This is an optimization exercise on Yosys and OpenROAD, whose aim is small area, not a production implementation. Function was checked by simulation only, so behaviour that the tests miss may differ from the original. Some runs may be left out. An edit can pass the tests and still lose a function that they never use. The clock cells of runs 12 and 14 come from the design's own scripts or RTL, not from TritonCTS. No driver is modelled on the clock port, so clock power and skew are understated where the tree is cut down; a real chip needs a root buffer or a tree.

Fig. 1: run 1, wires at chosen ports, followed through buffers
Drawn at 4 px/µm.
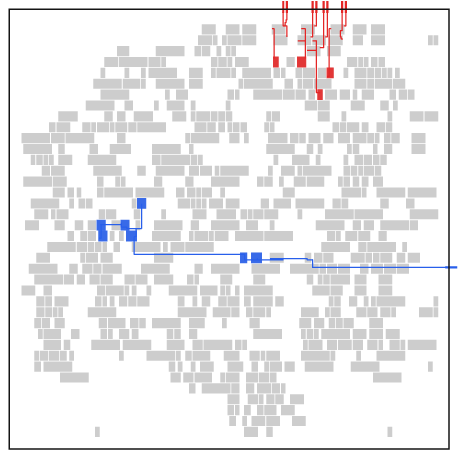
Fig. 2: run 1, cell placement
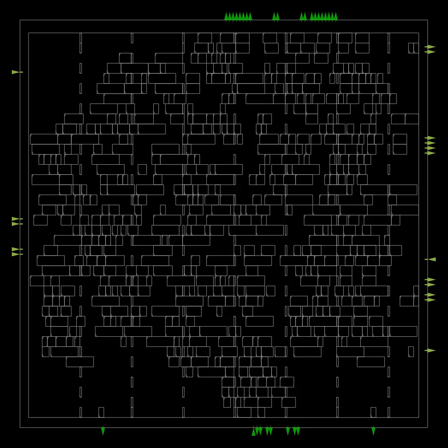
Fig. 3: run 1, sequential cells grouped by signal name
Drawn at 4 px/µm. Other sequential cells in the stronger gray, the rest of the logic in the fainter gray.
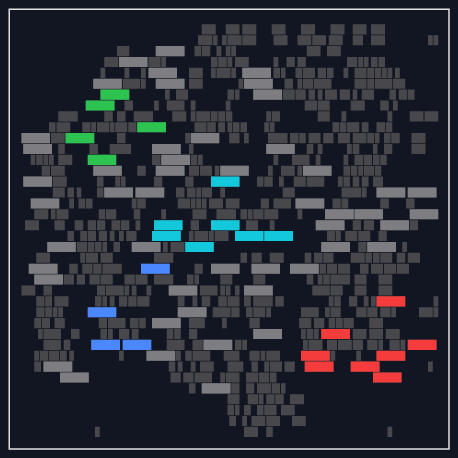
==> flow/design.v <==
module DigitalSystemDesigning(
	clk,
	rst,
	sw,
	state_in,
	row,
	col_r,
	col_g,
	seg_row,
	seg_col
);
	input clk,rst,sw;
	input[3:0] state_in;
	output[7:0] row;
	output[7:0] col_r;
	output[7:0] col_g;
	output[7:0] seg_row;
	output[7:0] seg_col;
	localparam GO = 3'd0, LEFT = 3'd1, RIGHT = 3'd2, STOP = 3'd3, OFF = 3'd4, BLANK = 3'd5;
	localparam P_GO = 2'd0, P_L = 2'd1, P_R = 2'd2, P_S = 2'd3;
	reg[4:0] a;
	reg p;
	reg[6:0] c;
	reg[2:0] c8d;
	reg[2:0] e2;
	reg[2:0] e1;
	wire a_0 = (a == 5'b00000);
	wire a_1 = (a == 5'b00001);
	wire a_13 = (a == 5'b10111);
	wire a_24 = (a == 5'b10000);
	wire c_0 = (c == 7'b0000000);
	wire c_62 = (c == 7'b0000010);
	always@(posedge clk)
		if(rst)
			a <= 0;
		else
			a <= {a[3:0], a[4] ^ a[1] ^ (!a[2] && !a[3])};
	always@(posedge clk)
		if(rst)
			c <= 0;
		else if(a_24 && p)
			c <= {c[5:0], c[6] ^ c[0] ^ (!c[0] && !c[1])};
	always@(posedge clk)
		if(rst)
			c8d <= 0;
		else if(a_1 && p && c_62)
			c8d <= c8d + 1'b1;
	always@(posedge clk)
		if(rst)
			e2 <= 0;
		else if(a_13)
			e2 <= e2 + 1'b1;
	always@(posedge clk)
		if(rst)
			e1 <= 0;
		else if(a_1 && p)
			e1 <= e1 + 1'b1;
	wire sec_base = c_0 && (c8d == 3'd4);
	wire tick_1Hz = sec_base && a_0 && p;
	wire tick_1Hz_d = sec_base && a_1 && !p;
	function [7:0] b_fwd(input [7:0] s);
		b_fwd = {s[6:0], s[7] ^ s[0] ^ (s[1] && s[3] && !s[6])};
	endfunction
	function [7:0] b_bwd(input [7:0] s);
		b_bwd = {s[0] ^ s[1] ^ (s[2] && s[4] && !s[7]), s[7:1]};
	endfunction
	reg[7:0] b1d;
	reg[7:0] b2d;
	reg flagd;
	reg on_d;
	wire b_wrap = (b1d == 8'h80);
	always@(posedge clk)
		if(rst)
			b1d <= 8'h80;
		else
			b1d <= b_fwd(b1d);
	always@(posedge clk)
		if(rst)
			begin
				b2d <= 8'h01;
				flagd <= 1'b1;
			end
		else if(b_wrap)
			begin
				if(!flagd)
					begin
						if(b2d == 8'h40)
							flagd <= 1'b1;
						else
							b2d <= b_fwd(b2d);
					end
				else
					begin
						if(b2d == 8'h01)
							flagd <= 1'b0;
						else
							b2d <= b_bwd(b2d);
					end
			end
	always@(posedge clk)
		if(rst || b_wrap)
			on_d <= 1'b0;
		else if(b1d == b2d)
			on_d <= 1'b1;
	wire[3:0] ns = sw ? state_in : 4'b1111;
	reg[2:0] cur;
	reg[1:0] prev;
	reg pend;
	reg[3:0] c10l;
	reg[3:0] c10r;
	reg[2:0] c5s;
	always@(posedge clk)
		if(rst)
			c10l <= 0;
		else if(tick_1Hz)
			begin
				if(!pend)
					c10l <= 0;
				else if(prev == P_L)
					c10l <= (c10l == 4'd10) ? 4'd0 : c10l + 1'b1;
			end
	always@(posedge clk)
		if(rst)
			c10r <= 0;
		else if(tick_1Hz)
			begin
				if(!pend)
					c10r <= 0;
				else if(prev == P_R)
					c10r <= (c10r == 4'd10) ? 4'd0 : c10r + 1'b1;
			end
	always@(posedge clk)
		if(rst)
			c5s <= 0;
		else if(tick_1Hz)
			begin
				if(!pend)
					c5s <= 0;
				else if(prev == P_S)
					c5s <= (c5s == 3'd5) ? 3'd0 : c5s + 1'b1;
			end
	reg keep;
	always@(*)
		case(prev)
			P_L: keep = pend && (c10l != 4'd10);
			P_R: keep = pend && (c10r != 4'd10);
			P_S: keep = pend && (c5s != 3'd5);
			default: keep = 1'b0;
		endcase
	always@(posedge clk)
		if(rst)
			begin
				cur <= GO;
				prev <= P_GO;
				pend <= 1'b0;
			end
		else
			case(ns)
				4'b0001:
					begin
						cur <= LEFT;
						prev <= P_L;
						pend <= 1'b1;
					end
				4'b0010:
					begin
						cur <= RIGHT;
						prev <= P_R;
						pend <= 1'b1;
					end
				4'b0100:
					begin
						cur <= STOP;
						prev <= P_S;
						pend <= 1'b1;
					end
				4'b1111:
					cur <= OFF;
				4'b0000:
					begin
						cur <= keep ? {1'b0, prev} : GO;
						pend <= keep;
					end
				default:
					;
			endcase
	reg[2:0] cur_d;
	always@(posedge clk)
		if(rst)
			cur_d <= BLANK;
		else
			cur_d <= cur;
	always@(posedge clk)
		if(rst)
			p <= 1'b0;
		else if(a_0 && cur_d != BLANK)
			p <= !p;
	wire[2:0] idx = (cur_d == GO) ? e2 : e1;
	reg[2:0] rid;
	always@(posedge clk)
		if(rst)
			rid <= 0;
		else
			rid <= idx;
	assign row = (cur_d == BLANK) ? 8'hFF : ~(8'd1 << idx);
	wire[1:0] rm = rid[1:0] ^ {2{rid[2]}};
	wire[1:0] gd = rid[1:0] - c8d[1:0];
	wire g0 = (gd == 2'd0);
	wire g1 = !gd[1];
	wire g2 = gd[0] ^ gd[1];
	wire g3 = gd[1];
	wire[7:0] pat_go = {g0, g1, g2, g3, g3, g2, g1, g0};
	wire tx = (rm == 2'd3);
	wire[7:0] tl = {1'b0, tx, tx, tx, rm != 2'd2, rm != 2'd0, rm[1], tx};
	wire[15:0] tl2 = {tl, tl} >> c8d;
	wire[7:0] arrow = tl2[7:0];
	wire[7:0] arrow_rev = {arrow[0], arrow[1], arrow[2], arrow[3], arrow[4], arrow[5], arrow[6], arrow[7]};
	wire[3:0] xr = 4'b0001 << rm;
	wire[7:0] pat_x = {xr[0], xr[1], xr[2], xr[3], xr[3], xr[2], xr[1], xr[0]};
	assign col_r = (cur_d == STOP) ? pat_x : 8'd0;
	assign col_g = (cur_d == GO) ? (on_d ? pat_go : 8'd0) :
		(cur_d == LEFT) ? arrow :
		(cur_d == RIGHT) ? arrow_rev : 8'd0;
	reg sr7, sr6;
	always@(posedge clk)
		if(rst || !sw)
			begin
				sr7 <= 1'b1;
				sr6 <= 1'b1;
			end
		else
			begin
				sr7 <= p;
				sr6 <= !p;
			end
	assign seg_row = {sr7, sr6, 6'b11_1111};
	wire swd = !(sr7 && sr6);
	reg[3:0] uni;
	reg[3:0] ten;
	always@(posedge clk)
		if(rst)
			begin
				uni <= 0;
				ten <= 0;
			end
		else if(tick_1Hz_d)
			begin
				if(!swd)
					begin
						uni <= 0;
						ten <= 0;
					end
				else if(uni == 4'd9)
					begin
						uni <= 0;
						ten <= (ten == 4'd9) ? 4'd0 : ten + 1'b1;
					end
				else
					uni <= uni + 1'b1;
			end
	wire[3:0] digit = sr6 ? ten : uni;
	reg[7:0] seg;
	always@(*)
		case(digit)
			4'd0: seg = sr6 ? 8'b0000_0000 : 8'b1111_1100;
			4'd1: seg = 8'b0110_0000;
			4'd2: seg = 8'b1101_1010;
			4'd3: seg = 8'b1111_0010;
			4'd4: seg = 8'b0110_0110;
			4'd5: seg = 8'b1011_0110;
			4'd6: seg = 8'b1011_1110;
			4'd7: seg = 8'b1110_0000;
			4'd8: seg = 8'b1111_1110;
			default: seg = 8'b1111_0110;
		endcase
	assign seg_col = swd ? seg : 8'd0;
endmodule
==> flow/run.sh <==
#!/bin/bash
# synth_recipe.tcl (not shown) runs the flow's synth.tcl, then flattens the netlist and writes it again
# the make line also repeats each setting of config.mk as NAME=value (left out here)
make -C /OpenROAD-flow-scripts/flow DESIGN_CONFIG=/design/flow/config.mk WORK_HOME=/design/flow/orfs CLKGATE_MAP_FILE= SYNTH_SCRIPT=/design/flow/synth_recipe.tcl finish
==> flow/config.mk <==
export PLATFORM = sky130hd
export DESIGN_NAME = DigitalSystemDesigning
export DESIGN_NICKNAME = DigitalSystemDesigning
export VERILOG_FILES = /design/flow/design.v
export SDC_FILE = /design/flow/constraint.sdc
export NUM_CORES = 4
export LEC_CHECK = 0
export CAP_MARGIN = 20
export CORE_MARGIN = 2
export CORE_UTILIZATION = 40
export PLACE_DENSITY = 0.6
export SLEW_MARGIN = 20
==> flow/constraint.sdc <==
create_clock -name core_clock -period 5.0 [get_ports {clk}]
set_input_delay 1.0000 -clock core_clock [delete_from_list [all_inputs] [get_ports {clk}]]
set_output_delay 1.0000 -clock core_clock [all_outputs]
set_load 0.01 [all_outputs]
==> metrics.md, run 1 <==
| Metric | Value |
|---|---|
| Seq_cells | `73` |
| XOR/XNOR Fraction of Synth Area | `under 10%` |
| Worst setup SP type | `flip-flop` |
| Crit path kind | `flip-flop to primary output` |
| Inverter count | `22` |
| Total wire length | `9440 µm` |
| Setup bufs post-CTS | `0` |
| Vias in the first global route | `approximately 3,400` |
| Prevailing post-synth register cell | `dfxtp_1` |
| Setup WS post-layout | `about 1.1 ns` |
| Pin count of the biggest net entering global routing | `64` |
| H-tree Lvls | `3` |
| Worst slew pin tran | `1.04 ns` |
| Buf/Inv on CP | `2` |
| Status | `timing/DRC/antenna clean` |
| CTS tree | `done` |
| Cts bufs inserted | `9` |
| Worst slew margin | `between 30% and 40%` |
| CP required | `approximately 4 ns` |
| Final Slew Violations | `0` |
| Met2 wire len | `4370 µm` |
| Cell variety after synth | `60` |
| GP Congestion | `0.937` |
| Worst-Skew Late Latency | `around 0.35 ns` |
| Worst Path Max Fanout | `16` |
| Met2 usage in global routing | `approximately a quarter` |
| GRT busiest layer | `met2` |
| R2R cell count | `7` |
| Tap Cells | `between 100 and 150` |
| R2R Setup Slk | `between 2 and 3 ns` |
| Slowest CP cell | `dfxtp_1` |
| Drt initial violations | `approximately 210` |
| Antenna violations before repair | `0` |
| Gr usage total | `between 15 and 20%` |
| Fraction of area in multi-input gates | `54.3%` |
| Port Buf Inserts | `39` |
| Hold_sp | `cur[0]` |
| CTS Sinks | `73` |
| GRT Residual Overflow | `0` |
| Register Area | `0.00146 mm²` |
| Dpl cells | `703` |
| Max Freq | `257 MHz` |
| Min-Delay Path Depth | `1` |
| Async SR Flop Fraction | `0%` |
| Final Cycle Share | `77.9%` |
| Non-clock buffer share | `about 7.9%` |
| Drt wl/cell | `about 13 µm` |
| Post-synthesis register bit count | `between 70 and 80` |
| Multi-input gates | `around 430` |
| Share of layout cells above drive strength 1 | `between 5 and 6%` |
| # resized after CTS | `0` |
| Buffers excl. clock | `40` |
| Die W | `around 110 µm` |
| Dominant kind of cell | `multi-input combinational cells` |
| Clock buffer cells | `11` |
| CP Capture Type | `primary output` |
| Mux share of post-synthesis cell area | `roughly 5.7%` |
| Synth Cell Area | `roughly 0.0045 mm²` |
| Clock buf/inv share | `3.45%` |
| Post-route minimum period | `approximately 3.9 ns` |
Notes on Fig. 1 above:
| color | port | bits | direction | end cells | buffers | wire |
|---|---|---|---|---|---|---|
| red | col_r | 8 | output | 4 | 8 | 98.7 µm |

Notes on Fig. 2 above:
core region area: 0.0108 mm²
fin util: 46.1%
Fillers: 1,077

Notes on Fig. 3 above:
| color | name in the netlist | sequential cells | where |
|---|---|---|---|
| blue | c10r | 4 | bottom left |
| red | b2d | 8 | bottom right |
| cyan | c | 7 | middle |
| green | a | 5 | top left |

## run 1: synth_stat cells, drive strengths merged (5+ instances only)
master   n  area share (%)
a211oi  12             2.0
a21oi   38             4.3
a31oi    6            0.84
and3     8             1.1
buf     16             2.5
clkbuf  27             2.3
dfxtp   73              33
ha      16             4.5
inv     22             1.9
mux2i   23             5.2
nand2   42             3.5
nand2b   6            0.84
nand3   17             1.9
nand3b   6             1.0
nand4    5            0.70
nor2    64             5.4
nor2b   25             3.5
nor3     8             1.1
nor4     7            0.98
o211ai   9             1.5
o21ai   29             3.3
or2      5            0.70
or3     10             1.5
or4      5            0.84
xnor2   14             2.8
xor2    16             3.1
## run 1: worst register-to-register path: stages, from the launching register on
cell and delay [ns]:
dfxtp_1 0.48, inv_1 0.21, ha_1 0.17, and4bb_2 0.26
nand2_1 0.05, or4_1 0.57, or3_4 0.45, o31ai_2 0.20
## run 1: state kept, by name (all words and copies together), names as in the netlist, 4 cells and up
register and flops:
b1d 8, b2d 8, c 7, a 5, c10l 4, c10r 4, ten 4, uni 4
==> run 2: changes to the inputs <==
--- a/flow/config.mk
+++ b/flow/config.mk
@@ -10,2 +10,3 @@
 export CORE_UTILIZATION = 40
+export CTS_BUF_LIST = sky130_fd_sc_hd__clkbuf_2 sky130_fd_sc_hd__clkbuf_4
 export PLACE_DENSITY = 0.6
==> run 2 against run 1 <==
Sequential share of layout area grew 0.37 points. Worst hold slack improved by 0.011 ns. Critical endpoint unchanged.
==> metrics.md, run 2 <==
| Metric | Value |
|---|---|
| Status | `timing/DRC/antenna clean` |
| Worst slew margin | `between 30% and 40%` |
| R2R Setup Slk | `around 2.5 ns` |
| Max Freq | `roughly 250 MHz` |
| Fillers | `1,093` |
| Prevailing post-synth register cell | `dfxtp_1` |
| Area post-placement | `just under 0.005 mm²` |
| Max Used Layer | `met4` |
| Pre-antenna DRT Iters | `4` |
| HP Class | `flip-flop to flip-flop` |
| GRT busiest layer | `met2` |
| CP Capture Point | `col_g[0]` |
| Die ar. | `0.0120 mm²` |
| Clock transition at the registers of the reported paths | `~0.12 ns` |
| Synth Cell Area | `approximately 0.0045 mm²` |
| Synth top cells by count | `dfxtp_1 (73), nor2_1 (64), nand2_1 (42)` |
| Largest family of logic cells by synthesized area | `simple AND/OR/NAND/NOR gates` |
| CTS Hold Buffers Added | `0` |
| Fin util | `approximately 46%` |
| Setup TNS | `0 ns` |
| # resized after CTS | `0` |
| Core region area | `~0.011 mm²` |
| Setup repair after global routing missed its margin | `false` |
| Rows | `38` |
| CP Capture Type | `primary output` |
| Residual DRC | `0` |
| GR Layer Usage met3 | `around 4.4%` |
| Pin count of the biggest net entering global routing | `64` |
| Critical R2R Launch | `c8d[0]` |
| H-tree Lvls | `3` |
| Cts bufs inserted | `9` |
| Syn-to-layout area delta | `10.8%` |
| Synth Area in Compound Gates | `17.7%` |
| Share of layout cells above drive strength 1 | `under 10%` |
| HPWL Detailed | `6840 µm` |
| Sequential area share after synthesis | `between 30% and 40%` |
| Synthesized instance count | `roughly 560` |
| XOR/XNOR Fraction of Synth Area | `~5.9%` |
| Placement Setup Slack | `about 1.5 ns` |
| Setup WS post-layout | `about 1 ns` |
| Hold_sp | `cur[0]` |
| Final Cycle Share | `79.7%` |
| Die Ht | `roughly 110 µm` |
| Adder-Cell Fraction of Synth Area | `4.49%` |
| Clock Skew | `roughly 0.014 ns` |
| Met3 wire length | `~340 µm` |
| Met2 wire len | `about 4400 µm` |
| WP data arrival | `approximately 3 ns` |
| Die W | `around 110 µm` |
| Crit path launch | `c8d[0]` |
| Largest registers | `b1d: 8 flops, b2d: 8 flops, c: 7 flops` |
| Final setup viols | `0` |
| Dpl cells | `703` |
| Worst slew pin tran | `slightly above 1 ns` |
| Routed vias | `3,877` |
| Post-synth EDFFs | `0` |
| Async SR Flop Fraction | `0%` |
| Antenna violations before repair | `0` |
| RR Endpoint | `ten[3]` |
| CTS tree | `done` |
| Simple-gate share of the synthesized area | `between 20% and 30%` |
| Highest-count cells in the layout ignoring fill and taps | `dfxtp_1 (73), nor2_1 (64), nand2_1 (42)` |
| Total I/O pin count | `47` |
| Commonest non-fill, non-tap cell in the layout | `dfxtp_1` |
| CP required | `around 4 ns` |
| Top-count cell post-synth | `dfxtp_1` |
| Gr usage total | `between 10% and 20%` |
| GRT Residual Overflow | `0` |
| Final Slew Violations | `0` |
| Non-Filler Instances | `approximately 720` |
| Drt wl/cell | `13.1 µm` |
| Met1 usage | `20.5%` |
| Global-route wire length before repair | `15,500 µm` |
| Drt initial violations | `between 150 and 200` |
| Worst-Skew Late Latency | `around 0.42 ns` |
| Hold Violations, Final | `0` |
| Initial Util | `between 40% and 50%` |
| Post-route minimum period | `3.99 ns` |
| Root buffer cell | `clkbuf_4` |
| N_diodes | `0` |
| Number of vias per cell | `~5.4` |
| Routed Antenna Nets | `0` |
| WHS Endpoint | `cur_d[0]` |
| Worst Path Max Fanout | `16` |
| Port Buf Inserts | `39` |
| Final hold slack | `about 0.45 ns` |
| Crit path kind | `flip-flop to primary output` |
| GP Congestion | `0.937` |
| Nets | `~600` |
| Min-Delay Path Depth | `1` |
| Max capacitance violation total | `0` |
| Synth area leader | `dfxtp_1` |
| Post-synthesis register bit count | `between 70 and 80` |
| Worst setup SP type | `flip-flop` |
| Fin area | `about 0.0049 mm²` |
| Max Root-Sink Buffers | `2` |
| Avg Inst Size Synth | `between 7 and 8 µm²` |
| Ys Warns | `1` |
| Cell variety after synth | `60` |
| Ranking of synthesized cells by area | `dfxtp_1 (33%), nor2_1 (5.4%), mux2i_1 (5.2%), ha_1 (4.5%), a21oi_1 (4.3%)` |
| R2R cell count | `7` |
| M1 WL | `around 4600 µm` |
| Setup bufs post-CTS | `0` |
| Mux share of post-synthesis cell area | `~5.7%` |
| Total wire length | `approximately 9400 µm` |
| Vias in the first global route | `about 3,400` |
| CTS Sinks | `between 70 and 80` |
| Met2 usage in global routing | `26.2%` |
| Share of the synthesized area in the top cell type | `32.8%` |
-- run 2: cell counts after synthesis --
No cell type changed its count.
-- run 2: kinds of logic (layout without fill, tap and decap cells) --
group,count (synthesis),count (layout)
AOI/OAI and AO/OA,125,125
xor gates and xnor gates,30,30
adders and majority gates,16,16
buffers and inverters,65,78
DFF,73,73
muxes,25,25
other,2,7
and+or+nand+nor,225,225
-- run 2: cell type report --
cell class              count  area [µm²]  area share [%]
well taps                 140         175            3.55
clock inverters             6        35.0           0.709
flip-flops and latches     73        1460            29.6
multi-input cells         428        2720            55.0
repair buffers             40         393            7.95
inverters                  22        82.6            1.67
clock buffers              10        75.1            1.52
-- run 2: critical path: stages, from the launching register on --
cell             delay (ns)
dfxtp_1                0.69
ha_1                   0.25
xnor2_1                0.08
xnor2_1                0.25
inv_1                  0.08
ha_1                   0.19
and3_1                 0.19
nor3_1                 0.21
o22ai_1                0.13
clkdlybuf4s50_1        0.49
Fig. 4: run 2, M2 wires
Drawn at 6 px/µm.
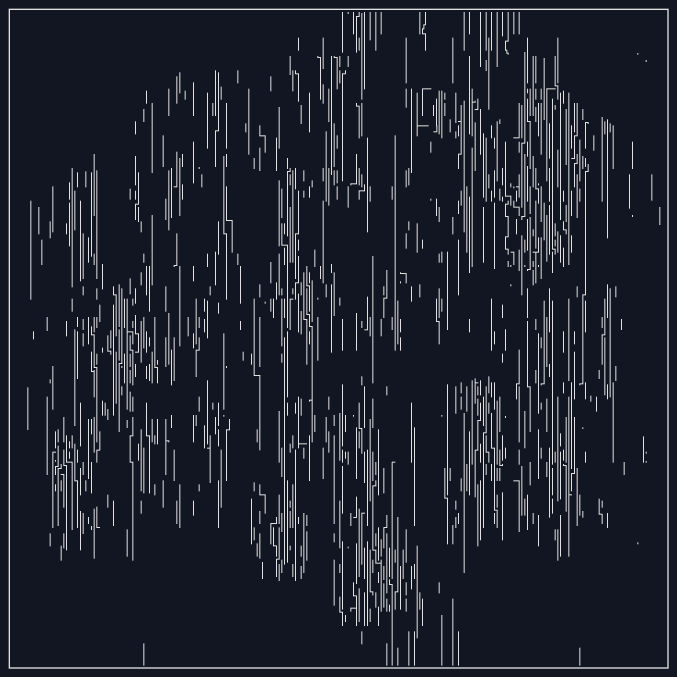
longest straight run: 37.7 µm
wire length on this layer: 4,360 µm
nets with wire on the layer: 486
main direction: vertical
share of all routed wire: 46%

Fig. 5: run 2, metal layers overlaid
Drawn at 3 px/µm. Two of the layers only.
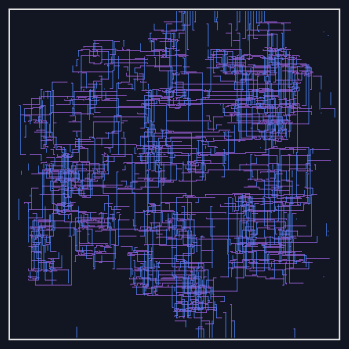
| color | layer | wire length |
|---|---|---|
| blue | met2 | 4,360 µm |
| purple | met1 | 4,610 µm |

==> run 3: changes to the inputs <==
==> flow/flow/run.sh (new file) <==
#!/bin/bash
# Standard ORFS layout with smaller port buffers, power (size) recovery after
# global routing, and a clock tree of small buffers without dummy loads.
set -euo pipefail
export BUFFER_PORTS_ARGS="-buffer_cell sky130_fd_sc_hd__buf_1"
export RECOVER_POWER=100
export CTS_ARGS="-sink_clustering_enable -repair_clock_nets -buf_list sky130_fd_sc_hd__clkbuf_4 -dont_use_dummy_load"
bash standard.sh > standard.log 2>&1
==> flow/standard.sh (new file) <==
#!/bin/bash
# synth_recipe.tcl (not shown) runs the flow's synth.tcl, then flattens the netlist and writes it again
# the make line also repeats each setting of config.mk as NAME=value (left out here)
make -C /OpenROAD-flow-scripts/flow DESIGN_CONFIG=/design/flow/config.mk WORK_HOME=/design/flow/orfs CLKGATE_MAP_FILE= SYNTH_SCRIPT=/design/flow/synth_recipe.tcl "${@:-finish}"
--- a/flow/config.mk
+++ b/flow/config.mk
@@ -10,3 +10,2 @@
 export CORE_UTILIZATION = 40
-export CTS_BUF_LIST = sky130_fd_sc_hd__clkbuf_2 sky130_fd_sc_hd__clkbuf_4
 export PLACE_DENSITY = 0.6
removed: flow/run.sh
Fig. 6: run 3, M2 wires
Drawn at 6 px/µm.
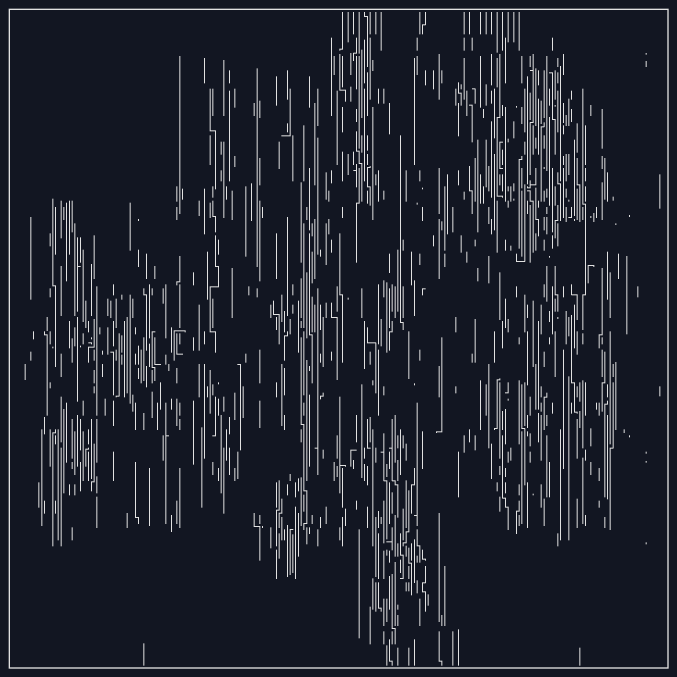
share of all routed wire: 48%
wire length on this layer: 4,380 µm
main direction: vertical

Fig. 7: run 3, metal layers overlaid
Drawn at 3 px/µm. Two of the layers only.
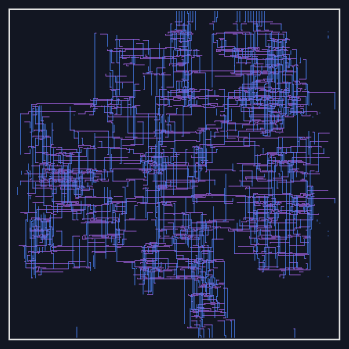
gr usage total: 16.4%
routed vias: 3,881
drt wl/cell: 12.9 µm

==> run 3 against run 2 <==
Now fails the layout checks on max-capacitance violations, max-slew violations. Clock skew grew 0.023 ns. Worst hold slack gained 0.0020 ns. Clock-buffer cell count shrank 1. Routed wire length shrank 2.3%. Register-to-register slack lost 0.12 ns. First-iteration DRC count grew 5.7%. Critical endpoint is now row[6].
==> metrics.md, run 3 <==
| Metric | Value |
|---|---|
| Status | `complete, but fails checks` |
| Layout Check Fails | `max-capacitance violations, max-slew violations` |
| Non-clock buffer share | `roughly 3.3%` |
| Worst slew margin | `-4.12%` |
| Post-route minimum period | `3.67 ns` |
| Worst slew pin tran | `1.55 ns` |
| H-tree Lvls | `3` |
| Max Root-Sink Buffers | `2` |
| Core region area | `between 0.01 and 0.015 mm²` |
| Highest-count cells in the layout ignoring fill and taps | `dfxtp_1 (73), nor2_1 (64), nand2_1 (42)` |
| Vias in the first global route | `approximately 3,500` |
| Root buffer cell | `clkbuf_4` |
| Pin count of the biggest net entering global routing | `between 60 and 70` |
| Setup repair after global routing missed its margin | `false` |
| GRT Residual Overflow | `0` |
| Tap Cells | `140` |
| Fraction of area in multi-input gates | `approximately three fifths` |
| Largest family of logic cells by synthesized area | `simple AND/OR/NAND/NOR gates` |
| Post-synth EDFFs | `0` |
| Worst Path Max Fanout | `9` |
| Final Slew Violations | `16` |
| Inverter count | `22` |
| Buf/Inv on CP | `1` |
| WP data arrival | `between 2 and 3 ns` |
| Crit path cell chain | `nor3_1 > mux2i_1 > nor2b_1 > nand2_1 > buf_1` |
| Worst-Skew Late Latency | `0.44 ns` |
| Routed Antenna Nets | `0` |
| Prevailing post-synth register cell | `dfxtp_1` |
| Delay-heaviest family, CP | `simple AND/OR/NAND/NOR gates` |
| M1 WL | `between 4000 and 5000 µm` |
| Antenna violations before repair | `0` |
| Die W | `around 110 µm` |
| N_diodes | `0` |
| Clock buf/inv share | `under 10%` |
| Share of layout cells above drive strength 1 | `under 10%` |
| Rows | `38` |
| Final setup viols | `0` |
| Area of the multi-input gates | `~0.0027 mm²` |
| Setup TNS | `0 ns` |
| CP Capture Type | `primary output` |
| Port Buf Inserts | `39` |
| Top-count cell post-synth | `dfxtp_1` |
| Critical R2R Launch | `b2d[1]` |
| Setup bufs post-CTS | `0` |
| Simple-gate share of the synthesized area | `about a quarter` |
| Synthesized instance count | `561` |
| Fillers | `between 1,000 and 1,500` |
| Drt initial violations | `a little over 200` |
| Synth Cell Area | `approximately 0.0045 mm²` |
| Worst setup SP type | `flip-flop` |
| Max capacitance violation total | `1` |
| CTS Sinks | `73` |
| Cell variety after synth | `60` |
| CTS Hold Buffers Added | `0` |
| Fin util | `a little over two fifths` |
| Max Freq | `272 MHz` |
| Die ar. | `between 0.01 and 0.015 mm²` |
| Avg Inst Size Synth | `between 7 and 8 µm²` |
| Met2 wire len | `4380 µm` |
==> run 3: worst max path at each step <==
| stage | startpoint | to | slack [ns] | cells after the start |
|---|---|---|---|---|
| 2_1_floorplan | rid[0] | col_g[0] | 2.03 | 10 |
| 3_3_place_gp | rid[0] | col_g[7] | 1.98 | 10 |
| 3_5_place_dp | rid[0] | col_g[7] | 1.86 | 10 |
| 4_1_cts | rid[0] | col_g[7] | 1.39 | 10 |
| 5_1_grt | cur_d[1] | row[5] | 1.12 | 5 |
| 6_report | cur_d[0] | row[6] | 1.33 | 5 |
==> run 3: kinds of logic after synthesis <==
group | count (synthesis)
and+or+nand+nor | 225
adders and majority gates | 16
AOI/OAI and AO/OA | 125
muxes | 25
buffers and inverters | 65
other | 2
xor gates and xnor gates | 30
DFF | 73
==> run 3: stage by stage <==
stage	hold WS, ns	area [µm²]	setup WS, ns
after global routing	0.482	4640	1.12
after detailed placement	0.453	4590	1.86
final	0.456	4640	1.33
after floorplan	0.418	4480	2.03
after global placement	0.446	4590	1.98
after CTS	0.467	4660	1.39
==> run 4: changes to the inputs <==
==> flow/flow/run.sh (replaced) <==
#!/bin/bash
# Standard ORFS layout with smaller port buffers and a clock tree of small
# buffers without dummy loads.
set -euo pipefail
export BUFFER_PORTS_ARGS="-buffer_cell sky130_fd_sc_hd__buf_1"
export CTS_ARGS="-sink_clustering_enable -repair_clock_nets -buf_list sky130_fd_sc_hd__clkbuf_4 -dont_use_dummy_load"
bash standard.sh > standard.log 2>&1
Fig. 8: run 4, wires at chosen ports, followed through buffers
Drawn at 4 px/µm.
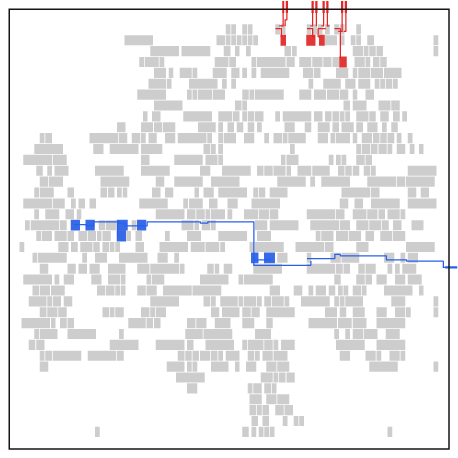
| color | port | bits | direction | end cells | buffers | wire |
|---|---|---|---|---|---|---|
| red | col_r | 8 | output | 4 | 8 | 55.9 µm |

Fig. 9: run 4, M2 wires
Drawn at 6 px/µm.
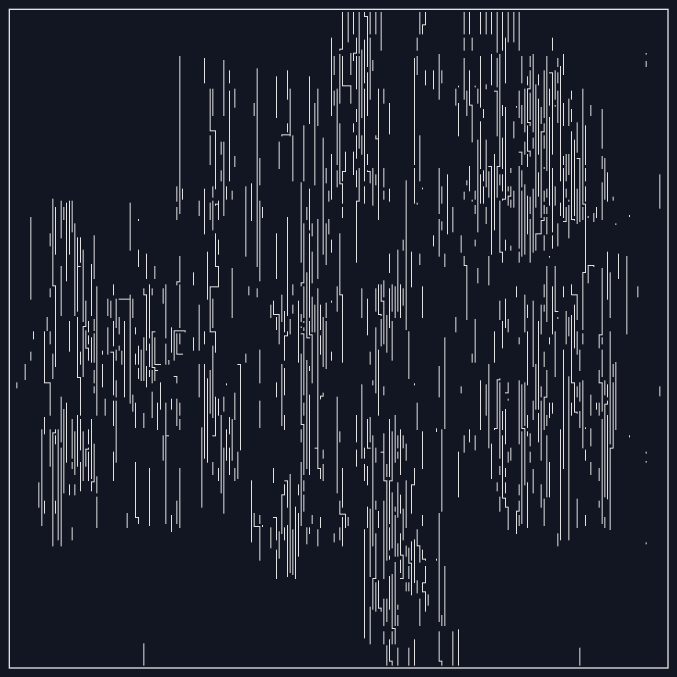
main direction: vertical
nets with wire on the layer: 496

==> run 4 against run 3 <==
Now clean on timing, DRC and antenna. Non-clock buffer count stayed put. Cell count is 0.14% higher. Die area stayed put. Critical path depth is 5 higher. Global-route usage stayed put. Critical path type unchanged. Largest cell class unchanged.
==> metrics.md, run 4 <==
| Metric | Value |
|---|---|
| Post-synth EDFFs | `0` |
| Clock transition at the registers of the reported paths | `roughly 0.12 ns` |
| Final Cycle Share | `between 70 and 80%` |
| Non-Filler Instances | `713` |
| Clock Skew | `approximately 0.036 ns` |
| Crit path launch | `rid[0]` |
| Async SR Flop Fraction | `0%` |
| Commonest non-fill, non-tap cell in the layout | `dfxtp_1` |
| Highest-count cells in the layout ignoring fill and taps | `dfxtp_1 (73), nor2_1 (64), nand2_1 (42)` |
| Global-route wire length before repair | `roughly 16,000 µm` |
| Min-Delay Path Depth | `1` |
| Critical R2R Launch | `c8d[0]` |
| Top-count cell post-synth | `dfxtp_1` |
| Hold Violations, Final | `0` |
| Synth Cell Area | `roughly 0.0045 mm²` |
| Synth top cells by count | `dfxtp_1 (73), nor2_1 (64), nand2_1 (42)` |
| Fin util | `a little over two fifths` |
| Total I/O pin count | `47` |
| Setup bufs post-CTS | `0` |
| Prevailing post-synth register cell | `dfxtp_1` |
| RR Endpoint | `ten[3]` |
| Status | `timing/DRC/antenna clean` |
| CP Capture Point | `col_g[7]` |
| GP Congestion | `between 0.9 and 1` |
| Crit path cell chain | `inv_1 > ha_1 > xnor2_1 > xnor2_1 > inv_1 > ha_1 > and3_1 > nor3_1 > o22ai_1 > buf_1` |
| Met2 usage in global routing | `between 20 and 30%` |
| Ranking of synthesized cells by area | `dfxtp_1 (33%), nor2_1 (5.4%), mux2i_1 (5.2%), ha_1 (4.5%), a21oi_1 (4.3%)` |
| Vias in the first global route | `between 3,000 and 4,000` |
| R2R cell count | `7` |
| Fin area | `between 0.004 and 0.005 mm²` |
| Post-synthesis register bit count | `73` |
| CP required | `around 4 ns` |
| Final Slew Violations | `0` |
| Crit path kind | `flip-flop to primary output` |
| Max Freq | `~280 MHz` |
| Die ar. | `0.0120 mm²` |
| CTS tree | `done` |
| Routed Antenna Nets | `0` |
| Worst Path Max Fanout | `10` |
| Final setup viols | `0` |
| GRT busiest layer | `met2` |
| WP data arrival | `roughly 2.6 ns` |
| Cts bufs inserted | `9` |
| Max Used Layer | `met4` |
| Max Root-Sink Buffers | `2` |
| Pre-antenna DRT Iters | `5` |
| Final hold slack | `roughly 0.46 ns` |
| Avg Inst Size Synth | `7.94 µm²` |
| Nets | `between 500 and 600` |
| Placement Setup Slack | `around 1.9 ns` |
| Worst slew margin | `~31%` |
| Sequential area share after synthesis | `approximately 33%` |
| Met3 wire length | `419 µm` |
[run 4: cell count changes in the layout (fill, tap and decap cells not counted), moves of 2 or more]
| cell | change |
|---|---|
| o21ai_1 | +2 |
| o21ai_0 | -2 |
| clkbuf_1 | -3 |
| buf_1 | +2 |
[run 4: area by class of cell]
class                      count  share of cell area, %
timing repair buffer          40                   3.33
clock buffer                   9                   1.45
inverter                      22                   1.77
sequential                    73                   31.3
tap                          140                   3.76
antenna                        1                 0.0537
multi-input combinational    428                   58.3
[run 4: kinds of logic (layout without fill, tap and decap cells)]
family	after synthesis	after routing	share of synthesized area (%)
buf+inv	65	71	6.65
simple gates	225	225	26.7
fa+ha+maj	16	16	4.49
xor+xnor	30	30	5.90
compound gates	125	125	17.7
mux	25	25	5.67
other cells	2	8	0.169
flops	73	73	32.8
[run 4: worst max-delay path, delay by kind of cell (launching register included)]
| kind | cells | cell delay, ns |
|---|---|---|
| flip-flops | 1 | 0.55 |
| XOR/XNOR | 2 | 0.37 |
| buffers and inverters | 3 | 0.35 |
| AND/OR/NAND/NOR | 2 | 0.39 |
| adder cells (fa/ha/maj) | 2 | 0.40 |
| AO/OA/AOI/OAI | 1 | 0.13 |
==> run 5: changes to the inputs <==
==> flow/flow/run.sh (replaced) <==
#!/bin/bash
# ORFS layout (standard.sh) with three changes:
# - synthesis maps logic with an area-oriented ABC script (flow/abc_area.script,
#   selected by ABC_AREA=1 from a private copy of the ORFS scripts folder) and
#   leaves adders to ABC instead of mapping them to half/full adder cells;
#   registers are untouched, so they keep the standard synthesis's names
# - ports are buffered with sky130_fd_sc_hd__buf_1
# - the clock tree uses sky130_fd_sc_hd__clkbuf_4 cells without dummy loads
set -euo pipefail
W=$(pwd)
rm -rf "$W/scripts"
cp -r "$FLOW_HOME/scripts" "$W/scripts"
cp "$W/flow/abc_area.script" "$W/scripts/abc_area.script"
export SCRIPTS_DIR="$W/scripts"
export ABC_AREA=1
export ADDER_MAP_FILE=
export BUFFER_PORTS_ARGS="-buffer_cell sky130_fd_sc_hd__buf_1"
export CTS_ARGS="-sink_clustering_enable -repair_clock_nets -buf_list sky130_fd_sc_hd__clkbuf_4 -dont_use_dummy_load"
bash standard.sh > standard.log 2>&1
==> flow/flow/abc_area.script (new file) <==
strash
balance
rewrite
refactor
balance
rewrite
rewrite -z
balance
refactor -z
rewrite -z
balance
balance
rewrite
refactor
balance
rewrite
rewrite -z
balance
refactor -z
rewrite -z
balance
dch -f
amap
==> run 5 against run 4 <==
Still clean. Fmax shrank 2.8%. Via count shrank 7.3%. Non-clock buffer count is the same. Core utilization grew 0.73 points. Clock-buffer cell count is the same. Synthesized cell count shrank 12%. Worst hold slack lost 0.012 ns.
==> metrics.md, run 5 <==
| Metric | Value |
|---|---|
| Worst slew margin | `50.6%` |
| Number of vias per cell | `about 5.6` |
| Total wire length | `about 8000 µm` |
| N_diodes | `0` |
| Synth area leader | `dfxtp_1` |
| WHS Endpoint | `a[2]` |
| Port Buf Inserts | `39` |
| Worst slew pin tran | `roughly 0.74 ns` |
| Buf/Inv on CP | `4` |
| Post-synthesis register bit count | `73` |
| WP data arrival | `roughly 2.7 ns` |
| Clock transition at the registers of the reported paths | `roughly 0.11 ns` |
| Setup TNS | `0 ns` |
| Met1 usage | `between 20% and 30%` |
| Fin util | `a little over two fifths` |
| Hold_sp | `a[1]` |
| GR Layer Usage met3 | `under 10%` |
| CTS tree | `done` |
| # resized after CTS | `0` |
| Worst-Skew Late Latency | `between 0.4 and 0.5 ns` |
| Nets | `~540` |
| Residual DRC | `0` |
| Global-route wire length before repair | `13,800 µm` |
| Worst setup SP type | `flip-flop` |
| CTS Hold Buffers Added | `0` |
| Prevailing post-synth register cell | `dfxtp_1` |
| Drt initial violations | `180` |
| Cell variety after synth | `43` |
| Die W | `~100 µm` |
| R2R cell count | `10` |
| Share of the synthesized area in the top cell type | `39.7%` |
| CTS Sinks | `73` |
| R2R Setup Slk | `~1.8 ns` |
| HP Class | `flip-flop to flip-flop` |
| Clock Skew | `between 0.03 and 0.04 ns` |
| Antenna violations before repair | `0` |
| Rows | `35` |
| Setup bufs post-CTS | `0` |
| Pre-antenna DRT Iters | `4` |
| RR Endpoint | `c10l[3]` |
| Placement Setup Slack | `between 1.5 and 2 ns` |
| CP required | `about 4.0 ns` |
| Die Ht | `99.9 µm` |
| Pin count of the biggest net entering global routing | `52` |
| Area post-placement | `about 0.0039 mm²` |
| Crit path kind | `flip-flop to primary output` |
| Top cell by count, worst path | `clkinv_1` |
| Ranking of synthesized cells by area | `dfxtp_1 (40%), nor2_1 (9.5%), clkinv_1 (7.2%), nor3_1 (4.3%), o22ai_1 (3.9%)` |
| Status | `timing/DRC/antenna clean` |
| Max Freq | `270 MHz` |
| Total I/O pin count | `between 40 and 50` |
| Worst path max stage delay | `around 0.43 ns` |
| Non-Filler Instances | `around 650` |
| Synthesized instance count | `493` |
| Drt wl/cell | `approximately 13 µm` |
| Syn-to-layout area delta | `7.68%` |
| Ys Warns | `1` |
| CP Capture Point | `col_g[7]` |
| Stages on the worst setup path | `9` |
| GRT busiest layer | `met2` |
| Final Slew Violations | `0` |
| Post-synth EDFFs | `0` |
| Largest registers | `b1d: 8 flops, b2d: 8 flops, c: 7 flops` |
-- run 5: cell types whose count changed in the layout (fill, tap and decap cells not counted), sizes merged, moves of 15 or more --
cell and delta:
mux2i -23, xor2 -15, nor2b -24, nand2 -21, clkinv +71, nor2 +29, a21oi -22, o22ai +19
inv -22, ha -16, nor3 +24
-- run 5: cells by family (layout without fill, tap and decap cells) --
logic type             Yosys count  count (layout)  synth area share [%]
AO/OA/AOI/OAI                  130             130                  24.2
XOR/XNOR                         1               1                 0.238
buffers and inverters           84             120                  9.89
flip-flops                      73              73                  39.7
other                            2               7                 0.204
AND/OR/NAND/NOR                203             203                  25.8
-- run 5: cell type report --
type                            count  area [µm²]  share of cell area, %
Clock buffer                        9        67.6                   1.70
Inverter                           71         267                   6.72
Multi-Input combinational cell    341        1880                   47.3
Sequential cell                    73        1460                   36.9
Tap cell                          111         139                   3.50
Timing Repair Buffer               40         155                   3.91
Fig. 10: run 5, sequential cells grouped by signal name
Drawn at 6 px/µm. Other sequential cells in the stronger gray, the rest of the logic in the fainter gray.
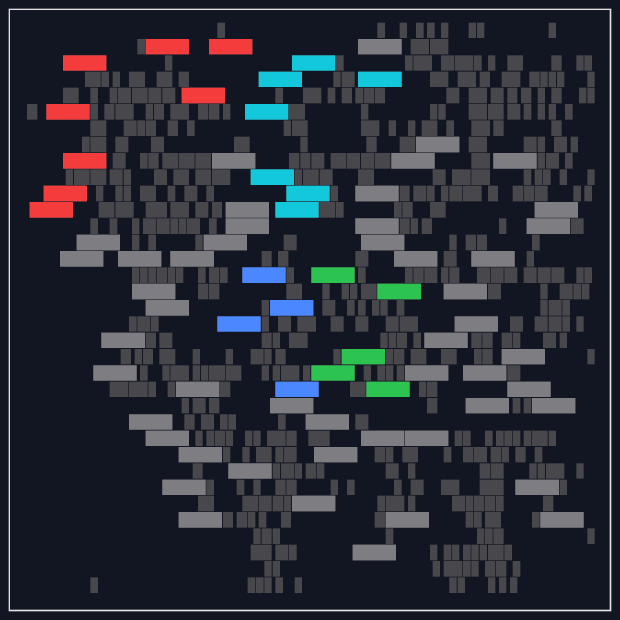
Seq area share: 36.9%

Fig. 11: run 5, metal layers overlaid
Drawn at 4 px/µm. Two of the layers only.
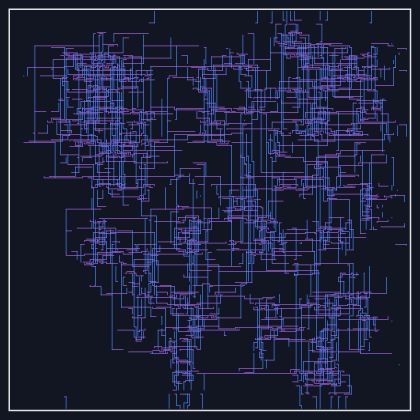
| color | layer | wire length |
|---|---|---|
| blue | met2 | 3,820 µm |
| purple | met1 | 3,820 µm |

==> run 6: changes to the inputs <==
--- a/flow/flow/run.sh
+++ b/flow/flow/run.sh
@@ -7,3 +7,3 @@
 # - ports are buffered with sky130_fd_sc_hd__buf_1
-# - the clock tree uses sky130_fd_sc_hd__clkbuf_4 cells without dummy loads
+# - the clock tree uses sky130_fd_sc_hd__clkbuf_8 cells without dummy loads
 set -euo pipefail
@@ -17,3 +17,3 @@
 export BUFFER_PORTS_ARGS="-buffer_cell sky130_fd_sc_hd__buf_1"
-export CTS_ARGS="-sink_clustering_enable -repair_clock_nets -buf_list sky130_fd_sc_hd__clkbuf_4 -dont_use_dummy_load"
+export CTS_ARGS="-sink_clustering_enable -repair_clock_nets -buf_list sky130_fd_sc_hd__clkbuf_8 -dont_use_dummy_load"
 bash standard.sh > standard.log 2>&1
Fig. 12: run 6, cell placement
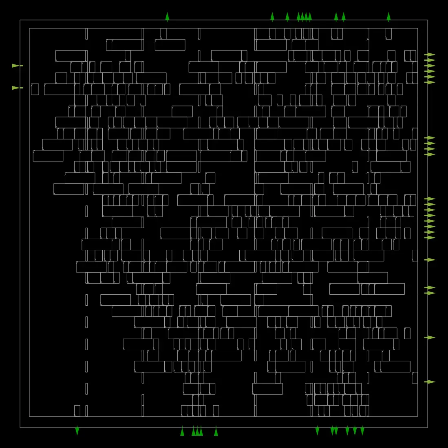
Fillers: 937
Seq area share: 36.3%

Fig. 13: run 6, M2 wires
Drawn at 8 px/µm.
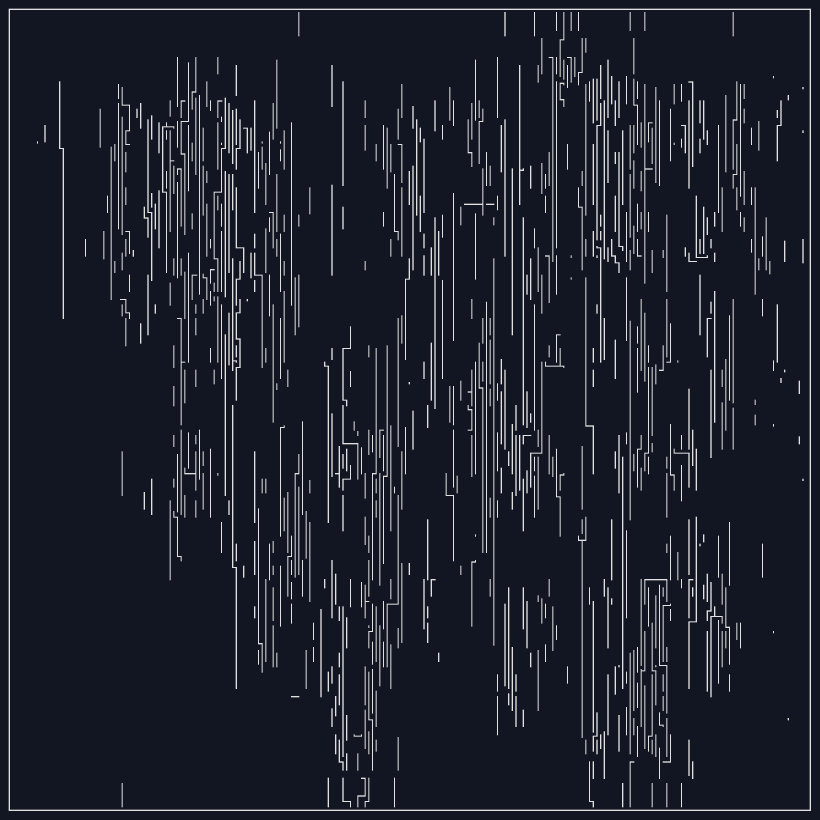
met2 usage in global routing: 28.6%
routed vias: 3,579
total wire length: 8150 µm

==> run 6 against run 5 <==
Still clean. First-iteration DRC count is 1.1% lower. Clock skew is 0.014 ns lower. Via count is 0.33% lower. Sequential share of layout area is 0.52 points lower. Synthesized cell count stayed put. Area after synthesis stayed put. Critical endpoint unchanged. Highest routed layer unchanged.
==> metrics.md, run 6 <==
| Metric | Value |
|---|---|
| Delay-heaviest family, CP | `compound AO/OA/AOI/OAI gates` |
| Non-clock buffer share | `3.86%` |
| Area post-placement | `roughly 0.0039 mm²` |
| Dominant kind of cell | `multi-input combinational cells` |
| Max Freq | `roughly 280 MHz` |
| Rows | `35` |
| Cell variety after synth | `43` |
| Synthesized instance count | `between 400 and 500` |
| Clock transition at the registers of the reported paths | `about 0.08 ns` |
| Pin count of the biggest net entering global routing | `between 50 and 60` |
| Max Used Layer | `met4` |
| Root buffer cell | `clkbuf_8` |
| Final Cycle Share | `72.4%` |
| Worst slew pin tran | `between 0.7 and 0.8 ns` |
| Synth Cell Area | `around 0.0037 mm²` |
| Cts bufs inserted | `9` |
| Top cell by count, worst path | `clkinv_1` |
| Drt initial violations | `between 150 and 200` |
| Vias in the first global route | `around 3,100` |
| Seq_cells | `73` |
| Prevailing post-synth register cell | `dfxtp_1` |
| Tap Cells | `between 100 and 150` |
| Async SR Flop Fraction | `0%` |
| N_diodes | `0` |
| Fraction of area in multi-input gates | `46.6%` |
| Met1 usage | `20.9%` |
| Initial Util | `approximately two fifths` |
| Die Ht | `between 90 and 100 µm` |
| R2R Setup Slk | `between 1.5 and 2 ns` |
| Synth area leader | `dfxtp_1` |
| GRT Residual Overflow | `0` |
| Number of vias per cell | `5.55` |
| Worst slew margin | `between 40 and 50%` |
| Status | `timing/DRC/antenna clean` |
| GR Layer Usage met3 | `between 4 and 5%` |
| HP Class | `flip-flop to flip-flop` |
| Crit path kind | `flip-flop to primary output` |
| CP Capture Type | `primary output` |
| Met2 wire len | `approximately 3900 µm` |
| Setup repair after global routing missed its margin | `false` |
| Port Buf Inserts | `39` |
| Buf/Inv on CP | `4` |
| Post-route minimum period | `around 3.6 ns` |
| Ys Warns | `1` |
| Met3 wire length | `~340 µm` |
| Fin area | `a little over 0.004 mm²` |
| Slowest CP cell | `nor2_1` |
| GP Congestion | `about 0.80` |
| Worst path max stage delay | `between 0.4 and 0.5 ns` |
| Worst setup SP type | `flip-flop` |
| Drt wl/cell | `12.6 µm` |
| Largest registers | `b1d: 8 flops, b2d: 8 flops, c: 7 flops` |
| Synth top cells by count | `nor2_1 (93), dfxtp_1 (73), clkinv_1 (71)` |
| Residual DRC | `0` |
| Syn-to-layout area delta | `9.21%` |
| WP data arrival | `~2.6 ns` |
| Max capacitance violation total | `0` |
| Worst Path Max Fanout | `9` |
| Nets | `543` |
| Core region area | `roughly 0.009 mm²` |
| GRT busiest layer | `met2` |
| Area of the multi-input gates | `~0.0019 mm²` |
| Post-synth EDFFs | `0` |
| Hold Violations, Final | `0` |
| CTS Hold Buffers Added | `0` |
| Multi-input gates | `between 300 and 400` |
| CP Capture Point | `col_g[7]` |
| Die W | `99.9 µm` |
| Ranking of synthesized cells by area | `dfxtp_1 (40%), nor2_1 (9.5%), clkinv_1 (7.2%), nor3_1 (4.3%), o22ai_1 (3.9%)` |
| Highest-count cells in the layout ignoring fill and taps | `nor2_1 (93), dfxtp_1 (73), clkinv_1 (71)` |
| CTS tree | `done` |
| Total I/O pin count | `47` |
| CTS Sinks | `between 70 and 80` |
| Routed Antenna Nets | `0` |
| # resized after CTS | `0` |
| Clock buf/inv share | `3.08%` |
| Crit path cell chain | `clkinv_1 > o22ai_1 > clkinv_1 > nor2_1 > clkinv_1 > a21oi_1 > o22ai_1 > o221ai_1 > buf_1` |
| Avg Inst Size Synth | `7.47 µm²` |
| Setup bufs post-CTS | `0` |
| Critical R2R Launch | `c8d[2]` |
| Clock Skew | `0.0190 ns` |
| Die ar. | `0.00999 mm²` |
| Worst-Skew Late Latency | `0.34 ns` |
| Stages on the worst setup path | `9` |
| Inverter count | `71` |
| Buffers excl. clock | `40` |
| Global-route wire length before repair | `approximately 14,000 µm` |
| R2R cell count | `10` |
| CP required | `roughly 4.0 ns` |
| H-tree Lvls | `3` |
| M1 WL | `about 3800 µm` |
| Crit path launch | `rid[0]` |
| Max Root-Sink Buffers | `2` |
| RR Endpoint | `c10l[3]` |
| Gr usage total | `roughly 17%` |
| Pre-antenna DRT Iters | `5` |
| Commonest non-fill, non-tap cell in the layout | `nor2_1` |
| Final setup viols | `0` |
| Sequential area share after synthesis | `between 30% and 40%` |
| Setup TNS | `0 ns` |
| Share of layout cells above drive strength 1 | `~2.1%` |
| Post-synthesis register bit count | `between 70 and 80` |
| Top-count cell post-synth | `nor2_1` |
| Register Area | `0.00146 mm²` |
| Final Slew Violations | `0` |
| Clock buffer cells | `9` |
| HPWL Detailed | `slightly above 6000 µm` |
| Antenna violations before repair | `0` |
| Share of the synthesized area in the top cell type | `approximately two fifths` |
## run 6: through the flow
step	hold slack, ns	utilization, %	setup slack (ns)	instances
after floorplan	0.397	-	2.10	498
after global placement	0.442	43.0	1.82	636
after detailed placement	0.445	43.0	1.80	636
after CTS	0.450	44.4	1.40	645
after global routing	0.482	44.4	1.00	645
final	0.447	44.4	1.38	645
## run 6: how the worst min path moves through the flow
| stage | start | slack, ns | cells past startpoint | to |
|---|---|---|---|---|
| after floorplan | cur[1] | 0.40 | 2 | cur_d[1] |
| after detailed placement | p | 0.44 | 1 | sr6 |
| final | a[1] | 0.45 | 2 | a[2] |
| after global routing | a[1] | 0.48 | 2 | a[2] |
| after CTS | a[1] | 0.45 | 2 | a[2] |
| after global placement | e1[2] | 0.44 | 1 | e1[2] |
## run 6: kinds of logic after synthesis
family | after synthesis | share of synthesized area, %
buf+inv | 84 | 9.89
simple gates | 203 | 25.8
flops | 73 | 39.7
xor+xnor | 1 | 0.238
compound gates | 130 | 24.2
other cells | 2 | 0.204
==> run 7: changes to the inputs <==
--- a/flow/design.v
+++ b/flow/design.v
@@ -100,3 +100,3 @@
 	always@(posedge clk)
-		if(rst || b_wrap)
+		if(b_wrap)
 			on_d <= 1'b0;
@@ -139,3 +139,3 @@
 				else if(prev == P_S)
-					c5s <= (c5s == 3'd5) ? 3'd0 : c5s + 1'b1;
+					c5s <= {c5s[1:0], !c5s[2]};
 			end
@@ -146,9 +146,11 @@
 			P_R: keep = pend && (c10r != 4'd10);
-			P_S: keep = pend && (c5s != 3'd5);
+			P_S: keep = pend && (c5s != 3'b100);
 			default: keep = 1'b0;
 		endcase
-	always@(posedge clk)
-		if(rst)
-			begin
-				cur <= GO;
+	reg[1:0] m;
+	localparam M_GO = 2'd0, M_OFF = 2'd1, M_ACT = 2'd2;
+	always@(posedge clk)
+		if(rst)
+			begin
+				m <= M_GO;
 				prev <= P_GO;
@@ -160,3 +162,3 @@
 					begin
-						cur <= LEFT;
+						m <= M_ACT;
 						prev <= P_L;
@@ -166,3 +168,3 @@
 					begin
-						cur <= RIGHT;
+						m <= M_ACT;
 						prev <= P_R;
@@ -172,3 +174,3 @@
 					begin
-						cur <= STOP;
+						m <= M_ACT;
 						prev <= P_S;
@@ -177,6 +179,6 @@
 				4'b1111:
-					cur <= OFF;
+					m <= M_OFF;
 				4'b0000:
 					begin
-						cur <= keep ? {1'b0, prev} : GO;
+						m <= keep ? M_ACT : M_GO;
 						pend <= keep;
@@ -186,2 +188,4 @@
 			endcase
+	always@(*)
+		cur = (m == M_ACT) ? {1'b0, prev} : (m == M_OFF) ? OFF : GO;
 	reg[2:0] cur_d;
@@ -200,6 +204,3 @@
 	always@(posedge clk)
-		if(rst)
-			rid <= 0;
-		else
-			rid <= idx;
+		rid <= idx;
 	assign row = (cur_d == BLANK) ? 8'hFF : ~(8'd1 << idx);
==> flow/flow/abc_area.script (replaced) <==
strash
&get -n
&deepsyn -T 120
&put
dch -f
amap
==> run 7 against run 6 <==
Clock-buffer cell count is the same. Area after synthesis shrank 5.0%. Still clean on timing, DRC and antenna. Via count shrank 7.5%. Clock skew grew 0.0099 ns. Critical path depth grew 5.
==> metrics.md, run 7 <==
| Metric | Value |
|---|---|
| Prevailing post-synth register cell | `dfxtp_1` |
| Total wire length | `slightly below 8000 µm` |
| Worst setup SP type | `flip-flop` |
| GRT Residual Overflow | `0` |
| Routed vias | `between 3,000 and 4,000` |
| HPWL Detailed | `between 5000 and 6000 µm` |
| Antenna violations before repair | `0` |
| Gr usage total | `about 17%` |
| Sequential area share after synthesis | `~40%` |
| CTS tree | `done` |
| Synth area leader | `dfxtp_1` |
| Setup TNS | `0 ns` |
| Slowest CP cell | `o21ai_0` |
| Setup repair after global routing missed its margin | `false` |
| Setup bufs post-CTS | `0` |
| Ys Warns | `1` |
| Worst slew margin | `between 40 and 50%` |
| Adder-Cell Fraction of Synth Area | `0%` |
| WP data arrival | `approximately 2.6 ns` |
| Die W | `~100 µm` |
| Fraction of area in multi-input gates | `between 40% and 50%` |
| Stages on the worst setup path | `14` |
| Worst Path Max Fanout | `5` |
| Residual DRC | `0` |
| Die ar. | `between 0.009 and 0.01 mm²` |
| Buffers excl. clock | `40` |
| Tap Cells | `about 110` |
| Final setup viols | `0` |
| Pre-antenna DRT Iters | `4` |
| Inverter count | `66` |
| Hold Violations, Final | `0` |
| Delay-heaviest family, CP | `compound AO/OA/AOI/OAI gates` |
| Synthesized instance count | `~480` |
| Drt initial violations | `136` |
| Async SR Flop Fraction | `0%` |
| Commonest non-fill, non-tap cell in the layout | `nor2_1` |
| Clock buf/inv share | `under 10%` |
| Status | `timing/DRC/antenna clean` |
| Crit path cell chain | `clkinv_1 > o21ai_0 > nand2_1 > nand2_1 > nand2_1 > nor3_1 > nor2_1 > a21oi_1 > nor2_1 > a21oi_1 > nor2_1 > nor2_1 > o21ai_0 > buf_1` |
| Rows | `34` |
| Drt wl/cell | `~12 µm` |
| Clock buffer cells | `9` |
| Area of the multi-input gates | `around 0.0017 mm²` |
| Clock Skew | `approximately 0.029 ns` |
| Syn-to-layout area delta | `9.55%` |
| Highest-count cells in the layout ignoring fill and taps | `nor2_1 (93), dfxtp_1 (72), clkinv_1 (66)` |
| Number of vias per cell | `approximately 5.3` |
| Post-route minimum period | `3.59 ns` |
| Final Slew Violations | `0` |
| Global-route wire length before repair | `approximately 13,000 µm` |
| Pin count of the biggest net entering global routing | `21` |
| HP Class | `flip-flop to flip-flop` |
| R2R Setup Slk | `1.72 ns` |
| # resized after CTS | `0` |
| Port Buf Inserts | `39` |
| Root buffer cell | `clkbuf_8` |
| Crit path kind | `flip-flop to primary output` |
| Crit path launch | `rid[1]` |
| CP Capture Point | `col_g[2]` |
| Register Area | `between 0.001 and 0.0015 mm²` |
| Non-clock buffer share | `under 10%` |
| Largest registers | `b1d: 8 flops, b2d: 8 flops, c: 7 flops` |
| Share of layout cells above drive strength 1 | `1.93%` |
| Initial Util | `about 40%` |
| Worst slew pin tran | `a little under 0.8 ns` |
| Largest family of logic cells by synthesized area | `simple AND/OR/NAND/NOR gates` |
| Vias in the first global route | `approximately 3,000` |
| Post-synth EDFFs | `0` |
| R2R cell count | `15` |
| Multi-input gates | `331` |
| N_diodes | `0` |
| CTS Hold Buffers Added | `0` |
| GP Congestion | `between 0.8 and 0.9` |
| Cts bufs inserted | `9` |
| H-tree Lvls | `3` |
| Core region area | `between 0.008 and 0.009 mm²` |
| Min-Delay Path Depth | `1` |
| Post-synthesis register bit count | `just over 70` |
| Final hold slack | `0.413 ns` |
| Routed Antenna Nets | `0` |
| Synth Cell Area | `0.00350 mm²` |
| Total I/O pin count | `47` |
| Clock transition at the registers of the reported paths | `roughly 0.060 ns` |
| Nets | `~530` |
| XOR/XNOR Fraction of Synth Area | `0%` |
| Simple-gate share of the synthesized area | `between 20% and 30%` |
| Mux share of post-synthesis cell area | `0%` |
| Synth Area in Compound Gates | `21.6%` |
| Max Freq | `278 MHz` |
| Cell variety after synth | `35` |
| Buf/Inv on CP | `2` |
| Synth top cells by count | `nor2_1 (93), dfxtp_1 (72), clkinv_1 (66)` |
run 7: per-stage QoR:
| stage | setup slack, ns | util, % | cell area (µm²) | std cells |
|---|---|---|---|---|
| floorplan | 2.10 | - | 3520 | 482 |
| global placement | 1.80 | 43.1 | 3710 | 617 |
| detailed placement | 1.79 | 43.1 | 3710 | 617 |
| CTS | 1.42 | 44.6 | 3830 | 626 |
| global route | 0.980 | 44.6 | 3830 | 626 |
| finish | 1.41 | 44.6 | 3830 | 626 |
run 7: worst min-delay path by stage:
stage | startpoint | end | slack, ns
floorplan | p | sr6 | 0.39
global placement | p | sr6 | 0.41
detailed placement | p | sr6 | 0.42
CTS | p | sr6 | 0.42
global route | a[2] | a[3] | 0.46
finish | p | sr6 | 0.41
run 7: layer usage:
metal	vias up	track usage, %	share of wire, %
met5	-	0	0
met4	0	6.30	1.4
met3	12	4.60	4.2
met2	67	27.5	46
met1	1488	21.0	49
li1	1742	-	-
Fig. 14: run 7, cell placement
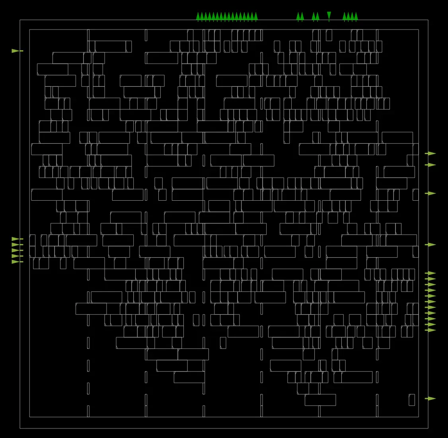
seq_cells: 72
Fillers: 894
Seq area share: 37.6%
Non-Filler Instances: 626
fin util: 44.6%

Fig. 15: run 7, M2 wires
Drawn at 8 px/µm.
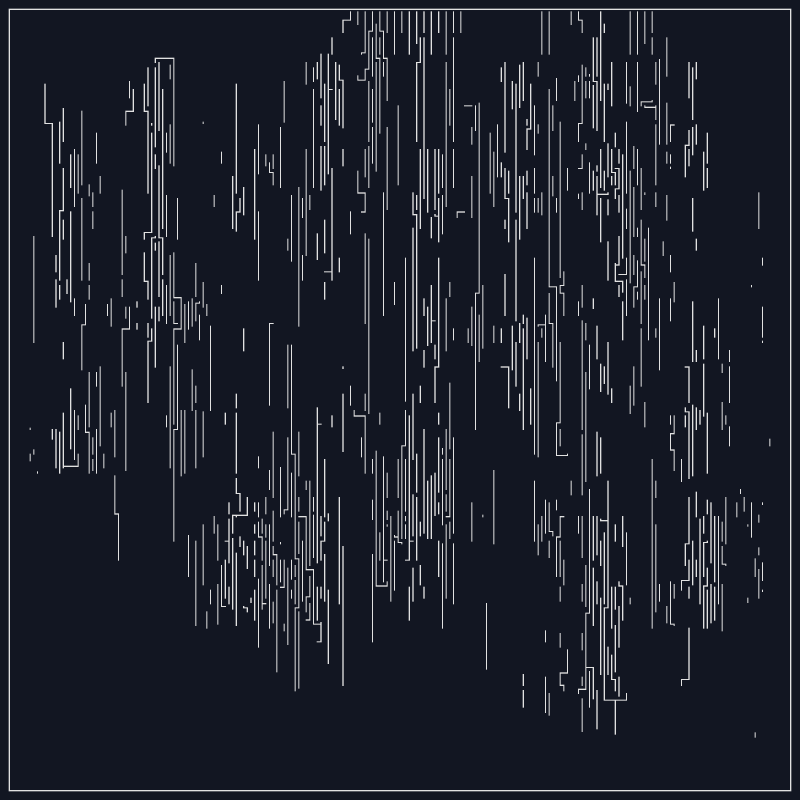
wire length on this layer: 3,530 µm
nets with wire on the layer: 452
share of all routed wire: 46%
longest straight run: 24.6 µm

==> run 8: changes to the inputs <==
==> flow/flow/abc_area.script (replaced) <==
strash
balance
rewrite
refactor
balance
rewrite
rewrite -z
balance
refactor -z
rewrite -z
balance
balance
rewrite
refactor
balance
rewrite
rewrite -z
balance
refactor -z
rewrite -z
balance
dch -f
amap
==> run 8 against run 7 <==
Critical path depth is 5 lower. Routed wire length rose by 3.1%. Sequential share of layout area shrank 0.88 points. First-iteration DRC count fell by 17%. Die area up 2.5%. Non-clock buffer count unchanged. Clock skew decreased by 0.017 ns. Core utilization up 0.39 points. Critical endpoint is now col_g[4]. Highest routed layer unchanged.
==> metrics.md, run 8 <==
| Metric | Value |
|---|---|
| Dpl cells | `622` |
| Cts bufs inserted | `9` |
| Prevailing post-synth register cell | `dfxtp_1` |
| Setup bufs post-CTS | `0` |
| Met1 usage | `24.1%` |
| Share of the synthesized area in the top cell type | `~40%` |
| Root buffer cell | `clkbuf_8` |
| M1 WL | `between 3000 and 4000 µm` |
| Synthesized instance count | `about 480` |
| Final Cycle Share | `approximately 72%` |
| Crit path kind | `flip-flop to primary output` |
| GRT Residual Overflow | `0` |
| Final setup viols | `0` |
| Max capacitance violation total | `0` |
| CTS tree | `done` |
| Pin count of the biggest net entering global routing | `49` |
| Fillers | `between 800 and 900` |
| Clock Skew | `0.0115 ns` |
| Initial Util | `approximately two fifths` |
| Status | `timing/DRC/antenna clean` |
| CTS Hold Buffers Added | `0` |
| CP required | `about 4.0 ns` |
| Max Freq | `~280 MHz` |
| Synth top cells by count | `nor2_1 (96), dfxtp_1 (72), clkinv_1 (68)` |
| Gr usage total | `17.2%` |
| Post-route minimum period | `about 3.6 ns` |
| Met2 usage in global routing | `26.4%` |
| Commonest non-fill, non-tap cell in the layout | `nor2_1` |
| Final Slew Violations | `0` |
| GRT busiest layer | `met2` |
| Area post-placement | `0.00380 mm²` |
| Placement Setup Slack | `about 1.7 ns` |
| Worst Path Max Fanout | `7` |
| N_diodes | `0` |
| Total I/O pin count | `47` |
| Async SR Flop Fraction | `0%` |
| Post-synthesis register bit count | `72` |
| Syn-to-layout area delta | `9.35%` |
| Total wire length | `7980 µm` |
| Hold Violations, Final | `0` |
| GP Congestion | `0.914` |
| Port Buf Inserts | `39` |
| Max Root-Sink Buffers | `2` |
| Cell variety after synth | `39` |
| Synth Cell Area | `~0.0036 mm²` |
| Top-count cell post-synth | `nor2_1` |
| Residual DRC | `0` |
| H-tree Lvls | `3` |
| Pre-antenna DRT Iters | `4` |
| GR Layer Usage met3 | `slightly below 3%` |
| Die Ht | `about 99 µm` |
| Met3 wire length | `around 350 µm` |
| Rows | `34` |
| Nets | `532` |
| # resized after CTS | `0` |
| Drt wl/cell | `between 10 and 15 µm` |
| Worst slew pin tran | `~0.77 ns` |
| Highest-count cells in the layout ignoring fill and taps | `nor2_1 (96), dfxtp_1 (72), clkinv_1 (68)` |
| Post-synth EDFFs | `0` |
| WP data arrival | `2.61 ns` |
| Ranking of synthesized cells by area | `dfxtp_1 (40%), nor2_1 (10%), clkinv_1 (7.1%), o22ai_1 (4.4%), nor3_1 (3.9%)` |
| CP Capture Type | `primary output` |
| Routed vias | `3,452` |
| Vias in the first global route | `3,136` |
| Global-route wire length before repair | `approximately 14,000 µm` |
| HP Class | `flip-flop to flip-flop` |
| Die ar. | `between 0.009 and 0.01 mm²` |
| Antenna violations before repair | `0` |
| Sequential area share after synthesis | `about two fifths` |
| Setup WS post-layout | `1.39 ns` |
| Largest registers | `b1d: 8 flops, b2d: 8 flops, c: 7 flops` |
| Die W | `just under 100 µm` |
| Final hold slack | `~0.45 ns` |
| Synth area leader | `dfxtp_1` |
| Routed Antenna Nets | `0` |
| Avg Inst Size Synth | `7.44 µm²` |
| Worst slew margin | `between 40% and 50%` |
| Worst-Skew Late Latency | `around 0.33 ns` |
| Worst setup SP type | `flip-flop` |
| Met2 wire len | `~3500 µm` |
| Clock transition at the registers of the reported paths | `roughly 0.06 ns` |
| Fin area | `roughly 0.004 mm²` |
| Share of layout cells above drive strength 1 | `2.10%` |
| Number of vias per cell | `5.47` |
| HPWL Detailed | `6050 µm` |
| Setup repair after global routing missed its margin | `false` |
| Core region area | `about 0.0087 mm²` |
| Fin util | `45.0%` |
==> run 8: final timing paths <==
path          start       end  slack (ns)  cells past startpoint
max reg2reg  c8d[2]    ten[3]        1.85                      9
min            a[2]      a[3]        0.45                      2
min reg2reg    a[2]      a[3]        0.45                      2
max          rid[2]  col_g[4]        1.39                      9
==> run 8: worst max-delay path, cell delays in order, from the launching register on <==
cell      delay [ns]
dfxtp_1         0.35
clkinv_1        0.10
o22ai_1         0.36
clkinv_1        0.21
nor2_1          0.36
clkinv_1        0.19
a21oi_1         0.21
o21ai_0         0.13
o221ai_1        0.21
buf_1           0.17
==> run 8: cells by family after synthesis <==
logic type	Yosys count	share of synthesized area, %
and+or+nand+nor	205	26.5
AOI/OAI and AO/OA	122	23.2
buffers and inverters	81	9.84
DFF	72	40.2
other	2	0.209
==> run 8: layout make-up <==
type                       count  area [µm²]  area share, %
inverter                      68         255           6.51
multi-input combinational    334        1810           46.2
tap                          108         135           3.44
sequential                    72        1440           36.7
clock buffer                   9         124           3.16
timing repair buffer          40         155           3.96
Fig. 16: run 8, metal layers overlaid
Drawn at 4 px/µm. Two of the layers only.
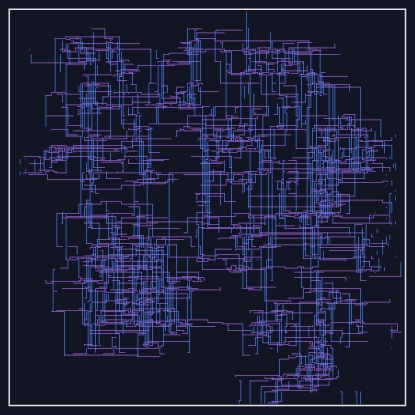
| color | layer | wire length |
|---|---|---|
| blue | met2 | 3,510 µm |
| purple | met1 | 3,980 µm |

Fig. 17: run 8, cell placement
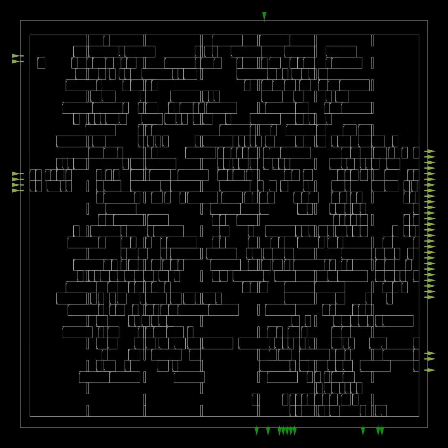
Non-Filler Instances: 631
Tap Cells: 108

==> run 9: changes to the inputs <==
--- a/flow/flow/run.sh
+++ b/flow/flow/run.sh
@@ -17,3 +17,3 @@
 export BUFFER_PORTS_ARGS="-buffer_cell sky130_fd_sc_hd__buf_1"
-export CTS_ARGS="-sink_clustering_enable -repair_clock_nets -buf_list sky130_fd_sc_hd__clkbuf_8 -dont_use_dummy_load"
+export CTS_ARGS="-sink_clustering_enable -repair_clock_nets -buf_list sky130_fd_sc_hd__clkbuf_16 -sink_clustering_size 100 -sink_clustering_max_diameter 500 -dont_use_dummy_load"
 bash standard.sh > standard.log 2>&1
==> run 9 against run 8 <==
Cell count unchanged. First-iteration DRC count grew 51%. Non-clock buffer count is the same.
==> metrics.md, run 9 <==
| Metric | Value |
|---|---|
| Fraction of area in multi-input gates | `a little under half` |
| Die Ht | `slightly below 100 µm` |
| Prevailing post-synth register cell | `dfxtp_1` |
| Crit path kind | `flip-flop to primary output` |
| Final Slew Violations | `0` |
| CP Capture Type | `primary output` |
| Cell variety after synth | `39` |
| Clock transition at the registers of the reported paths | `~0.050 ns` |
| CTS Sinks | `approximately 70` |
| Synth Cell Area | `around 0.0036 mm²` |
| Crit path launch | `rid[2]` |
| Syn-to-layout area delta | `12.2%` |
| CTS Hold Buffers Added | `0` |
| Async SR Flop Fraction | `0%` |
| Sequential area share after synthesis | `40.2%` |
| CTS tree | `done` |
| Max Root-Sink Buffers | `2` |
| Core region area | `about 0.0087 mm²` |
| Clock Skew | `about 0.0096 ns` |
| Fillers | `866` |
| HPWL Detailed | `slightly above 6000 µm` |
| Avg Inst Size Synth | `roughly 7.4 µm²` |
| GRT Residual Overflow | `0` |
| Status | `timing/DRC/antenna clean` |
| Setup bufs post-CTS | `0` |
| Register Area | `0.00144 mm²` |
| Gr usage total | `about 17%` |
| GRT busiest layer | `met2` |
| Drt wl/cell | `12.7 µm` |
| Nets | `about 530` |
| Multi-input gates | `334` |
| Max Freq | `about 280 MHz` |
| H-tree Lvls | `3` |
| Residual DRC | `0` |
| Post-synthesis register bit count | `~70` |
| HP Class | `flip-flop to flip-flop` |
| Cts bufs inserted | `9` |
| WP data arrival | `between 2 and 3 ns` |
| Max capacitance violation total | `0` |
| Top-count cell post-synth | `nor2_1` |
| Synth top cells by count | `nor2_1 (96), dfxtp_1 (72), clkinv_1 (68)` |
| Simple-gate share of the synthesized area | `a little over a quarter` |
| Setup repair after global routing missed its margin | `false` |
| Mux share of post-synthesis cell area | `0%` |
| Largest registers | `b1d: 8 flops, b2d: 8 flops, c: 7 flops` |
| Worst setup SP type | `flip-flop` |
| Final setup viols | `0` |
| Setup TNS | `0 ns` |
| Worst slew margin | `between 40% and 50%` |
| Adder-Cell Fraction of Synth Area | `0%` |
| Synthesized instance count | `about 480` |
| GP Congestion | `around 0.9` |
| Met1 usage | `24.0%` |
| Hold Violations, Final | `0` |
| Antenna violations before repair | `0` |
| Synth Area in Compound Gates | `a little under a quarter` |
| Non-clock buffer share | `around 3.9%` |
| Share of layout cells above drive strength 1 | `roughly 2.1%` |
| Number of vias per cell | `between 5 and 6` |
| Pin count of the biggest net entering global routing | `49` |
| Ys Warns | `1` |
| Dominant kind of cell | `multi-input combinational cells` |
| Die ar. | `between 0.009 and 0.01 mm²` |
| Worst slew pin tran | `0.755 ns` |
| N_diodes | `0` |
| M1 WL | `roughly 4000 µm` |
| Critical R2R Launch | `c8d[2]` |
| Area of the multi-input gates | `0.00181 mm²` |
| Vias in the first global route | `about 3,100` |
| XOR/XNOR Fraction of Synth Area | `0%` |
| Final Cycle Share | `a little under three quarters` |
| Final hold slack | `0.452 ns` |
| Routed Antenna Nets | `0` |
| Seq_cells | `72` |
| Inverter count | `a little under 70` |
| Port Buf Inserts | `39` |
| # resized after CTS | `0` |
| Share of the synthesized area in the top cell type | `40.2%` |
| Non-Filler Instances | `approximately 630` |
| Synth area leader | `dfxtp_1` |
| Clock buffer cells | `9` |
| Root buffer cell | `clkbuf_16` |
| Commonest non-fill, non-tap cell in the layout | `nor2_1` |
| GR Layer Usage met3 | `approximately 3.2%` |
| Seq area share | `between 30% and 40%` |
| Highest-count cells in the layout ignoring fill and taps | `nor2_1 (96), dfxtp_1 (72), clkinv_1 (68)` |
| Worst-Skew Late Latency | `~0.32 ns` |
| Max Used Layer | `met4` |
| Rows | `34` |
| CP required | `~4 ns` |
| Total I/O pin count | `47` |
| Clock buf/inv share | `between 5 and 6%` |
| Buffers excl. clock | `40` |
| Worst Path Max Fanout | `7` |
| Post-route minimum period | `approximately 3.6 ns` |
| Pre-antenna DRT Iters | `4` |
| Met3 wire length | `roughly 390 µm` |
| Post-synth EDFFs | `0` |
| Hold_sp | `a[2]` |
| Initial Util | `41.1%` |
| Largest family of logic cells by synthesized area | `simple AND/OR/NAND/NOR gates` |
| Global-route wire length before repair | `roughly 14,000 µm` |
| Ranking of synthesized cells by area | `dfxtp_1 (40%), nor2_1 (10%), clkinv_1 (7.1%), o22ai_1 (4.4%), nor3_1 (3.9%)` |
| Drt initial violations | `roughly 170` |
| Tap Cells | `around 110` |
| Met2 wire len | `approximately 3500 µm` |
| Die W | `98.7 µm` |
| Dpl cells | `622` |
==> run 9: critical path: stages, from the launching register on <==
cell and delay, ns:
dfxtp_1 0.35, clkinv_1 0.10, o22ai_1 0.36, clkinv_1 0.21
nor2_1 0.35, clkinv_1 0.18, a21oi_1 0.22, o21ai_0 0.13
o221ai_1 0.21, buf_1 0.17
==> run 9: final timing paths <==
path              depth (start not counted)  slack [ns]        to
setup / recovery                          9        1.41  col_g[4]
hold / removal                            2        0.45      a[3]
setup reg to reg                          9        1.82    ten[3]
hold reg to reg                           2        0.45      a[3]
==> run 9: metrics by stage <==
step           setup slack, ns  area (µm²)  utilization [%]
2_1_floorplan             2.12        3610                -
3_5_place_dp              1.75        3800             43.6
4_1_cts                   1.41        4020             46.1
6_report                  1.41        4020             46.1
3_3_place_gp              1.85        3800             43.6
5_1_grt                   1.06        4020             46.1
Fig. 18: run 9, metal layers overlaid
Drawn at 4 px/µm. Two of the layers only.
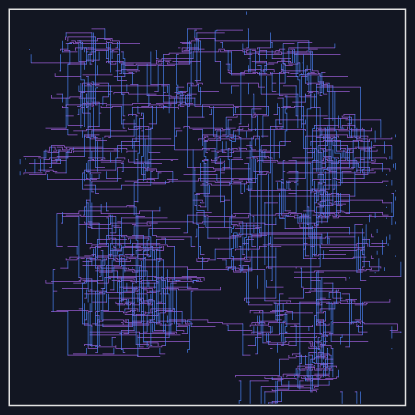
| color | layer | wire length |
|---|---|---|
| purple | met1 | 4,000 µm |
| blue | met2 | 3,470 µm |

Fig. 19: run 9, M2 wires
Drawn at 8 px/µm.
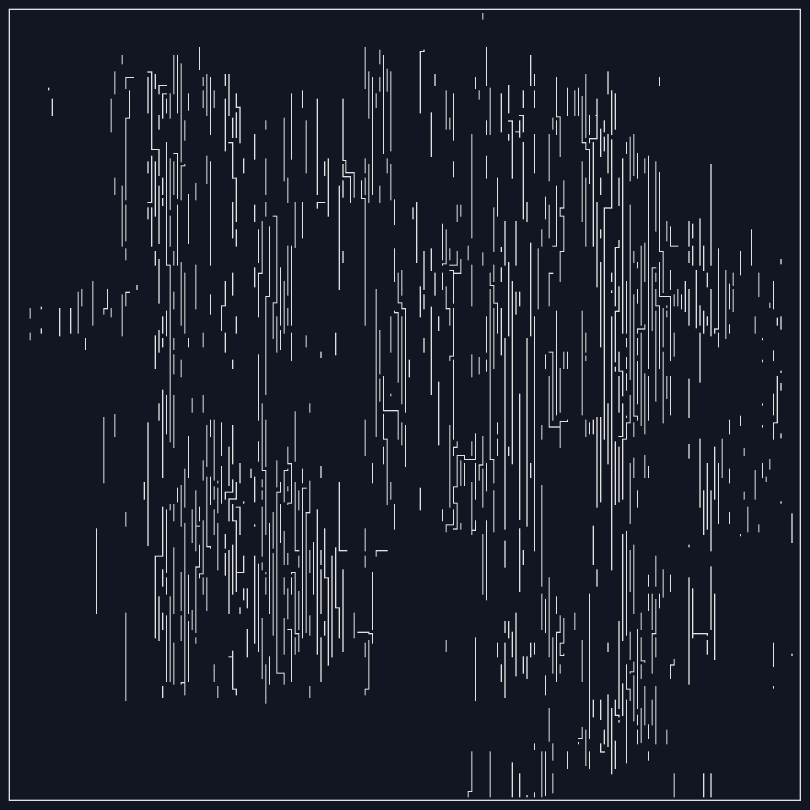
total wire length: 7980 µm
met2 usage in global routing: 26.1%
routed vias: 3,472

==> run 10: changes to the inputs <==
--- a/flow/flow/run.sh
+++ b/flow/flow/run.sh
@@ -17,3 +17,3 @@
 export BUFFER_PORTS_ARGS="-buffer_cell sky130_fd_sc_hd__buf_1"
-export CTS_ARGS="-sink_clustering_enable -repair_clock_nets -buf_list sky130_fd_sc_hd__clkbuf_16 -sink_clustering_size 100 -sink_clustering_max_diameter 500 -dont_use_dummy_load"
+export CTS_ARGS="-sink_clustering_enable -repair_clock_nets -buf_list sky130_fd_sc_hd__clkbuf_16 -sink_clustering_size 100 -sink_clustering_max_diameter 500 -sink_buffer_max_cap_derate 1.0 -dont_use_dummy_load"
 bash standard.sh > standard.log 2>&1
Fig. 20: run 10, sequential cells grouped by signal name
Drawn at 6 px/µm. Other sequential cells in the stronger gray, the rest of the logic in the fainter gray.
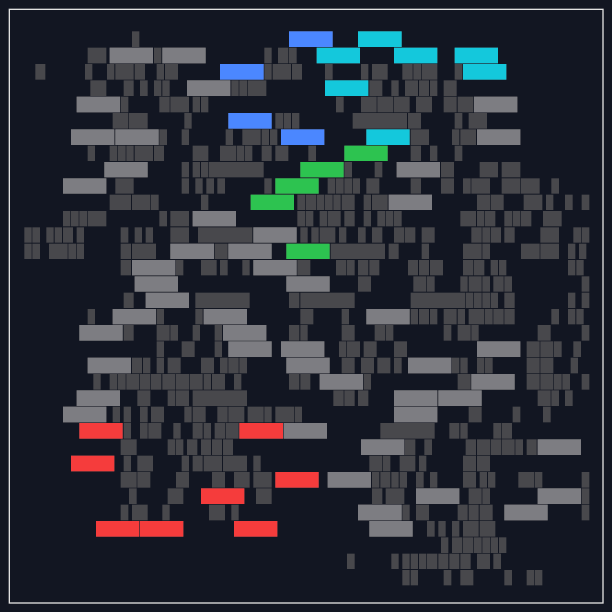
| color | name in the netlist | sequential cells |
|---|---|---|
| red | b2d | 8 |
| green | a | 5 |
| blue | c10r | 4 |
| cyan | c | 7 |

Fig. 21: run 10, cell placement
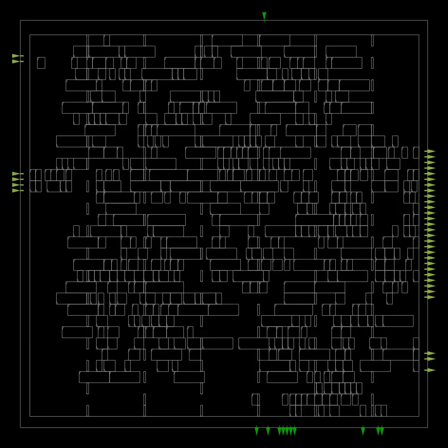
Rows: 34
fin util: 46.1%
Fillers: 866
core region area: 0.00872 mm²
Seq area share: 35.8%

==> run 10 against run 9 <==
Still clean. Setup slack unchanged. Routed wire length unchanged. Via count unchanged. Worst hold slack unchanged. Fmax unchanged. Area after synthesis unchanged. Cell count unchanged. Global-route usage unchanged.
==> metrics.md, run 10 <==
| Metric | Value |
|---|---|
| Drt wl/cell | `12.7 µm` |
| Pin count of the biggest net entering global routing | `49` |
| Die W | `98.7 µm` |
| Initial Util | `just over 40%` |
| Residual DRC | `0` |
| Root buffer cell | `clkbuf_16` |
| Worst setup SP type | `flip-flop` |
| Min-Delay Path Depth | `2` |
| Post-synth EDFFs | `0` |
| Port Buf Inserts | `39` |
| Sequential area share after synthesis | `around 40%` |
| Commonest non-fill, non-tap cell in the layout | `nor2_1` |
| WHS Endpoint | `a[3]` |
| Synthesized instance count | `~480` |
| CP Capture Point | `col_g[4]` |
| Die Ht | `about 99 µm` |
| GP Congestion | `around 0.91` |
| Share of layout cells above drive strength 1 | `about 2.1%` |
| Largest registers | `b1d: 8 flops, b2d: 8 flops, c: 7 flops` |
| Worst slew margin | `between 40% and 50%` |
| Nets | `about 530` |
| Routed Antenna Nets | `0` |
| Crit path kind | `flip-flop to primary output` |
| Total wire length | `around 8000 µm` |
| Die ar. | `between 0.009 and 0.01 mm²` |
| Final hold slack | `0.452 ns` |
| Final Slew Violations | `0` |
| Antenna violations before repair | `0` |
| WP data arrival | `around 2.6 ns` |
| Synth Cell Area | `about 0.0036 mm²` |
| Placement Setup Slack | `between 1.5 and 2 ns` |
| R2R Setup Slk | `roughly 1.8 ns` |
| Worst Path Max Fanout | `7` |
| Hold Violations, Final | `0` |
| N_diodes | `0` |
| HP Class | `flip-flop to flip-flop` |
| Number of vias per cell | `around 5.5` |
| Async SR Flop Fraction | `0%` |
| Non-Filler Instances | `approximately 630` |
| Max Root-Sink Buffers | `2` |
| Vias in the first global route | `roughly 3,100` |
| Top-count cell post-synth | `nor2_1` |
| CP Capture Type | `primary output` |
| Status | `timing/DRC/antenna clean` |
| Hold_sp | `a[2]` |
| Share of the synthesized area in the top cell type | `between 40% and 50%` |
| Final Cycle Share | `71.8%` |
| Crit path launch | `rid[2]` |
| Setup TNS | `0 ns` |
| Ranking of synthesized cells by area | `dfxtp_1 (40%), nor2_1 (10%), clkinv_1 (7.1%), o22ai_1 (4.4%), nor3_1 (3.9%)` |
| Clock transition at the registers of the reported paths | `roughly 0.05 ns` |
| CTS tree | `done` |
| Setup repair after global routing missed its margin | `false` |
| Avg Inst Size Synth | `approximately 7.4 µm²` |
| CTS Hold Buffers Added | `0` |
| Synth top cells by count | `nor2_1 (96), dfxtp_1 (72), clkinv_1 (68)` |
| # resized after CTS | `0` |
| Area post-placement | `0.00380 mm²` |
| Post-synthesis register bit count | `between 70 and 80` |
| Final setup viols | `0` |
| Setup WS post-layout | `approximately 1.4 ns` |
| Pre-antenna DRT Iters | `4` |
| Dpl cells | `just over 600` |
| GRT Residual Overflow | `0` |
| Max capacitance violation total | `0` |
| CTS Sinks | `72` |
| CP required | `4.00 ns` |
## run 10: cell counts after synthesis
No cell type changed its count.
## run 10: layout make-up
class / instances / area (µm²) / share of cell area (%)
clock buffer: 9 / 225 / 5.60
tap: 108 / 135 / 3.36
sequential: 72 / 1440 / 35.8
multi-input combinational: 334 / 1810 / 45.0
timing repair buffer: 40 / 155 / 3.86
inverter: 68 / 255 / 6.34
## run 10: logic make-up (layout without fill, tap and decap cells)
| logic type | after synthesis | count (layout) | share of synthesized area (%) |
|---|---|---|---|
| simple gates | 205 | 205 | 26.5 |
| compound gates | 122 | 122 | 23.2 |
| flops | 72 | 72 | 40.2 |
| other cells | 2 | 7 | 0.209 |
| buf+inv | 81 | 117 | 9.84 |
## run 10: critical path: stages (launching register included)
cell	delay, ns
dfxtp_1	0.35
clkinv_1	0.10
o22ai_1	0.36
clkinv_1	0.21
nor2_1	0.35
clkinv_1	0.18
a21oi_1	0.22
o21ai_0	0.13
o221ai_1	0.21
buf_1	0.17
## run 10: routing by layer
metal  wire (µm)  vias to the layer above  GRT usage (%)
met2        3470                       88           26.1
met4         125                        0           7.90
met5           0                        -              0
met1        4000                     1564           24.0
li1            -                     1810              -
met3         394                       10           3.19
==> run 11: changes to the inputs <==
--- a/flow/design.v
+++ b/flow/design.v
@@ -60,46 +60,49 @@
 	wire tick_1Hz_d = sec_base && a_1 && !p;
-	function [7:0] b_fwd(input [7:0] s);
-		b_fwd = {s[6:0], s[7] ^ s[0] ^ (s[1] && s[3] && !s[6])};
+	function [7:0] b_step(input [7:0] s);
+		b_step = {s[6:0], s[7] ^ s[0] ^ (s[1] && s[3] && !s[6])};
 	endfunction
-	function [7:0] b_bwd(input [7:0] s);
-		b_bwd = {s[0] ^ s[1] ^ (s[2] && s[4] && !s[7]), s[7:1]};
-	endfunction
-	reg[7:0] b1d;
-	reg[7:0] b2d;
-	reg flagd;
+	reg[7:0] b1;
+	reg[7:0] y;
+	reg flag;
+	wire b1_0 = (b1 == 8'h01);
+	wire b1_240 = (b1 == 8'h80);
+	wire y_0 = (y == 8'h01);
+	wire y_239 = (y == 8'h40);
+	always@(posedge clk)
+		if(rst)
+			b1 <= 8'h01;
+		else
+			b1 <= b_step(b1);
+	always@(posedge clk)
+		if(rst)
+			begin
+				y <= 8'h80;
+				flag <= 1'b0;
+			end
+		else if(b1_240)
+			begin
+				if(!flag)
+					begin
+						if(y_0)
+							begin
+								flag <= 1'b1;
+								y <= b_step(y);
+							end
+					end
+				else
+					begin
+						if(y_239)
+							begin
+								flag <= 1'b0;
+								y <= b_step(y);
+							end
+						else
+							y <= b_step(b_step(y));
+					end
+			end
+		else
+			y <= b_step(y);
 	reg on_d;
-	wire b_wrap = (b1d == 8'h80);
-	always@(posedge clk)
-		if(rst)
-			b1d <= 8'h80;
-		else
-			b1d <= b_fwd(b1d);
-	always@(posedge clk)
-		if(rst)
-			begin
-				b2d <= 8'h01;
-				flagd <= 1'b1;
-			end
-		else if(b_wrap)
-			begin
-				if(!flagd)
-					begin
-						if(b2d == 8'h40)
-							flagd <= 1'b1;
-						else
-							b2d <= b_fwd(b2d);
-					end
-				else
-					begin
-						if(b2d == 8'h01)
-							flagd <= 1'b0;
-						else
-							b2d <= b_bwd(b2d);
-					end
-			end
-	always@(posedge clk)
-		if(b_wrap)
-			on_d <= 1'b0;
-		else if(b1d == b2d)
-			on_d <= 1'b1;
+	always@(posedge clk)
+		on_d <= y_0 || (on_d && !b1_0);
 	wire[3:0] ns = sw ? state_in : 4'b1111;
--- a/flow/flow/run.sh
+++ b/flow/flow/run.sh
@@ -7,3 +7,3 @@
 # - ports are buffered with sky130_fd_sc_hd__buf_1
-# - the clock tree uses sky130_fd_sc_hd__clkbuf_8 cells without dummy loads
+# - the clock tree uses sky130_fd_sc_hd__clkbuf_4 cells without dummy loads
 set -euo pipefail
@@ -17,3 +17,3 @@
 export BUFFER_PORTS_ARGS="-buffer_cell sky130_fd_sc_hd__buf_1"
-export CTS_ARGS="-sink_clustering_enable -repair_clock_nets -buf_list sky130_fd_sc_hd__clkbuf_16 -sink_clustering_size 100 -sink_clustering_max_diameter 500 -sink_buffer_max_cap_derate 1.0 -dont_use_dummy_load"
+export CTS_ARGS="-sink_clustering_enable -repair_clock_nets -buf_list sky130_fd_sc_hd__clkbuf_4 -dont_use_dummy_load"
 bash standard.sh > standard.log 2>&1
--- a/flow/config.mk
+++ b/flow/config.mk
@@ -9,4 +9,4 @@
 export CORE_MARGIN = 2
-export CORE_UTILIZATION = 40
-export PLACE_DENSITY = 0.6
+export CORE_UTILIZATION = 70
+export PLACE_DENSITY = 0.75
 export SLEW_MARGIN = 20
Fig. 22: run 11, M2 wires
Drawn at 10 px/µm.
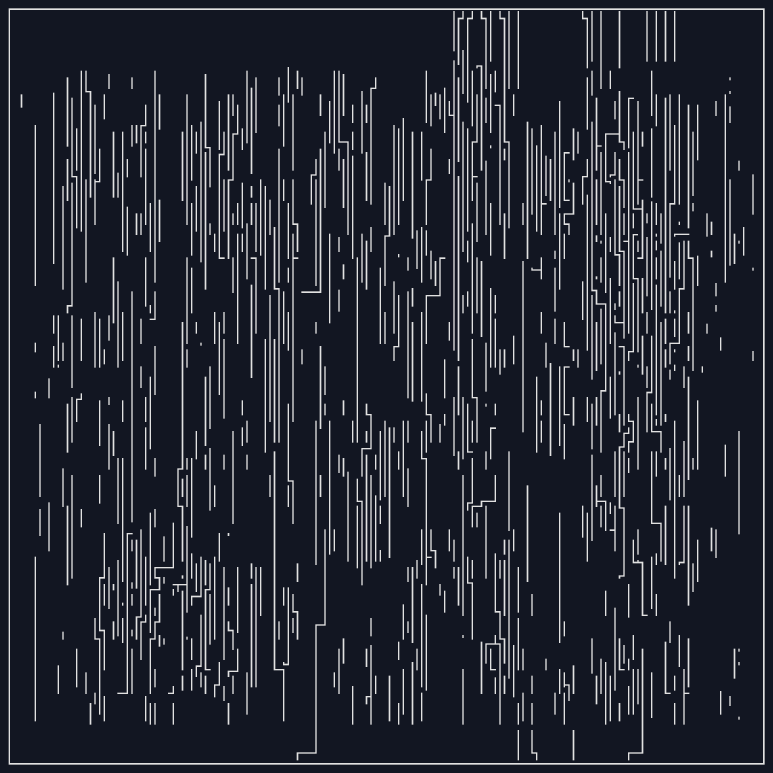
main direction: vertical
nets with wire on the layer: 466
share of all routed wire: 49%

==> run 11 against run 10 <==
Still clean on timing, DRC and antenna. Sequential share of layout area rose by 2.2 points. Via count down 0.58%.
==> metrics.md, run 11 <==
| Metric | Value |
|---|---|
| Status | `timing/DRC/antenna clean` |
| Worst setup SP type | `flip-flop` |
| R2R cell count | `8` |
| Async SR Flop Fraction | `0%` |
| Largest family of logic cells by synthesized area | `simple AND/OR/NAND/NOR gates` |
| GR Layer Usage met3 | `between 7 and 8%` |
| Root buffer cell | `clkbuf_4` |
| Drt initial violations | `~210` |
| Global-route wire length before repair | `about 12,000 µm` |
| WHS Endpoint | `b1[6]` |
| Gr usage total | `27.7%` |
| Die Ht | `75.3 µm` |
| GP Congestion | `0.903` |
| Setup repair after global routing missed its margin | `false` |
| Max Used Layer | `met4` |
| Max Root-Sink Buffers | `2` |
| Slowest CP cell | `nor2_1` |
| Worst Path Max Fanout | `7` |
| Stages on the worst setup path | `9` |
| Met1 usage | `34.3%` |
| Routed Antenna Nets | `0` |
| Syn-to-layout area delta | `6.40%` |
| WP data arrival | `2.74 ns` |
| Total wire length | `around 7300 µm` |
| Largest registers | `b1: 8 flops, y: 8 flops, c: 7 flops` |
| Met3 wire length | `341 µm` |
| Avg Inst Size Synth | `around 7.4 µm²` |
| CTS tree | `done` |
| Max Freq | `about 270 MHz` |
| Area of the multi-input gates | `0.00178 mm²` |
| Register Area | `0.00144 mm²` |
| Share of layout cells above drive strength 1 | `approximately 2.1%` |
| Pre-antenna DRT Iters | `5` |
| Synthesized instance count | `approximately 480` |
| GRT Residual Overflow | `0` |
| Final setup viols | `0` |
| Sequential area share after synthesis | `40.5%` |
| Setup WS post-layout | `~1.3 ns` |
| Die W | `between 70 and 80 µm` |
| Antenna violations before repair | `0` |
| Met2 usage in global routing | `between 40% and 50%` |
| Synth area leader | `dfxtp_1` |
| Hold Violations, Final | `0` |
| Clock transition at the registers of the reported paths | `approximately 0.10 ns` |
| Vias in the first global route | `approximately 3,000` |
| Crit path cell chain | `clkinv_1 > o22ai_1 > clkinv_1 > nor2_1 > clkinv_1 > a21oi_1 > o21ai_0 > o221ai_1 > buf_1` |
| XOR/XNOR Fraction of Synth Area | `0%` |
| RR Endpoint | `ten[3]` |
| Cts bufs inserted | `9` |
| Cell variety after synth | `39` |
| Clock Skew | `roughly 0.034 ns` |
| Commonest non-fill, non-tap cell in the layout | `nor2_1` |
| Total I/O pin count | `47` |
| Rows | `25` |
| Ranking of synthesized cells by area | `dfxtp_1 (40%), nor2_1 (9.4%), clkinv_1 (7.3%), nor3_1 (5.2%), o21ai_0 (3.4%)` |
| Nets | `roughly 530` |
| Share of the synthesized area in the top cell type | `about two fifths` |
| Buf/Inv on CP | `4` |
| Routed vias | `between 3,000 and 4,000` |
| Highest-count cells in the layout ignoring fill and taps | `nor2_1 (89), dfxtp_1 (72), clkinv_1 (69)` |
| Setup bufs post-CTS | `0` |
| Post-route minimum period | `roughly 3.7 ns` |
| Fin area | `0.00379 mm²` |
| Fin util | `roughly four fifths` |
| Top cell by count, worst path | `clkinv_1` |
| Max capacitance violation total | `0` |
| Synth top cells by count | `nor2_1 (89), dfxtp_1 (72), clkinv_1 (69)` |
| CTS Hold Buffers Added | `0` |
| H-tree Lvls | `3` |
| Worst path max stage delay | `~0.37 ns` |
| Ys Warns | `1` |
| Initial Util | `roughly three quarters` |
| Port Buf Inserts | `39` |
| Area post-placement | `between 0.003 and 0.004 mm²` |
| Fillers | `~390` |
| HPWL Detailed | `5600 µm` |
| Worst-Skew Late Latency | `around 0.41 ns` |
| R2R Setup Slk | `roughly 2.1 ns` |
| Placement Setup Slack | `around 1.7 ns` |
| N_diodes | `0` |
| HP Class | `flip-flop to flip-flop` |
| Mux share of post-synthesis cell area | `0%` |
| CP Capture Type | `primary output` |
| Setup TNS | `0 ns` |
| Pin count of the biggest net entering global routing | `49` |
| Min-Delay Path Depth | `1` |
| Simple-gate share of the synthesized area | `between 20% and 30%` |
| Top-count cell post-synth | `nor2_1` |
| Adder-Cell Fraction of Synth Area | `0%` |
| Drt wl/cell | `12.3 µm` |
| Residual DRC | `0` |
| Synth Cell Area | `0.00356 mm²` |
| Final Cycle Share | `approximately 75%` |
| Met2 wire len | `between 3000 and 4000 µm` |
| Critical R2R Launch | `c8d[2]` |
| Crit path kind | `flip-flop to primary output` |
| Number of vias per cell | `approximately 5.8` |
| Post-synthesis register bit count | `72` |
| CTS Sinks | `between 70 and 80` |
| Dpl cells | `582` |
| Core region area | `roughly 0.0048 mm²` |
| M1 WL | `roughly 3300 µm` |
| CP required | `approximately 4.0 ns` |
Fig. 23: run 11, metal layers overlaid
Drawn at 4 px/µm. Two of the layers only.
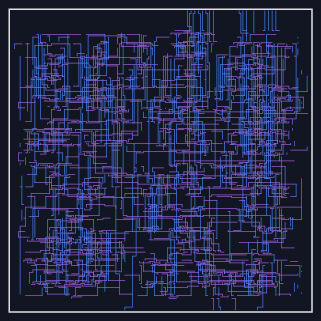
| color | layer | wire length |
|---|---|---|
| purple | met1 | 3,290 µm |
| blue | met2 | 3,550 µm |

run 11: changes by cell type after synthesis, sizes merged, moves of 5 or more:
cell / previous run / this run
nor2: 96 / 89
nor3: 28 / 37
a21oi: 22 / 17
nand2: 22 / 29
o22ai: 25 / 14
a22oi: 14 / 9
o21ai: 15 / 24
run 11: through the flow:
stage / hold WS [ns]
floorplan: 0.415
global placement: 0.435
detailed placement: 0.447
CTS: 0.446
global route: 0.465
finish: 0.451
run 11: cells by family after synthesis:
family | count (synthesis)
simple gates | 214
compound gates | 113
buf+inv | 82
flops | 72
other cells | 2
run 11: area by class of cell:
cell class	count	share of cell area (%)
Tap cell	67	2.21
Clock buffer	9	1.78
Inverter	69	6.84
Timing Repair Buffer	40	4.10
Sequential cell	72	38.1
Multi-Input combinational cell	334	47.0
run 11: how the worst max path moves through the flow:
stage,start,to,slack [ns]
6_report,rid[2],col_g[4],1.26
5_1_grt,rid[2],col_g[4],0.97
4_1_cts,rid[2],col_g[4],1.30
3_5_place_dp,rid[2],col_g[4],1.73
3_3_place_gp,rid[2],col_g[4],1.91
2_1_floorplan,rid[2],col_g[4],2.12
==> run 12: changes to the inputs <==
--- a/flow/flow/run.sh
+++ b/flow/flow/run.sh
@@ -13,2 +13,3 @@
 cp "$W/flow/abc_area.script" "$W/scripts/abc_area.script"
+cp "$W/flow/cts.tcl" "$W/scripts/cts.tcl"
 export SCRIPTS_DIR="$W/scripts"
@@ -17,3 +18,4 @@
 export BUFFER_PORTS_ARGS="-buffer_cell sky130_fd_sc_hd__buf_1"
-export CTS_ARGS="-sink_clustering_enable -repair_clock_nets -buf_list sky130_fd_sc_hd__clkbuf_4 -dont_use_dummy_load"
+export FLOW_CLOCK_BUF=sky130_fd_sc_hd__clkbuf_8
+export FLOW_CLOCK_GROUPS=4
 bash standard.sh > standard.log 2>&1
==> flow/flow/cts.tcl (new file) <==
utl::set_metrics_stage "cts__{}"
source $::env(SCRIPTS_DIR)/load.tcl
source $::env(SCRIPTS_DIR)/lec_check.tcl
erase_non_stage_variables cts
load_design 3_place.odb 3_place.sdc
source_step_tcl PRE CTS

# Clone clock tree inverters next to register loads
# so cts does not try to buffer the inverted clocks.
repair_clock_inverters

proc save_progress { stage } {
  puts "Run 'make gui_$stage.odb' to load progress snapshot"
  orfs_write_db $::env(RESULTS_DIR)/$stage.odb
  orfs_write_sdc $::env(RESULTS_DIR)/$stage.sdc
}

# Run CTS
set cts_args [list \
  -sink_clustering_enable \
  -repair_clock_nets]

append_env_var cts_args CTS_BUF_DISTANCE -distance_between_buffers 1
append_env_var cts_args CTS_CLUSTER_SIZE -sink_clustering_size 1
append_env_var cts_args CTS_CLUSTER_DIAMETER -sink_clustering_max_diameter 1
append_env_var cts_args CTS_BUF_LIST -buf_list 1
append_env_var cts_args CTS_LIB_NAME -library 1


if { [env_var_exists_and_non_empty CTS_ARGS] } {
  set cts_args $::env(CTS_ARGS)
}

set_dont_use $::env(DONT_USE_CELLS)

proc my_clock_buffers { } {
  set db [ord::get_db]
  set block [ord::get_db_block]
  set master [$db findMaster $::env(FLOW_CLOCK_BUF)]
  set ngroups $::env(FLOW_CLOCK_GROUPS)
  set src [lindex [get_property [lindex [all_clocks] 0] sources] 0]
  set bterm [$block findBTerm [get_property $src name]]
  set clknet [$bterm getNet]
  set sinks {}
  foreach it [$clknet getITerms] {
    set loc [[$it getInst] getLocation]
    lappend sinks [list $it [lindex $loc 0] [lindex $loc 1]]
  }
  set groups [list $sinks]
  if { $ngroups >= 2 } {
    set s [lsort -integer -index 1 $sinks]
    set h [expr { [llength $s] / 2 }]
    set groups [list [lrange $s 0 [expr { $h - 1 }]] [lrange $s $h end]]
  }
  if { $ngroups >= 4 } {
    set g4 {}
    foreach g $groups {
      set s [lsort -integer -index 2 $g]
      set h [expr { [llength $s] / 2 }]
      lappend g4 [lrange $s 0 [expr { $h - 1 }]] [lrange $s $h end]
    }
    set groups $g4
  }
  set k 0
  foreach g $groups {
    set inst [odb::dbInst_create $block $master "clkbuf_bench_$k"]
    set newnet [odb::dbNet_create $block "clknet_bench_$k"]
    $newnet setSigType CLOCK
    set sx 0
    set sy 0
    foreach e $g {
      set it [lindex $e 0]
      $it disconnect
      $it connect $newnet
      set sx [expr { $sx + [lindex $e 1] }]
      set sy [expr { $sy + [lindex $e 2] }]
    }
    set n [llength $g]
    [$inst findITerm A] connect $clknet
    [$inst findITerm X] connect $newnet
    $inst setLocation [expr { $sx / $n }] [expr { $sy / $n }]
    $inst setPlacementStatus PLACED
    puts "flow: clock buffer $k ($::env(FLOW_CLOCK_BUF)) drives $n sinks"
    incr k
  }
  set_propagated_clock [all_clocks]
}
my_clock_buffers

utl::push_metrics_stage "cts__{}__pre_repair_timing"
log_cmd estimate_parasitics -placement
if { $::env(DETAILED_METRICS) } {
  report_metrics 4 "cts pre-repair-timing"
}
utl::pop_metrics_stage

set_placement_padding -global \
  -left $::env(CELL_PAD_IN_SITES_DETAIL_PLACEMENT) \
  -right $::env(CELL_PAD_IN_SITES_DETAIL_PLACEMENT)

set result [catch { detailed_placement } msg]
if { $result != 0 } {
  save_progress 4_1_error
  error "Detailed placement failed in CTS: $msg"
}

log_cmd estimate_parasitics -placement

if { $::env(CTS_SNAPSHOTS) } {
  save_progress 4_1_pre_repair_hold_setup
}

if { !$::env(SKIP_CTS_REPAIR_TIMING) } {
  if { $::env(EQUIVALENCE_CHECK) } {
    write_eqy_verilog 4_before_rsz.v
  }
  if { $::env(LEC_CHECK) } {
    write_lec_verilog 4_before_rsz_lec.v
  }

  repair_timing_helper

  if { $::env(EQUIVALENCE_CHECK) } {
    run_equivalence_test
  }
  if { $::env(LEC_CHECK) } {
    write_lec_verilog 4_after_rsz_lec.v
    run_lec_test 4_rsz 4_before_rsz_lec.v 4_after_rsz_lec.v
  }

  set result [catch { detailed_placement } msg]
  if { $result != 0 } {
    save_progress 4_1_error
    error "Detailed placement failed in CTS: $msg"
  }

  check_placement -verbose
}

report_metrics 4 "cts final"

source_step_tcl POST CTS

orfs_write_db $::env(RESULTS_DIR)/4_1_cts.odb
orfs_write_sdc $::env(RESULTS_DIR)/4_cts.sdc
Fig. 24: run 12, metal layers overlaid
Drawn at 4 px/µm. Two of the layers only.
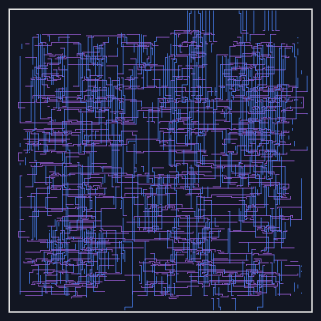
routed vias: 3,443
total wire length: 7200 µm

==> run 12 against run 11 <==
Largest cell class unchanged. Setup slack better by 0.23 ns. Sequential share of layout area up 0.13 points. Die area stayed put. Fmax is 6.5% higher. Synthesized cell count did not move. Still clean on timing, DRC and antenna. Core utilization down 0.26 points. Highest routed layer unchanged.
==> metrics.md, run 12 <==
| Metric | Value |
|---|---|
| Status | `timing/DRC/antenna clean` |
| WP data arrival | `2.51 ns` |
| Worst path max stage delay | `about 0.37 ns` |
| Port Buf Inserts | `39` |
| Rows | `25` |
| N_diodes | `0` |
| Die ar. | `0.00567 mm²` |
| Share of layout cells above drive strength 1 | `under 10%` |
| Clock transition at the registers of the reported paths | `0.10 ns` |
| Synth area leader | `dfxtp_1` |
| Async SR Flop Fraction | `0%` |
| Register Area | `between 0.001 and 0.0015 mm²` |
| Pin count of the biggest net entering global routing | `49` |
| GRT busiest layer | `met2` |
| Initial Util | `approximately three quarters` |
| Antenna violations before repair | `0` |
| GR Layer Usage met3 | `around 1.2%` |
| Met2 wire len | `3580 µm` |
| Slowest CP cell | `dfxtp_1` |
| Max capacitance violation total | `0` |
| Crit path kind | `flip-flop to primary output` |
| Max Used Layer | `met4` |
| Gr usage total | `26.3%` |
| Prevailing post-synth register cell | `dfxtp_1` |
| Drt initial violations | `between 150 and 200` |
| Vias in the first global route | `between 2,000 and 3,000` |
| Buf/Inv on CP | `4` |
| Avg Inst Size Synth | `between 7 and 8 µm²` |
| Nets | `roughly 530` |
| CP required | `4.00 ns` |
| Synth Cell Area | `~0.0036 mm²` |
| Fin area | `between 0.003 and 0.004 mm²` |
| Ranking of synthesized cells by area | `dfxtp_1 (40%), nor2_1 (9.4%), clkinv_1 (7.3%), nor3_1 (5.2%), o21ai_0 (3.4%)` |
| Core region area | `0.00482 mm²` |
| Largest registers | `b1: 8 flops, y: 8 flops, c: 7 flops` |
| Fin util | `78.4%` |
| Share of the synthesized area in the top cell type | `around two fifths` |
| Total I/O pin count | `47` |
| Worst Path Max Fanout | `7` |
| HPWL Detailed | `around 5600 µm` |
| Syn-to-layout area delta | `6.05%` |
| GP Congestion | `0.903` |
| Final Slew Violations | `0` |
| Setup repair after global routing missed its margin | `false` |
| Sequential area share after synthesis | `roughly two fifths` |
| Max Freq | `between 200 and 300 MHz` |
| Highest-count cells in the layout ignoring fill and taps | `nor2_1 (89), dfxtp_1 (72), clkinv_1 (69)` |
| Worst-Skew Late Latency | `roughly 0.16 ns` |
| Top cell by count, worst path | `clkinv_1` |
| CTS Hold Buffers Added | `0` |
| Final Cycle Share | `a little over two thirds` |
| Clock Skew | `0.00624 ns` |
| Ys Warns | `1` |
| Routed Antenna Nets | `0` |
| Worst setup SP type | `flip-flop` |
| Met1 usage | `a little over a third` |
| Area of the multi-input gates | `around 0.0018 mm²` |
| Number of vias per cell | `just under 6` |
| Global-route wire length before repair | `approximately 12,000 µm` |
| Area post-placement | `roughly 0.0037 mm²` |
| Met3 wire length | `264 µm` |
| GRT Residual Overflow | `0` |
| Residual DRC | `0` |
| Pre-antenna DRT Iters | `5` |
| Post-route minimum period | `~3.5 ns` |
| Setup TNS | `0 ns` |
| # resized after CTS | `0` |
| HP Class | `flip-flop to flip-flop` |
| M1 WL | `roughly 3300 µm` |
| Post-synthesis register bit count | `between 70 and 80` |
| CP Capture Type | `primary output` |
| Fillers | `about 390` |
| Drt wl/cell | `between 10 and 15 µm` |
| Die Ht | `approximately 75 µm` |
| Die W | `roughly 75 µm` |
| Delay-heaviest family, CP | `compound AO/OA/AOI/OAI gates` |
| Crit path cell chain | `clkinv_1 > o22ai_1 > clkinv_1 > nor2_1 > clkinv_1 > a21oi_1 > o21ai_0 > o221ai_1 > buf_1` |
| Synthesized instance count | `483` |
| Setup bufs post-CTS | `0` |
Fig. 25: run 12, M2 wires
Drawn at 10 px/µm.
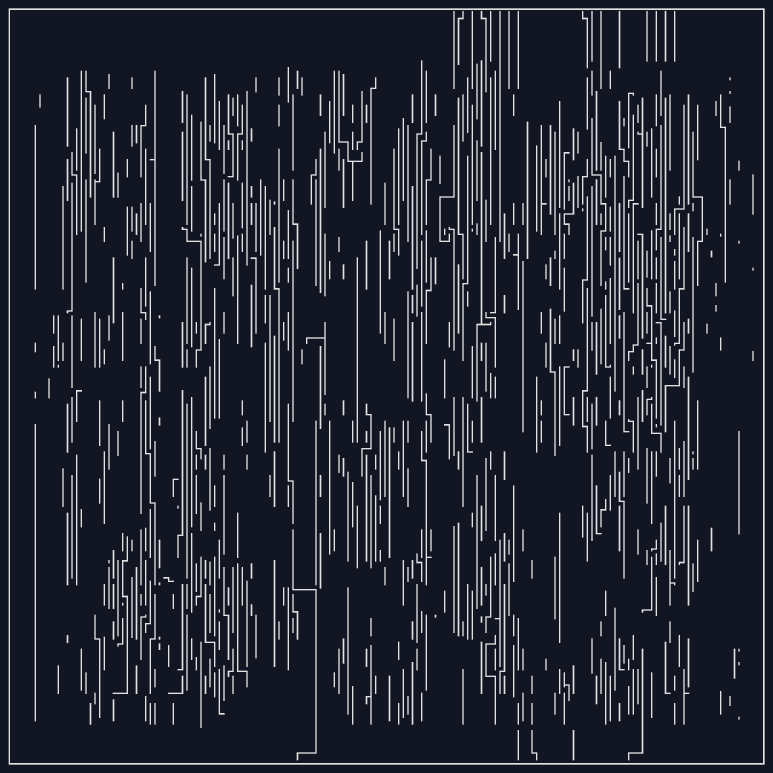
met2 usage in global routing: 48.5%

run 12: logic make-up after synthesis:
kind of cell           after synthesis  share of synthesized area [%]
AND/OR/NAND/NOR                    214                           27.9
AO/OA/AOI/OAI                      113                           21.4
flip-flops                          72                           40.5
buffers and inverters               82                           10.0
other                                2                          0.211
run 12: final cells by class:
type                       instances  area share, %
buffer                             4           1.46
inverter                          69           6.86
multi-input combinational        334           47.2
tap                               67           2.22
timing repair buffer              40           4.11
sequential                        72           38.2
run 12: per-stage QoR:
step                cells  setup slack, ns  hold slack (ns)
finish                586             1.49            0.452
global route          586             1.19            0.474
floorplan             488             2.12            0.415
CTS                   586             1.53            0.461
global placement      582             1.91            0.435
detailed placement    582             1.73            0.447
run 12: path summary, 6_finish.rpt:
check	end	slack, ns	from	cells after the start
worst min register to register	a[3]	0.45	a[2]	2
worst min-delay path	a[3]	0.45	a[2]	2
worst max register to register	c10r[3]	2.08	c8d[2]	8
worst max-delay path	col_g[4]	1.49	rid[2]	9
==> run 13: changes to the inputs <==
--- a/flow/config.mk
+++ b/flow/config.mk
@@ -9,4 +9,4 @@
 export CORE_MARGIN = 2
-export CORE_UTILIZATION = 70
-export PLACE_DENSITY = 0.75
+export CORE_UTILIZATION = 85
+export PLACE_DENSITY = 0.9
 export SLEW_MARGIN = 20
==> run 13 against run 12 <==
The flow now stops in global placement without I/O (3_1_place_gp_skip_io). Area after synthesis is the same. Synthesized cell count did not move.
==> metrics.md, run 13 <==
| Metric | Value |
|---|---|
| Avg Inst Size Synth | `about 7.4 µm²` |
| Top-count cell post-synth | `nor2_1` |
| Async SR Flop Fraction | `0%` |
| Status | `aborted with a tool error` |
| Post-synth EDFFs | `0` |
| Initial Util | `a little under 90%` |
| Sequential area share after synthesis | `between 40% and 50%` |
| Die W | `68.7 µm` |
| Ys Warns | `1` |
| Synthesized instance count | `483` |
| Ranking of synthesized cells by area | `dfxtp_1 (40%), nor2_1 (9.4%), clkinv_1 (7.3%), nor3_1 (5.2%), o21ai_0 (3.4%)` |
| Synth area leader | `dfxtp_1` |
| Post-synthesis register bit count | `72` |
| Error msg | `[ERROR GPL-0301] Utilization 104.056 % exceeds 100%.` |
| Die Ht | `68.7 µm` |
| Cell variety after synth | `39` |
| Synth Cell Area | `0.00356 mm²` |
| Halt Stage | `global placement without I/O (3_1_place_gp_skip_io)` |
| Rows | `23` |
| Share of the synthesized area in the top cell type | `a little over 40%` |
| Synth top cells by count | `nor2_1 (89), dfxtp_1 (72), clkinv_1 (69)` |
| Prevailing post-synth register cell | `dfxtp_1` |
run 13: cells by family after synthesis:
logic type             after synthesis  share of synthesized area [%]
DFF                                 72                           40.5
buffers and inverters               82                           10.0
and+or+nand+nor                    214                           27.9
other                                2                          0.211
AOI/OAI and AO/OA                  113                           21.4
==> run 14: changes to the inputs <==
==> flow/flow/abc_area.script (replaced) <==
strash
&get -n
&deepsyn -T 120
&put
dch -f
amap
--- a/flow/config.mk
+++ b/flow/config.mk
@@ -9,4 +9,4 @@
 export CORE_MARGIN = 2
-export CORE_UTILIZATION = 85
-export PLACE_DENSITY = 0.9
+export CORE_UTILIZATION = 70
+export PLACE_DENSITY = 0.75
 export SLEW_MARGIN = 20
Fig. 26: run 14, cell placement
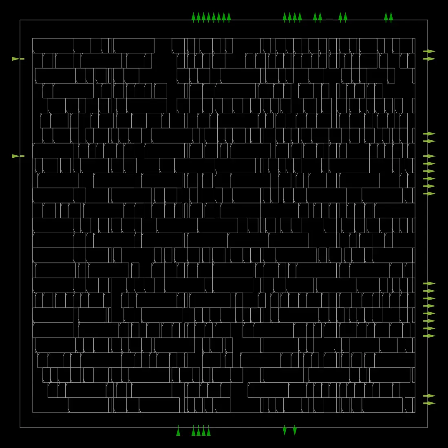
Seq area share: 39.5%
fin util: 77.2%
Tap Cells: 67
Non-Filler Instances: 567
Fillers: 375

Fig. 27: run 14, wires at chosen ports, followed through buffers
Drawn at 8 px/µm.
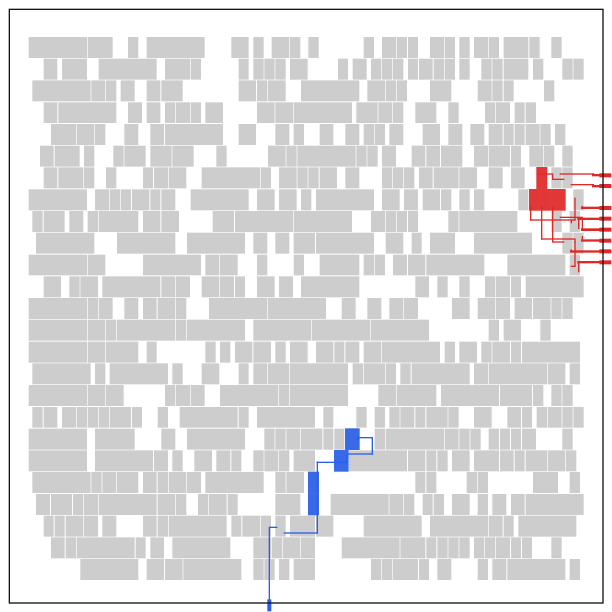
| color | port | bits | direction | end cells | buffers | wire |
|---|---|---|---|---|---|---|
| red | col_r | 8 | output | 4 | 8 | 63.2 µm |

==> run 14 against run 13 <==
The run now finishes clean. Synthesized cell count decreased by 3.9%. Area after synthesis down 3.6%.
==> metrics.md, run 14 <==
| Metric | Value |
|---|---|
| Slowest CP cell | `o21ai_0` |
| CP Capture Point | `col_g[5]` |
| Largest registers | `b1: 8 flops, y: 8 flops, c: 7 flops` |
| Setup TNS | `0 ns` |
| Clock Skew | `0.00905 ns` |
| Setup WS post-layout | `roughly 1.5 ns` |
| Fin area | `between 0.003 and 0.004 mm²` |
| Ys Warns | `1` |
| Clock transition at the registers of the reported paths | `about 0.10 ns` |
| Final Slew Violations | `0` |
| Commonest non-fill, non-tap cell in the layout | `nor2_1` |
| Synth Area in Compound Gates | `a little over a fifth` |
| M1 WL | `between 3000 and 4000 µm` |
| CP Capture Type | `primary output` |
| Final hold slack | `0.446 ns` |
| Gr usage total | `24.6%` |
| Status | `timing/DRC/antenna clean` |
| GP Congestion | `around 1.0` |
| Initial Util | `between 70% and 80%` |
| Ranking of synthesized cells by area | `dfxtp_1 (42%), nor2_1 (8.1%), clkinv_1 (6.7%), o21ai_0 (5.4%), nor3_1 (4.5%)` |
| Hold Violations, Final | `0` |
| Total wire length | `around 6800 µm` |
| Met2 wire len | `approximately 3300 µm` |
| Core region area | `0.00472 mm²` |
| Sequential area share after synthesis | `about two fifths` |
| WP data arrival | `roughly 2.5 ns` |
| Worst Path Max Fanout | `6` |
| Worst slew pin tran | `between 0.7 and 0.8 ns` |
| Post-synthesis register bit count | `72` |
| Area post-placement | `approximately 0.0036 mm²` |
| Mux share of post-synthesis cell area | `0%` |
| RR Endpoint | `ten[1]` |
| Share of layout cells above drive strength 1 | `1.00%` |
| Worst setup SP type | `flip-flop` |
| Crit path launch | `rid[1]` |
| R2R Setup Slk | `about 1.8 ns` |
| Critical R2R Launch | `a[3]` |
| N_diodes | `0` |
| # resized after CTS | `0` |
| Synth area leader | `dfxtp_1` |
| Highest-count cells in the layout ignoring fill and taps | `nor2_1 (74), dfxtp_1 (72), clkinv_1 (61)` |
| Adder-Cell Fraction of Synth Area | `0%` |
| Number of vias per cell | `~5.7` |
| Routed Antenna Nets | `0` |
| Hold_sp | `a[2]` |
| Global-route wire length before repair | `approximately 11,000 µm` |
| Drt wl/cell | `roughly 12 µm` |
| Post-synth EDFFs | `0` |
| Port Buf Inserts | `39` |
| GRT busiest layer | `met2` |
| XOR/XNOR Fraction of Synth Area | `0%` |
| Pin count of the biggest net entering global routing | `27` |
| Final setup viols | `0` |
| Crit path cell chain | `clkinv_1 > o21ai_0 > o21ai_0 > nor2_1 > nor2_1 > a211oi_1 > nor2_1 > nor2_1 > o21ai_0 > buf_1` |
| R2R cell count | `14` |
| Synth Cell Area | `~0.0034 mm²` |
| Max capacitance violation total | `0` |
| Synth top cells by count | `nor2_1 (74), dfxtp_1 (72), clkinv_1 (61)` |
| Max Used Layer | `met4` |
| CP required | `approximately 4 ns` |
| Rows | `25` |
| Dpl cells | `~560` |
| Die Ht | `74.0 µm` |
| Placement Setup Slack | `between 1.5 and 2 ns` |
| Max Freq | `284 MHz` |
## run 14: changes by cell type after synthesis, sizes merged, moves of 5 or more
cell / delta
a22oi: -8
clkinv: -8
nand2: +5
nor2: -15
nor3: -6
o21a: +5
o21ai: +13
o221ai: -8
o22ai: +7
## run 14: how the worst min path moves through the flow
stage	end	cells after the start
detailed placement	b1[4]	2
CTS	a[3]	2
finish	a[3]	2
floorplan	b1[4]	2
global route	a[3]	2
global placement	a[3]	2
## run 14: area by class of cell
class / count / area (µm²) / area share (%)
plain buffers: 4 / 55.1 / 1.51
inverters: 61 / 229 / 6.28
multi-input cells: 323 / 1680 / 46.2
flip-flops and latches: 72 / 1440 / 39.5
well taps: 67 / 83.8 / 2.30
repair buffers: 40 / 154 / 4.22
## run 14: critical path, delay by kind of cell (launching register included)
kind | cells | cell delay [ns]
flops | 1 | 0.36
buf+inv | 2 | 0.27
simple gates | 4 | 0.50
compound gates | 4 | 1.23
## run 14: cell families (layout without fill, tap and decap cells)
kind of cell / after synthesis / count (layout)
other cells: 2 / 7
buf+inv: 74 / 105
flops: 72 / 72
simple gates: 198 / 198
compound gates: 118 / 118

## Gallery

Cell placement.
shot_01.png
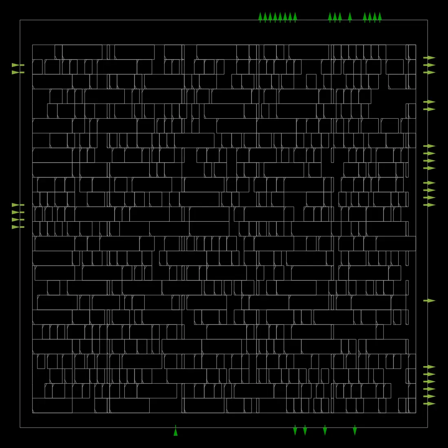
shot_02.png
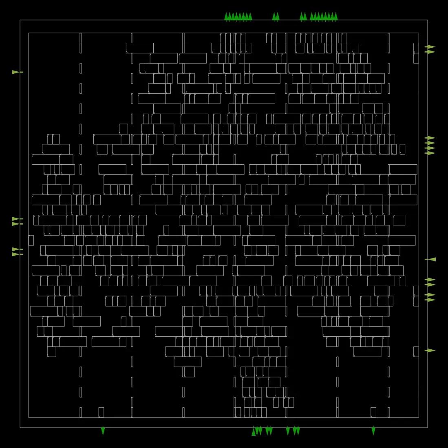
shot_03.png
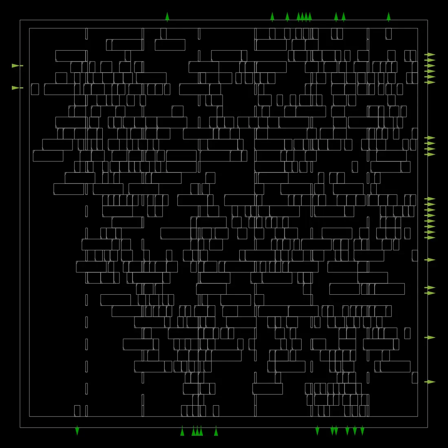
- highest utilization: shot_01.png
Run 3 is shot_02.png.
Run 12 is shot_01.png.
Run 5 is shot_03.png.


==> screenshots <==
Wires at chosen ports, followed through buffers.
(a)
Drawn at 6 px/µm.
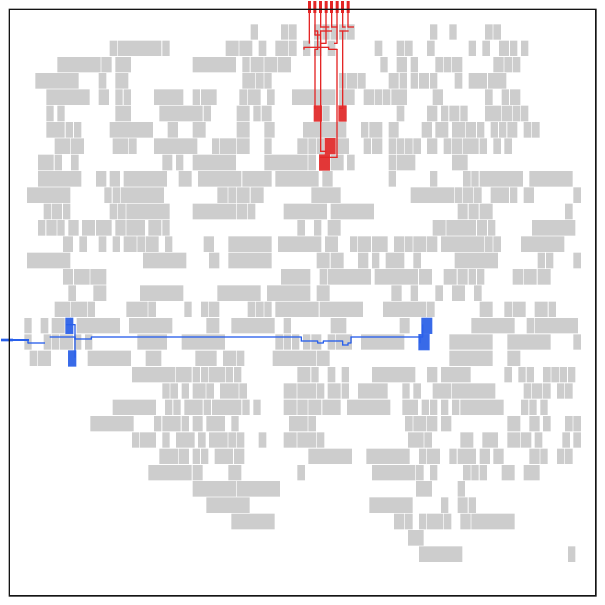
(b)
Drawn at 4 px/µm.
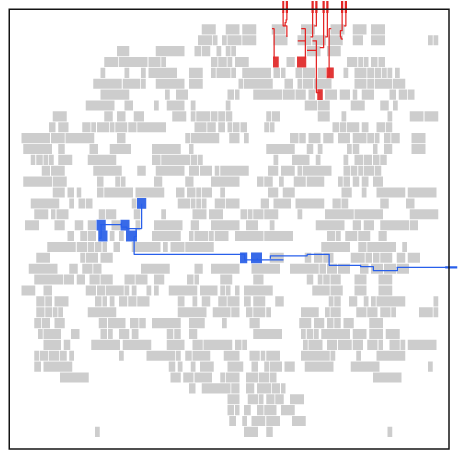
(c)
Drawn at 8 px/µm.
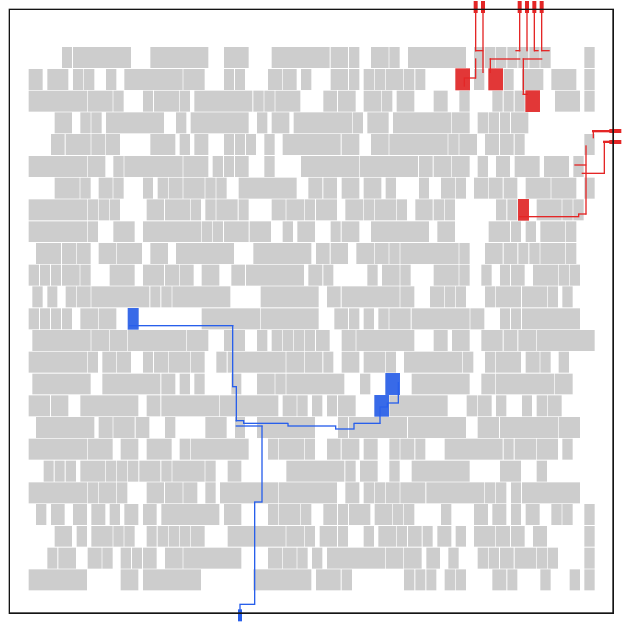
(d)
Drawn at 6 px/µm.
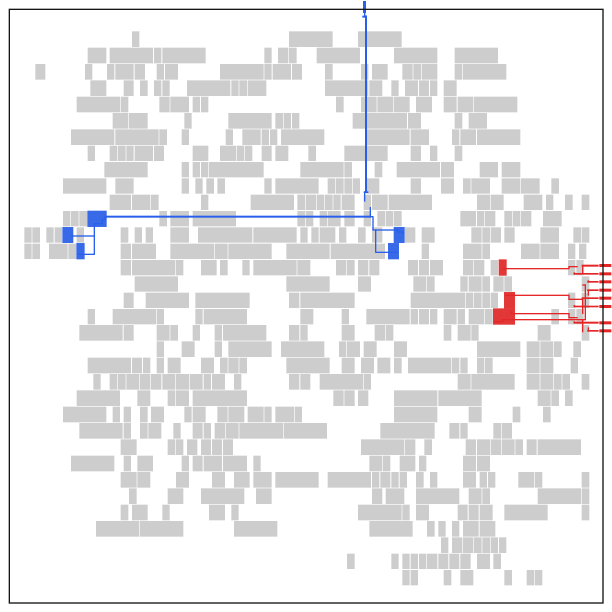
(e)
Drawn at 6 px/µm.
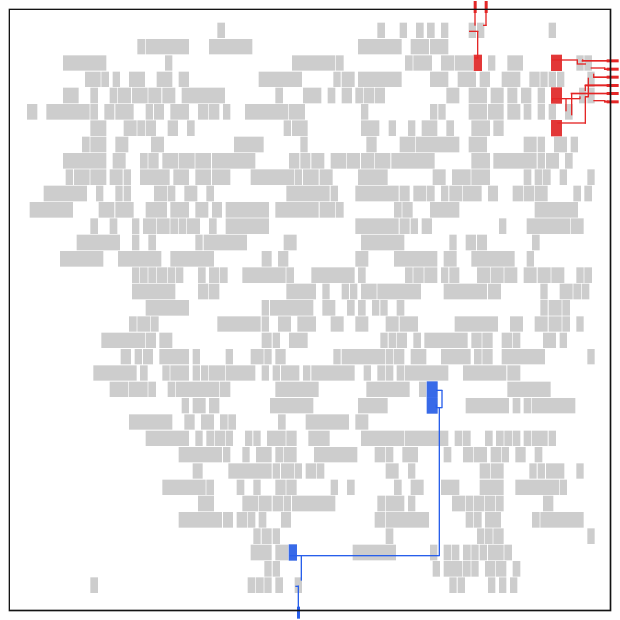
Of these, largest die: (b)
Of these, smallest die: (c)
(d): run 9
(a): run 7
(e): run 6
(b): run 2
(c): run 11

[re-timing with driven ports]
No port has a modelled driver above. Below, the same layouts with a new extraction and two added sets of constraints.
Step 1 (the two cells are an assumption about what drives the block):
set clk [get_ports {clk}]
set_driving_cell -lib_cell sky130_fd_sc_hd__clkbuf_16 $clk
set_driving_cell -lib_cell sky130_fd_sc_hd__buf_2 [delete_from_list [all_inputs] $clk]
Step 2, shift: input delay + t, output delay - t, t = (earliest + latest rising clock arrival at the registers) / 2. This alone moves slack from input paths to output paths.
Three values: ideal ports, drivers, drivers and shift; two values: the first two.
run | t (ns) | setup WS [ns] | hold WS [ns] | slew at the worst register clock pin (ns) | cell pins on the clock port's net
run 1 | 0.381 | 1.106 / 1.072 / 1.453 | 0.443 / 0.443 / 0.443 | 0.08 / 0.08 | 1
run 2 | 0.447 | 1.013 / 0.984 / 1.431 | 0.454 / 0.454 / 0.454 | 0.12 / 0.12 | 1
run 3 | 0.448 | 1.325 / 1.295 / 1.743 | 0.456 / 0.456 / 0.456 | 0.12 / 0.12 | 1
run 4 | 0.445 | 1.397 / 1.368 / 1.813 | 0.456 / 0.456 / 0.456 | 0.12 / 0.12 | 1
run 5 | 0.429 | 1.292 / 1.262 / 1.692 | 0.445 / 0.445 / 0.445 | 0.11 / 0.11 | 1
run 6 | 0.364 | 1.382 / 1.349 / 1.714 | 0.447 / 0.447 / 0.447 | 0.08 / 0.08 | 1
run 7 | 0.368 | 1.409 / 1.379 / 1.721 | 0.413 / 0.413 / 0.413 | 0.08 / 0.08 | 1
run 8 | 0.360 | 1.391 / 1.359 / 1.719 | 0.454 / 0.454 / 0.454 | 0.07 / 0.07 | 1
run 9 | 0.351 | 1.409 / 1.372 / 1.723 | 0.452 / 0.452 / 0.452 | 0.05 / 0.05 | 1
run 10 | 0.351 | 1.409 / 1.372 / 1.723 | 0.452 / 0.452 / 0.452 | 0.05 / 0.05 | 1
run 11 | 0.421 | 1.263 / 1.239 / 1.660 | 0.451 / 0.451 / 0.451 | 0.11 / 0.11 | 1
run 12 | 0.214 | 1.490 / 1.434 / 1.648 | 0.452 / 0.452 / 0.452 | 0.10 / 0.10 | 4
run 14 | 0.210 | 1.483 / 1.428 / 1.639 | 0.446 / 0.446 / 0.446 | 0.10 / 0.10 | 4
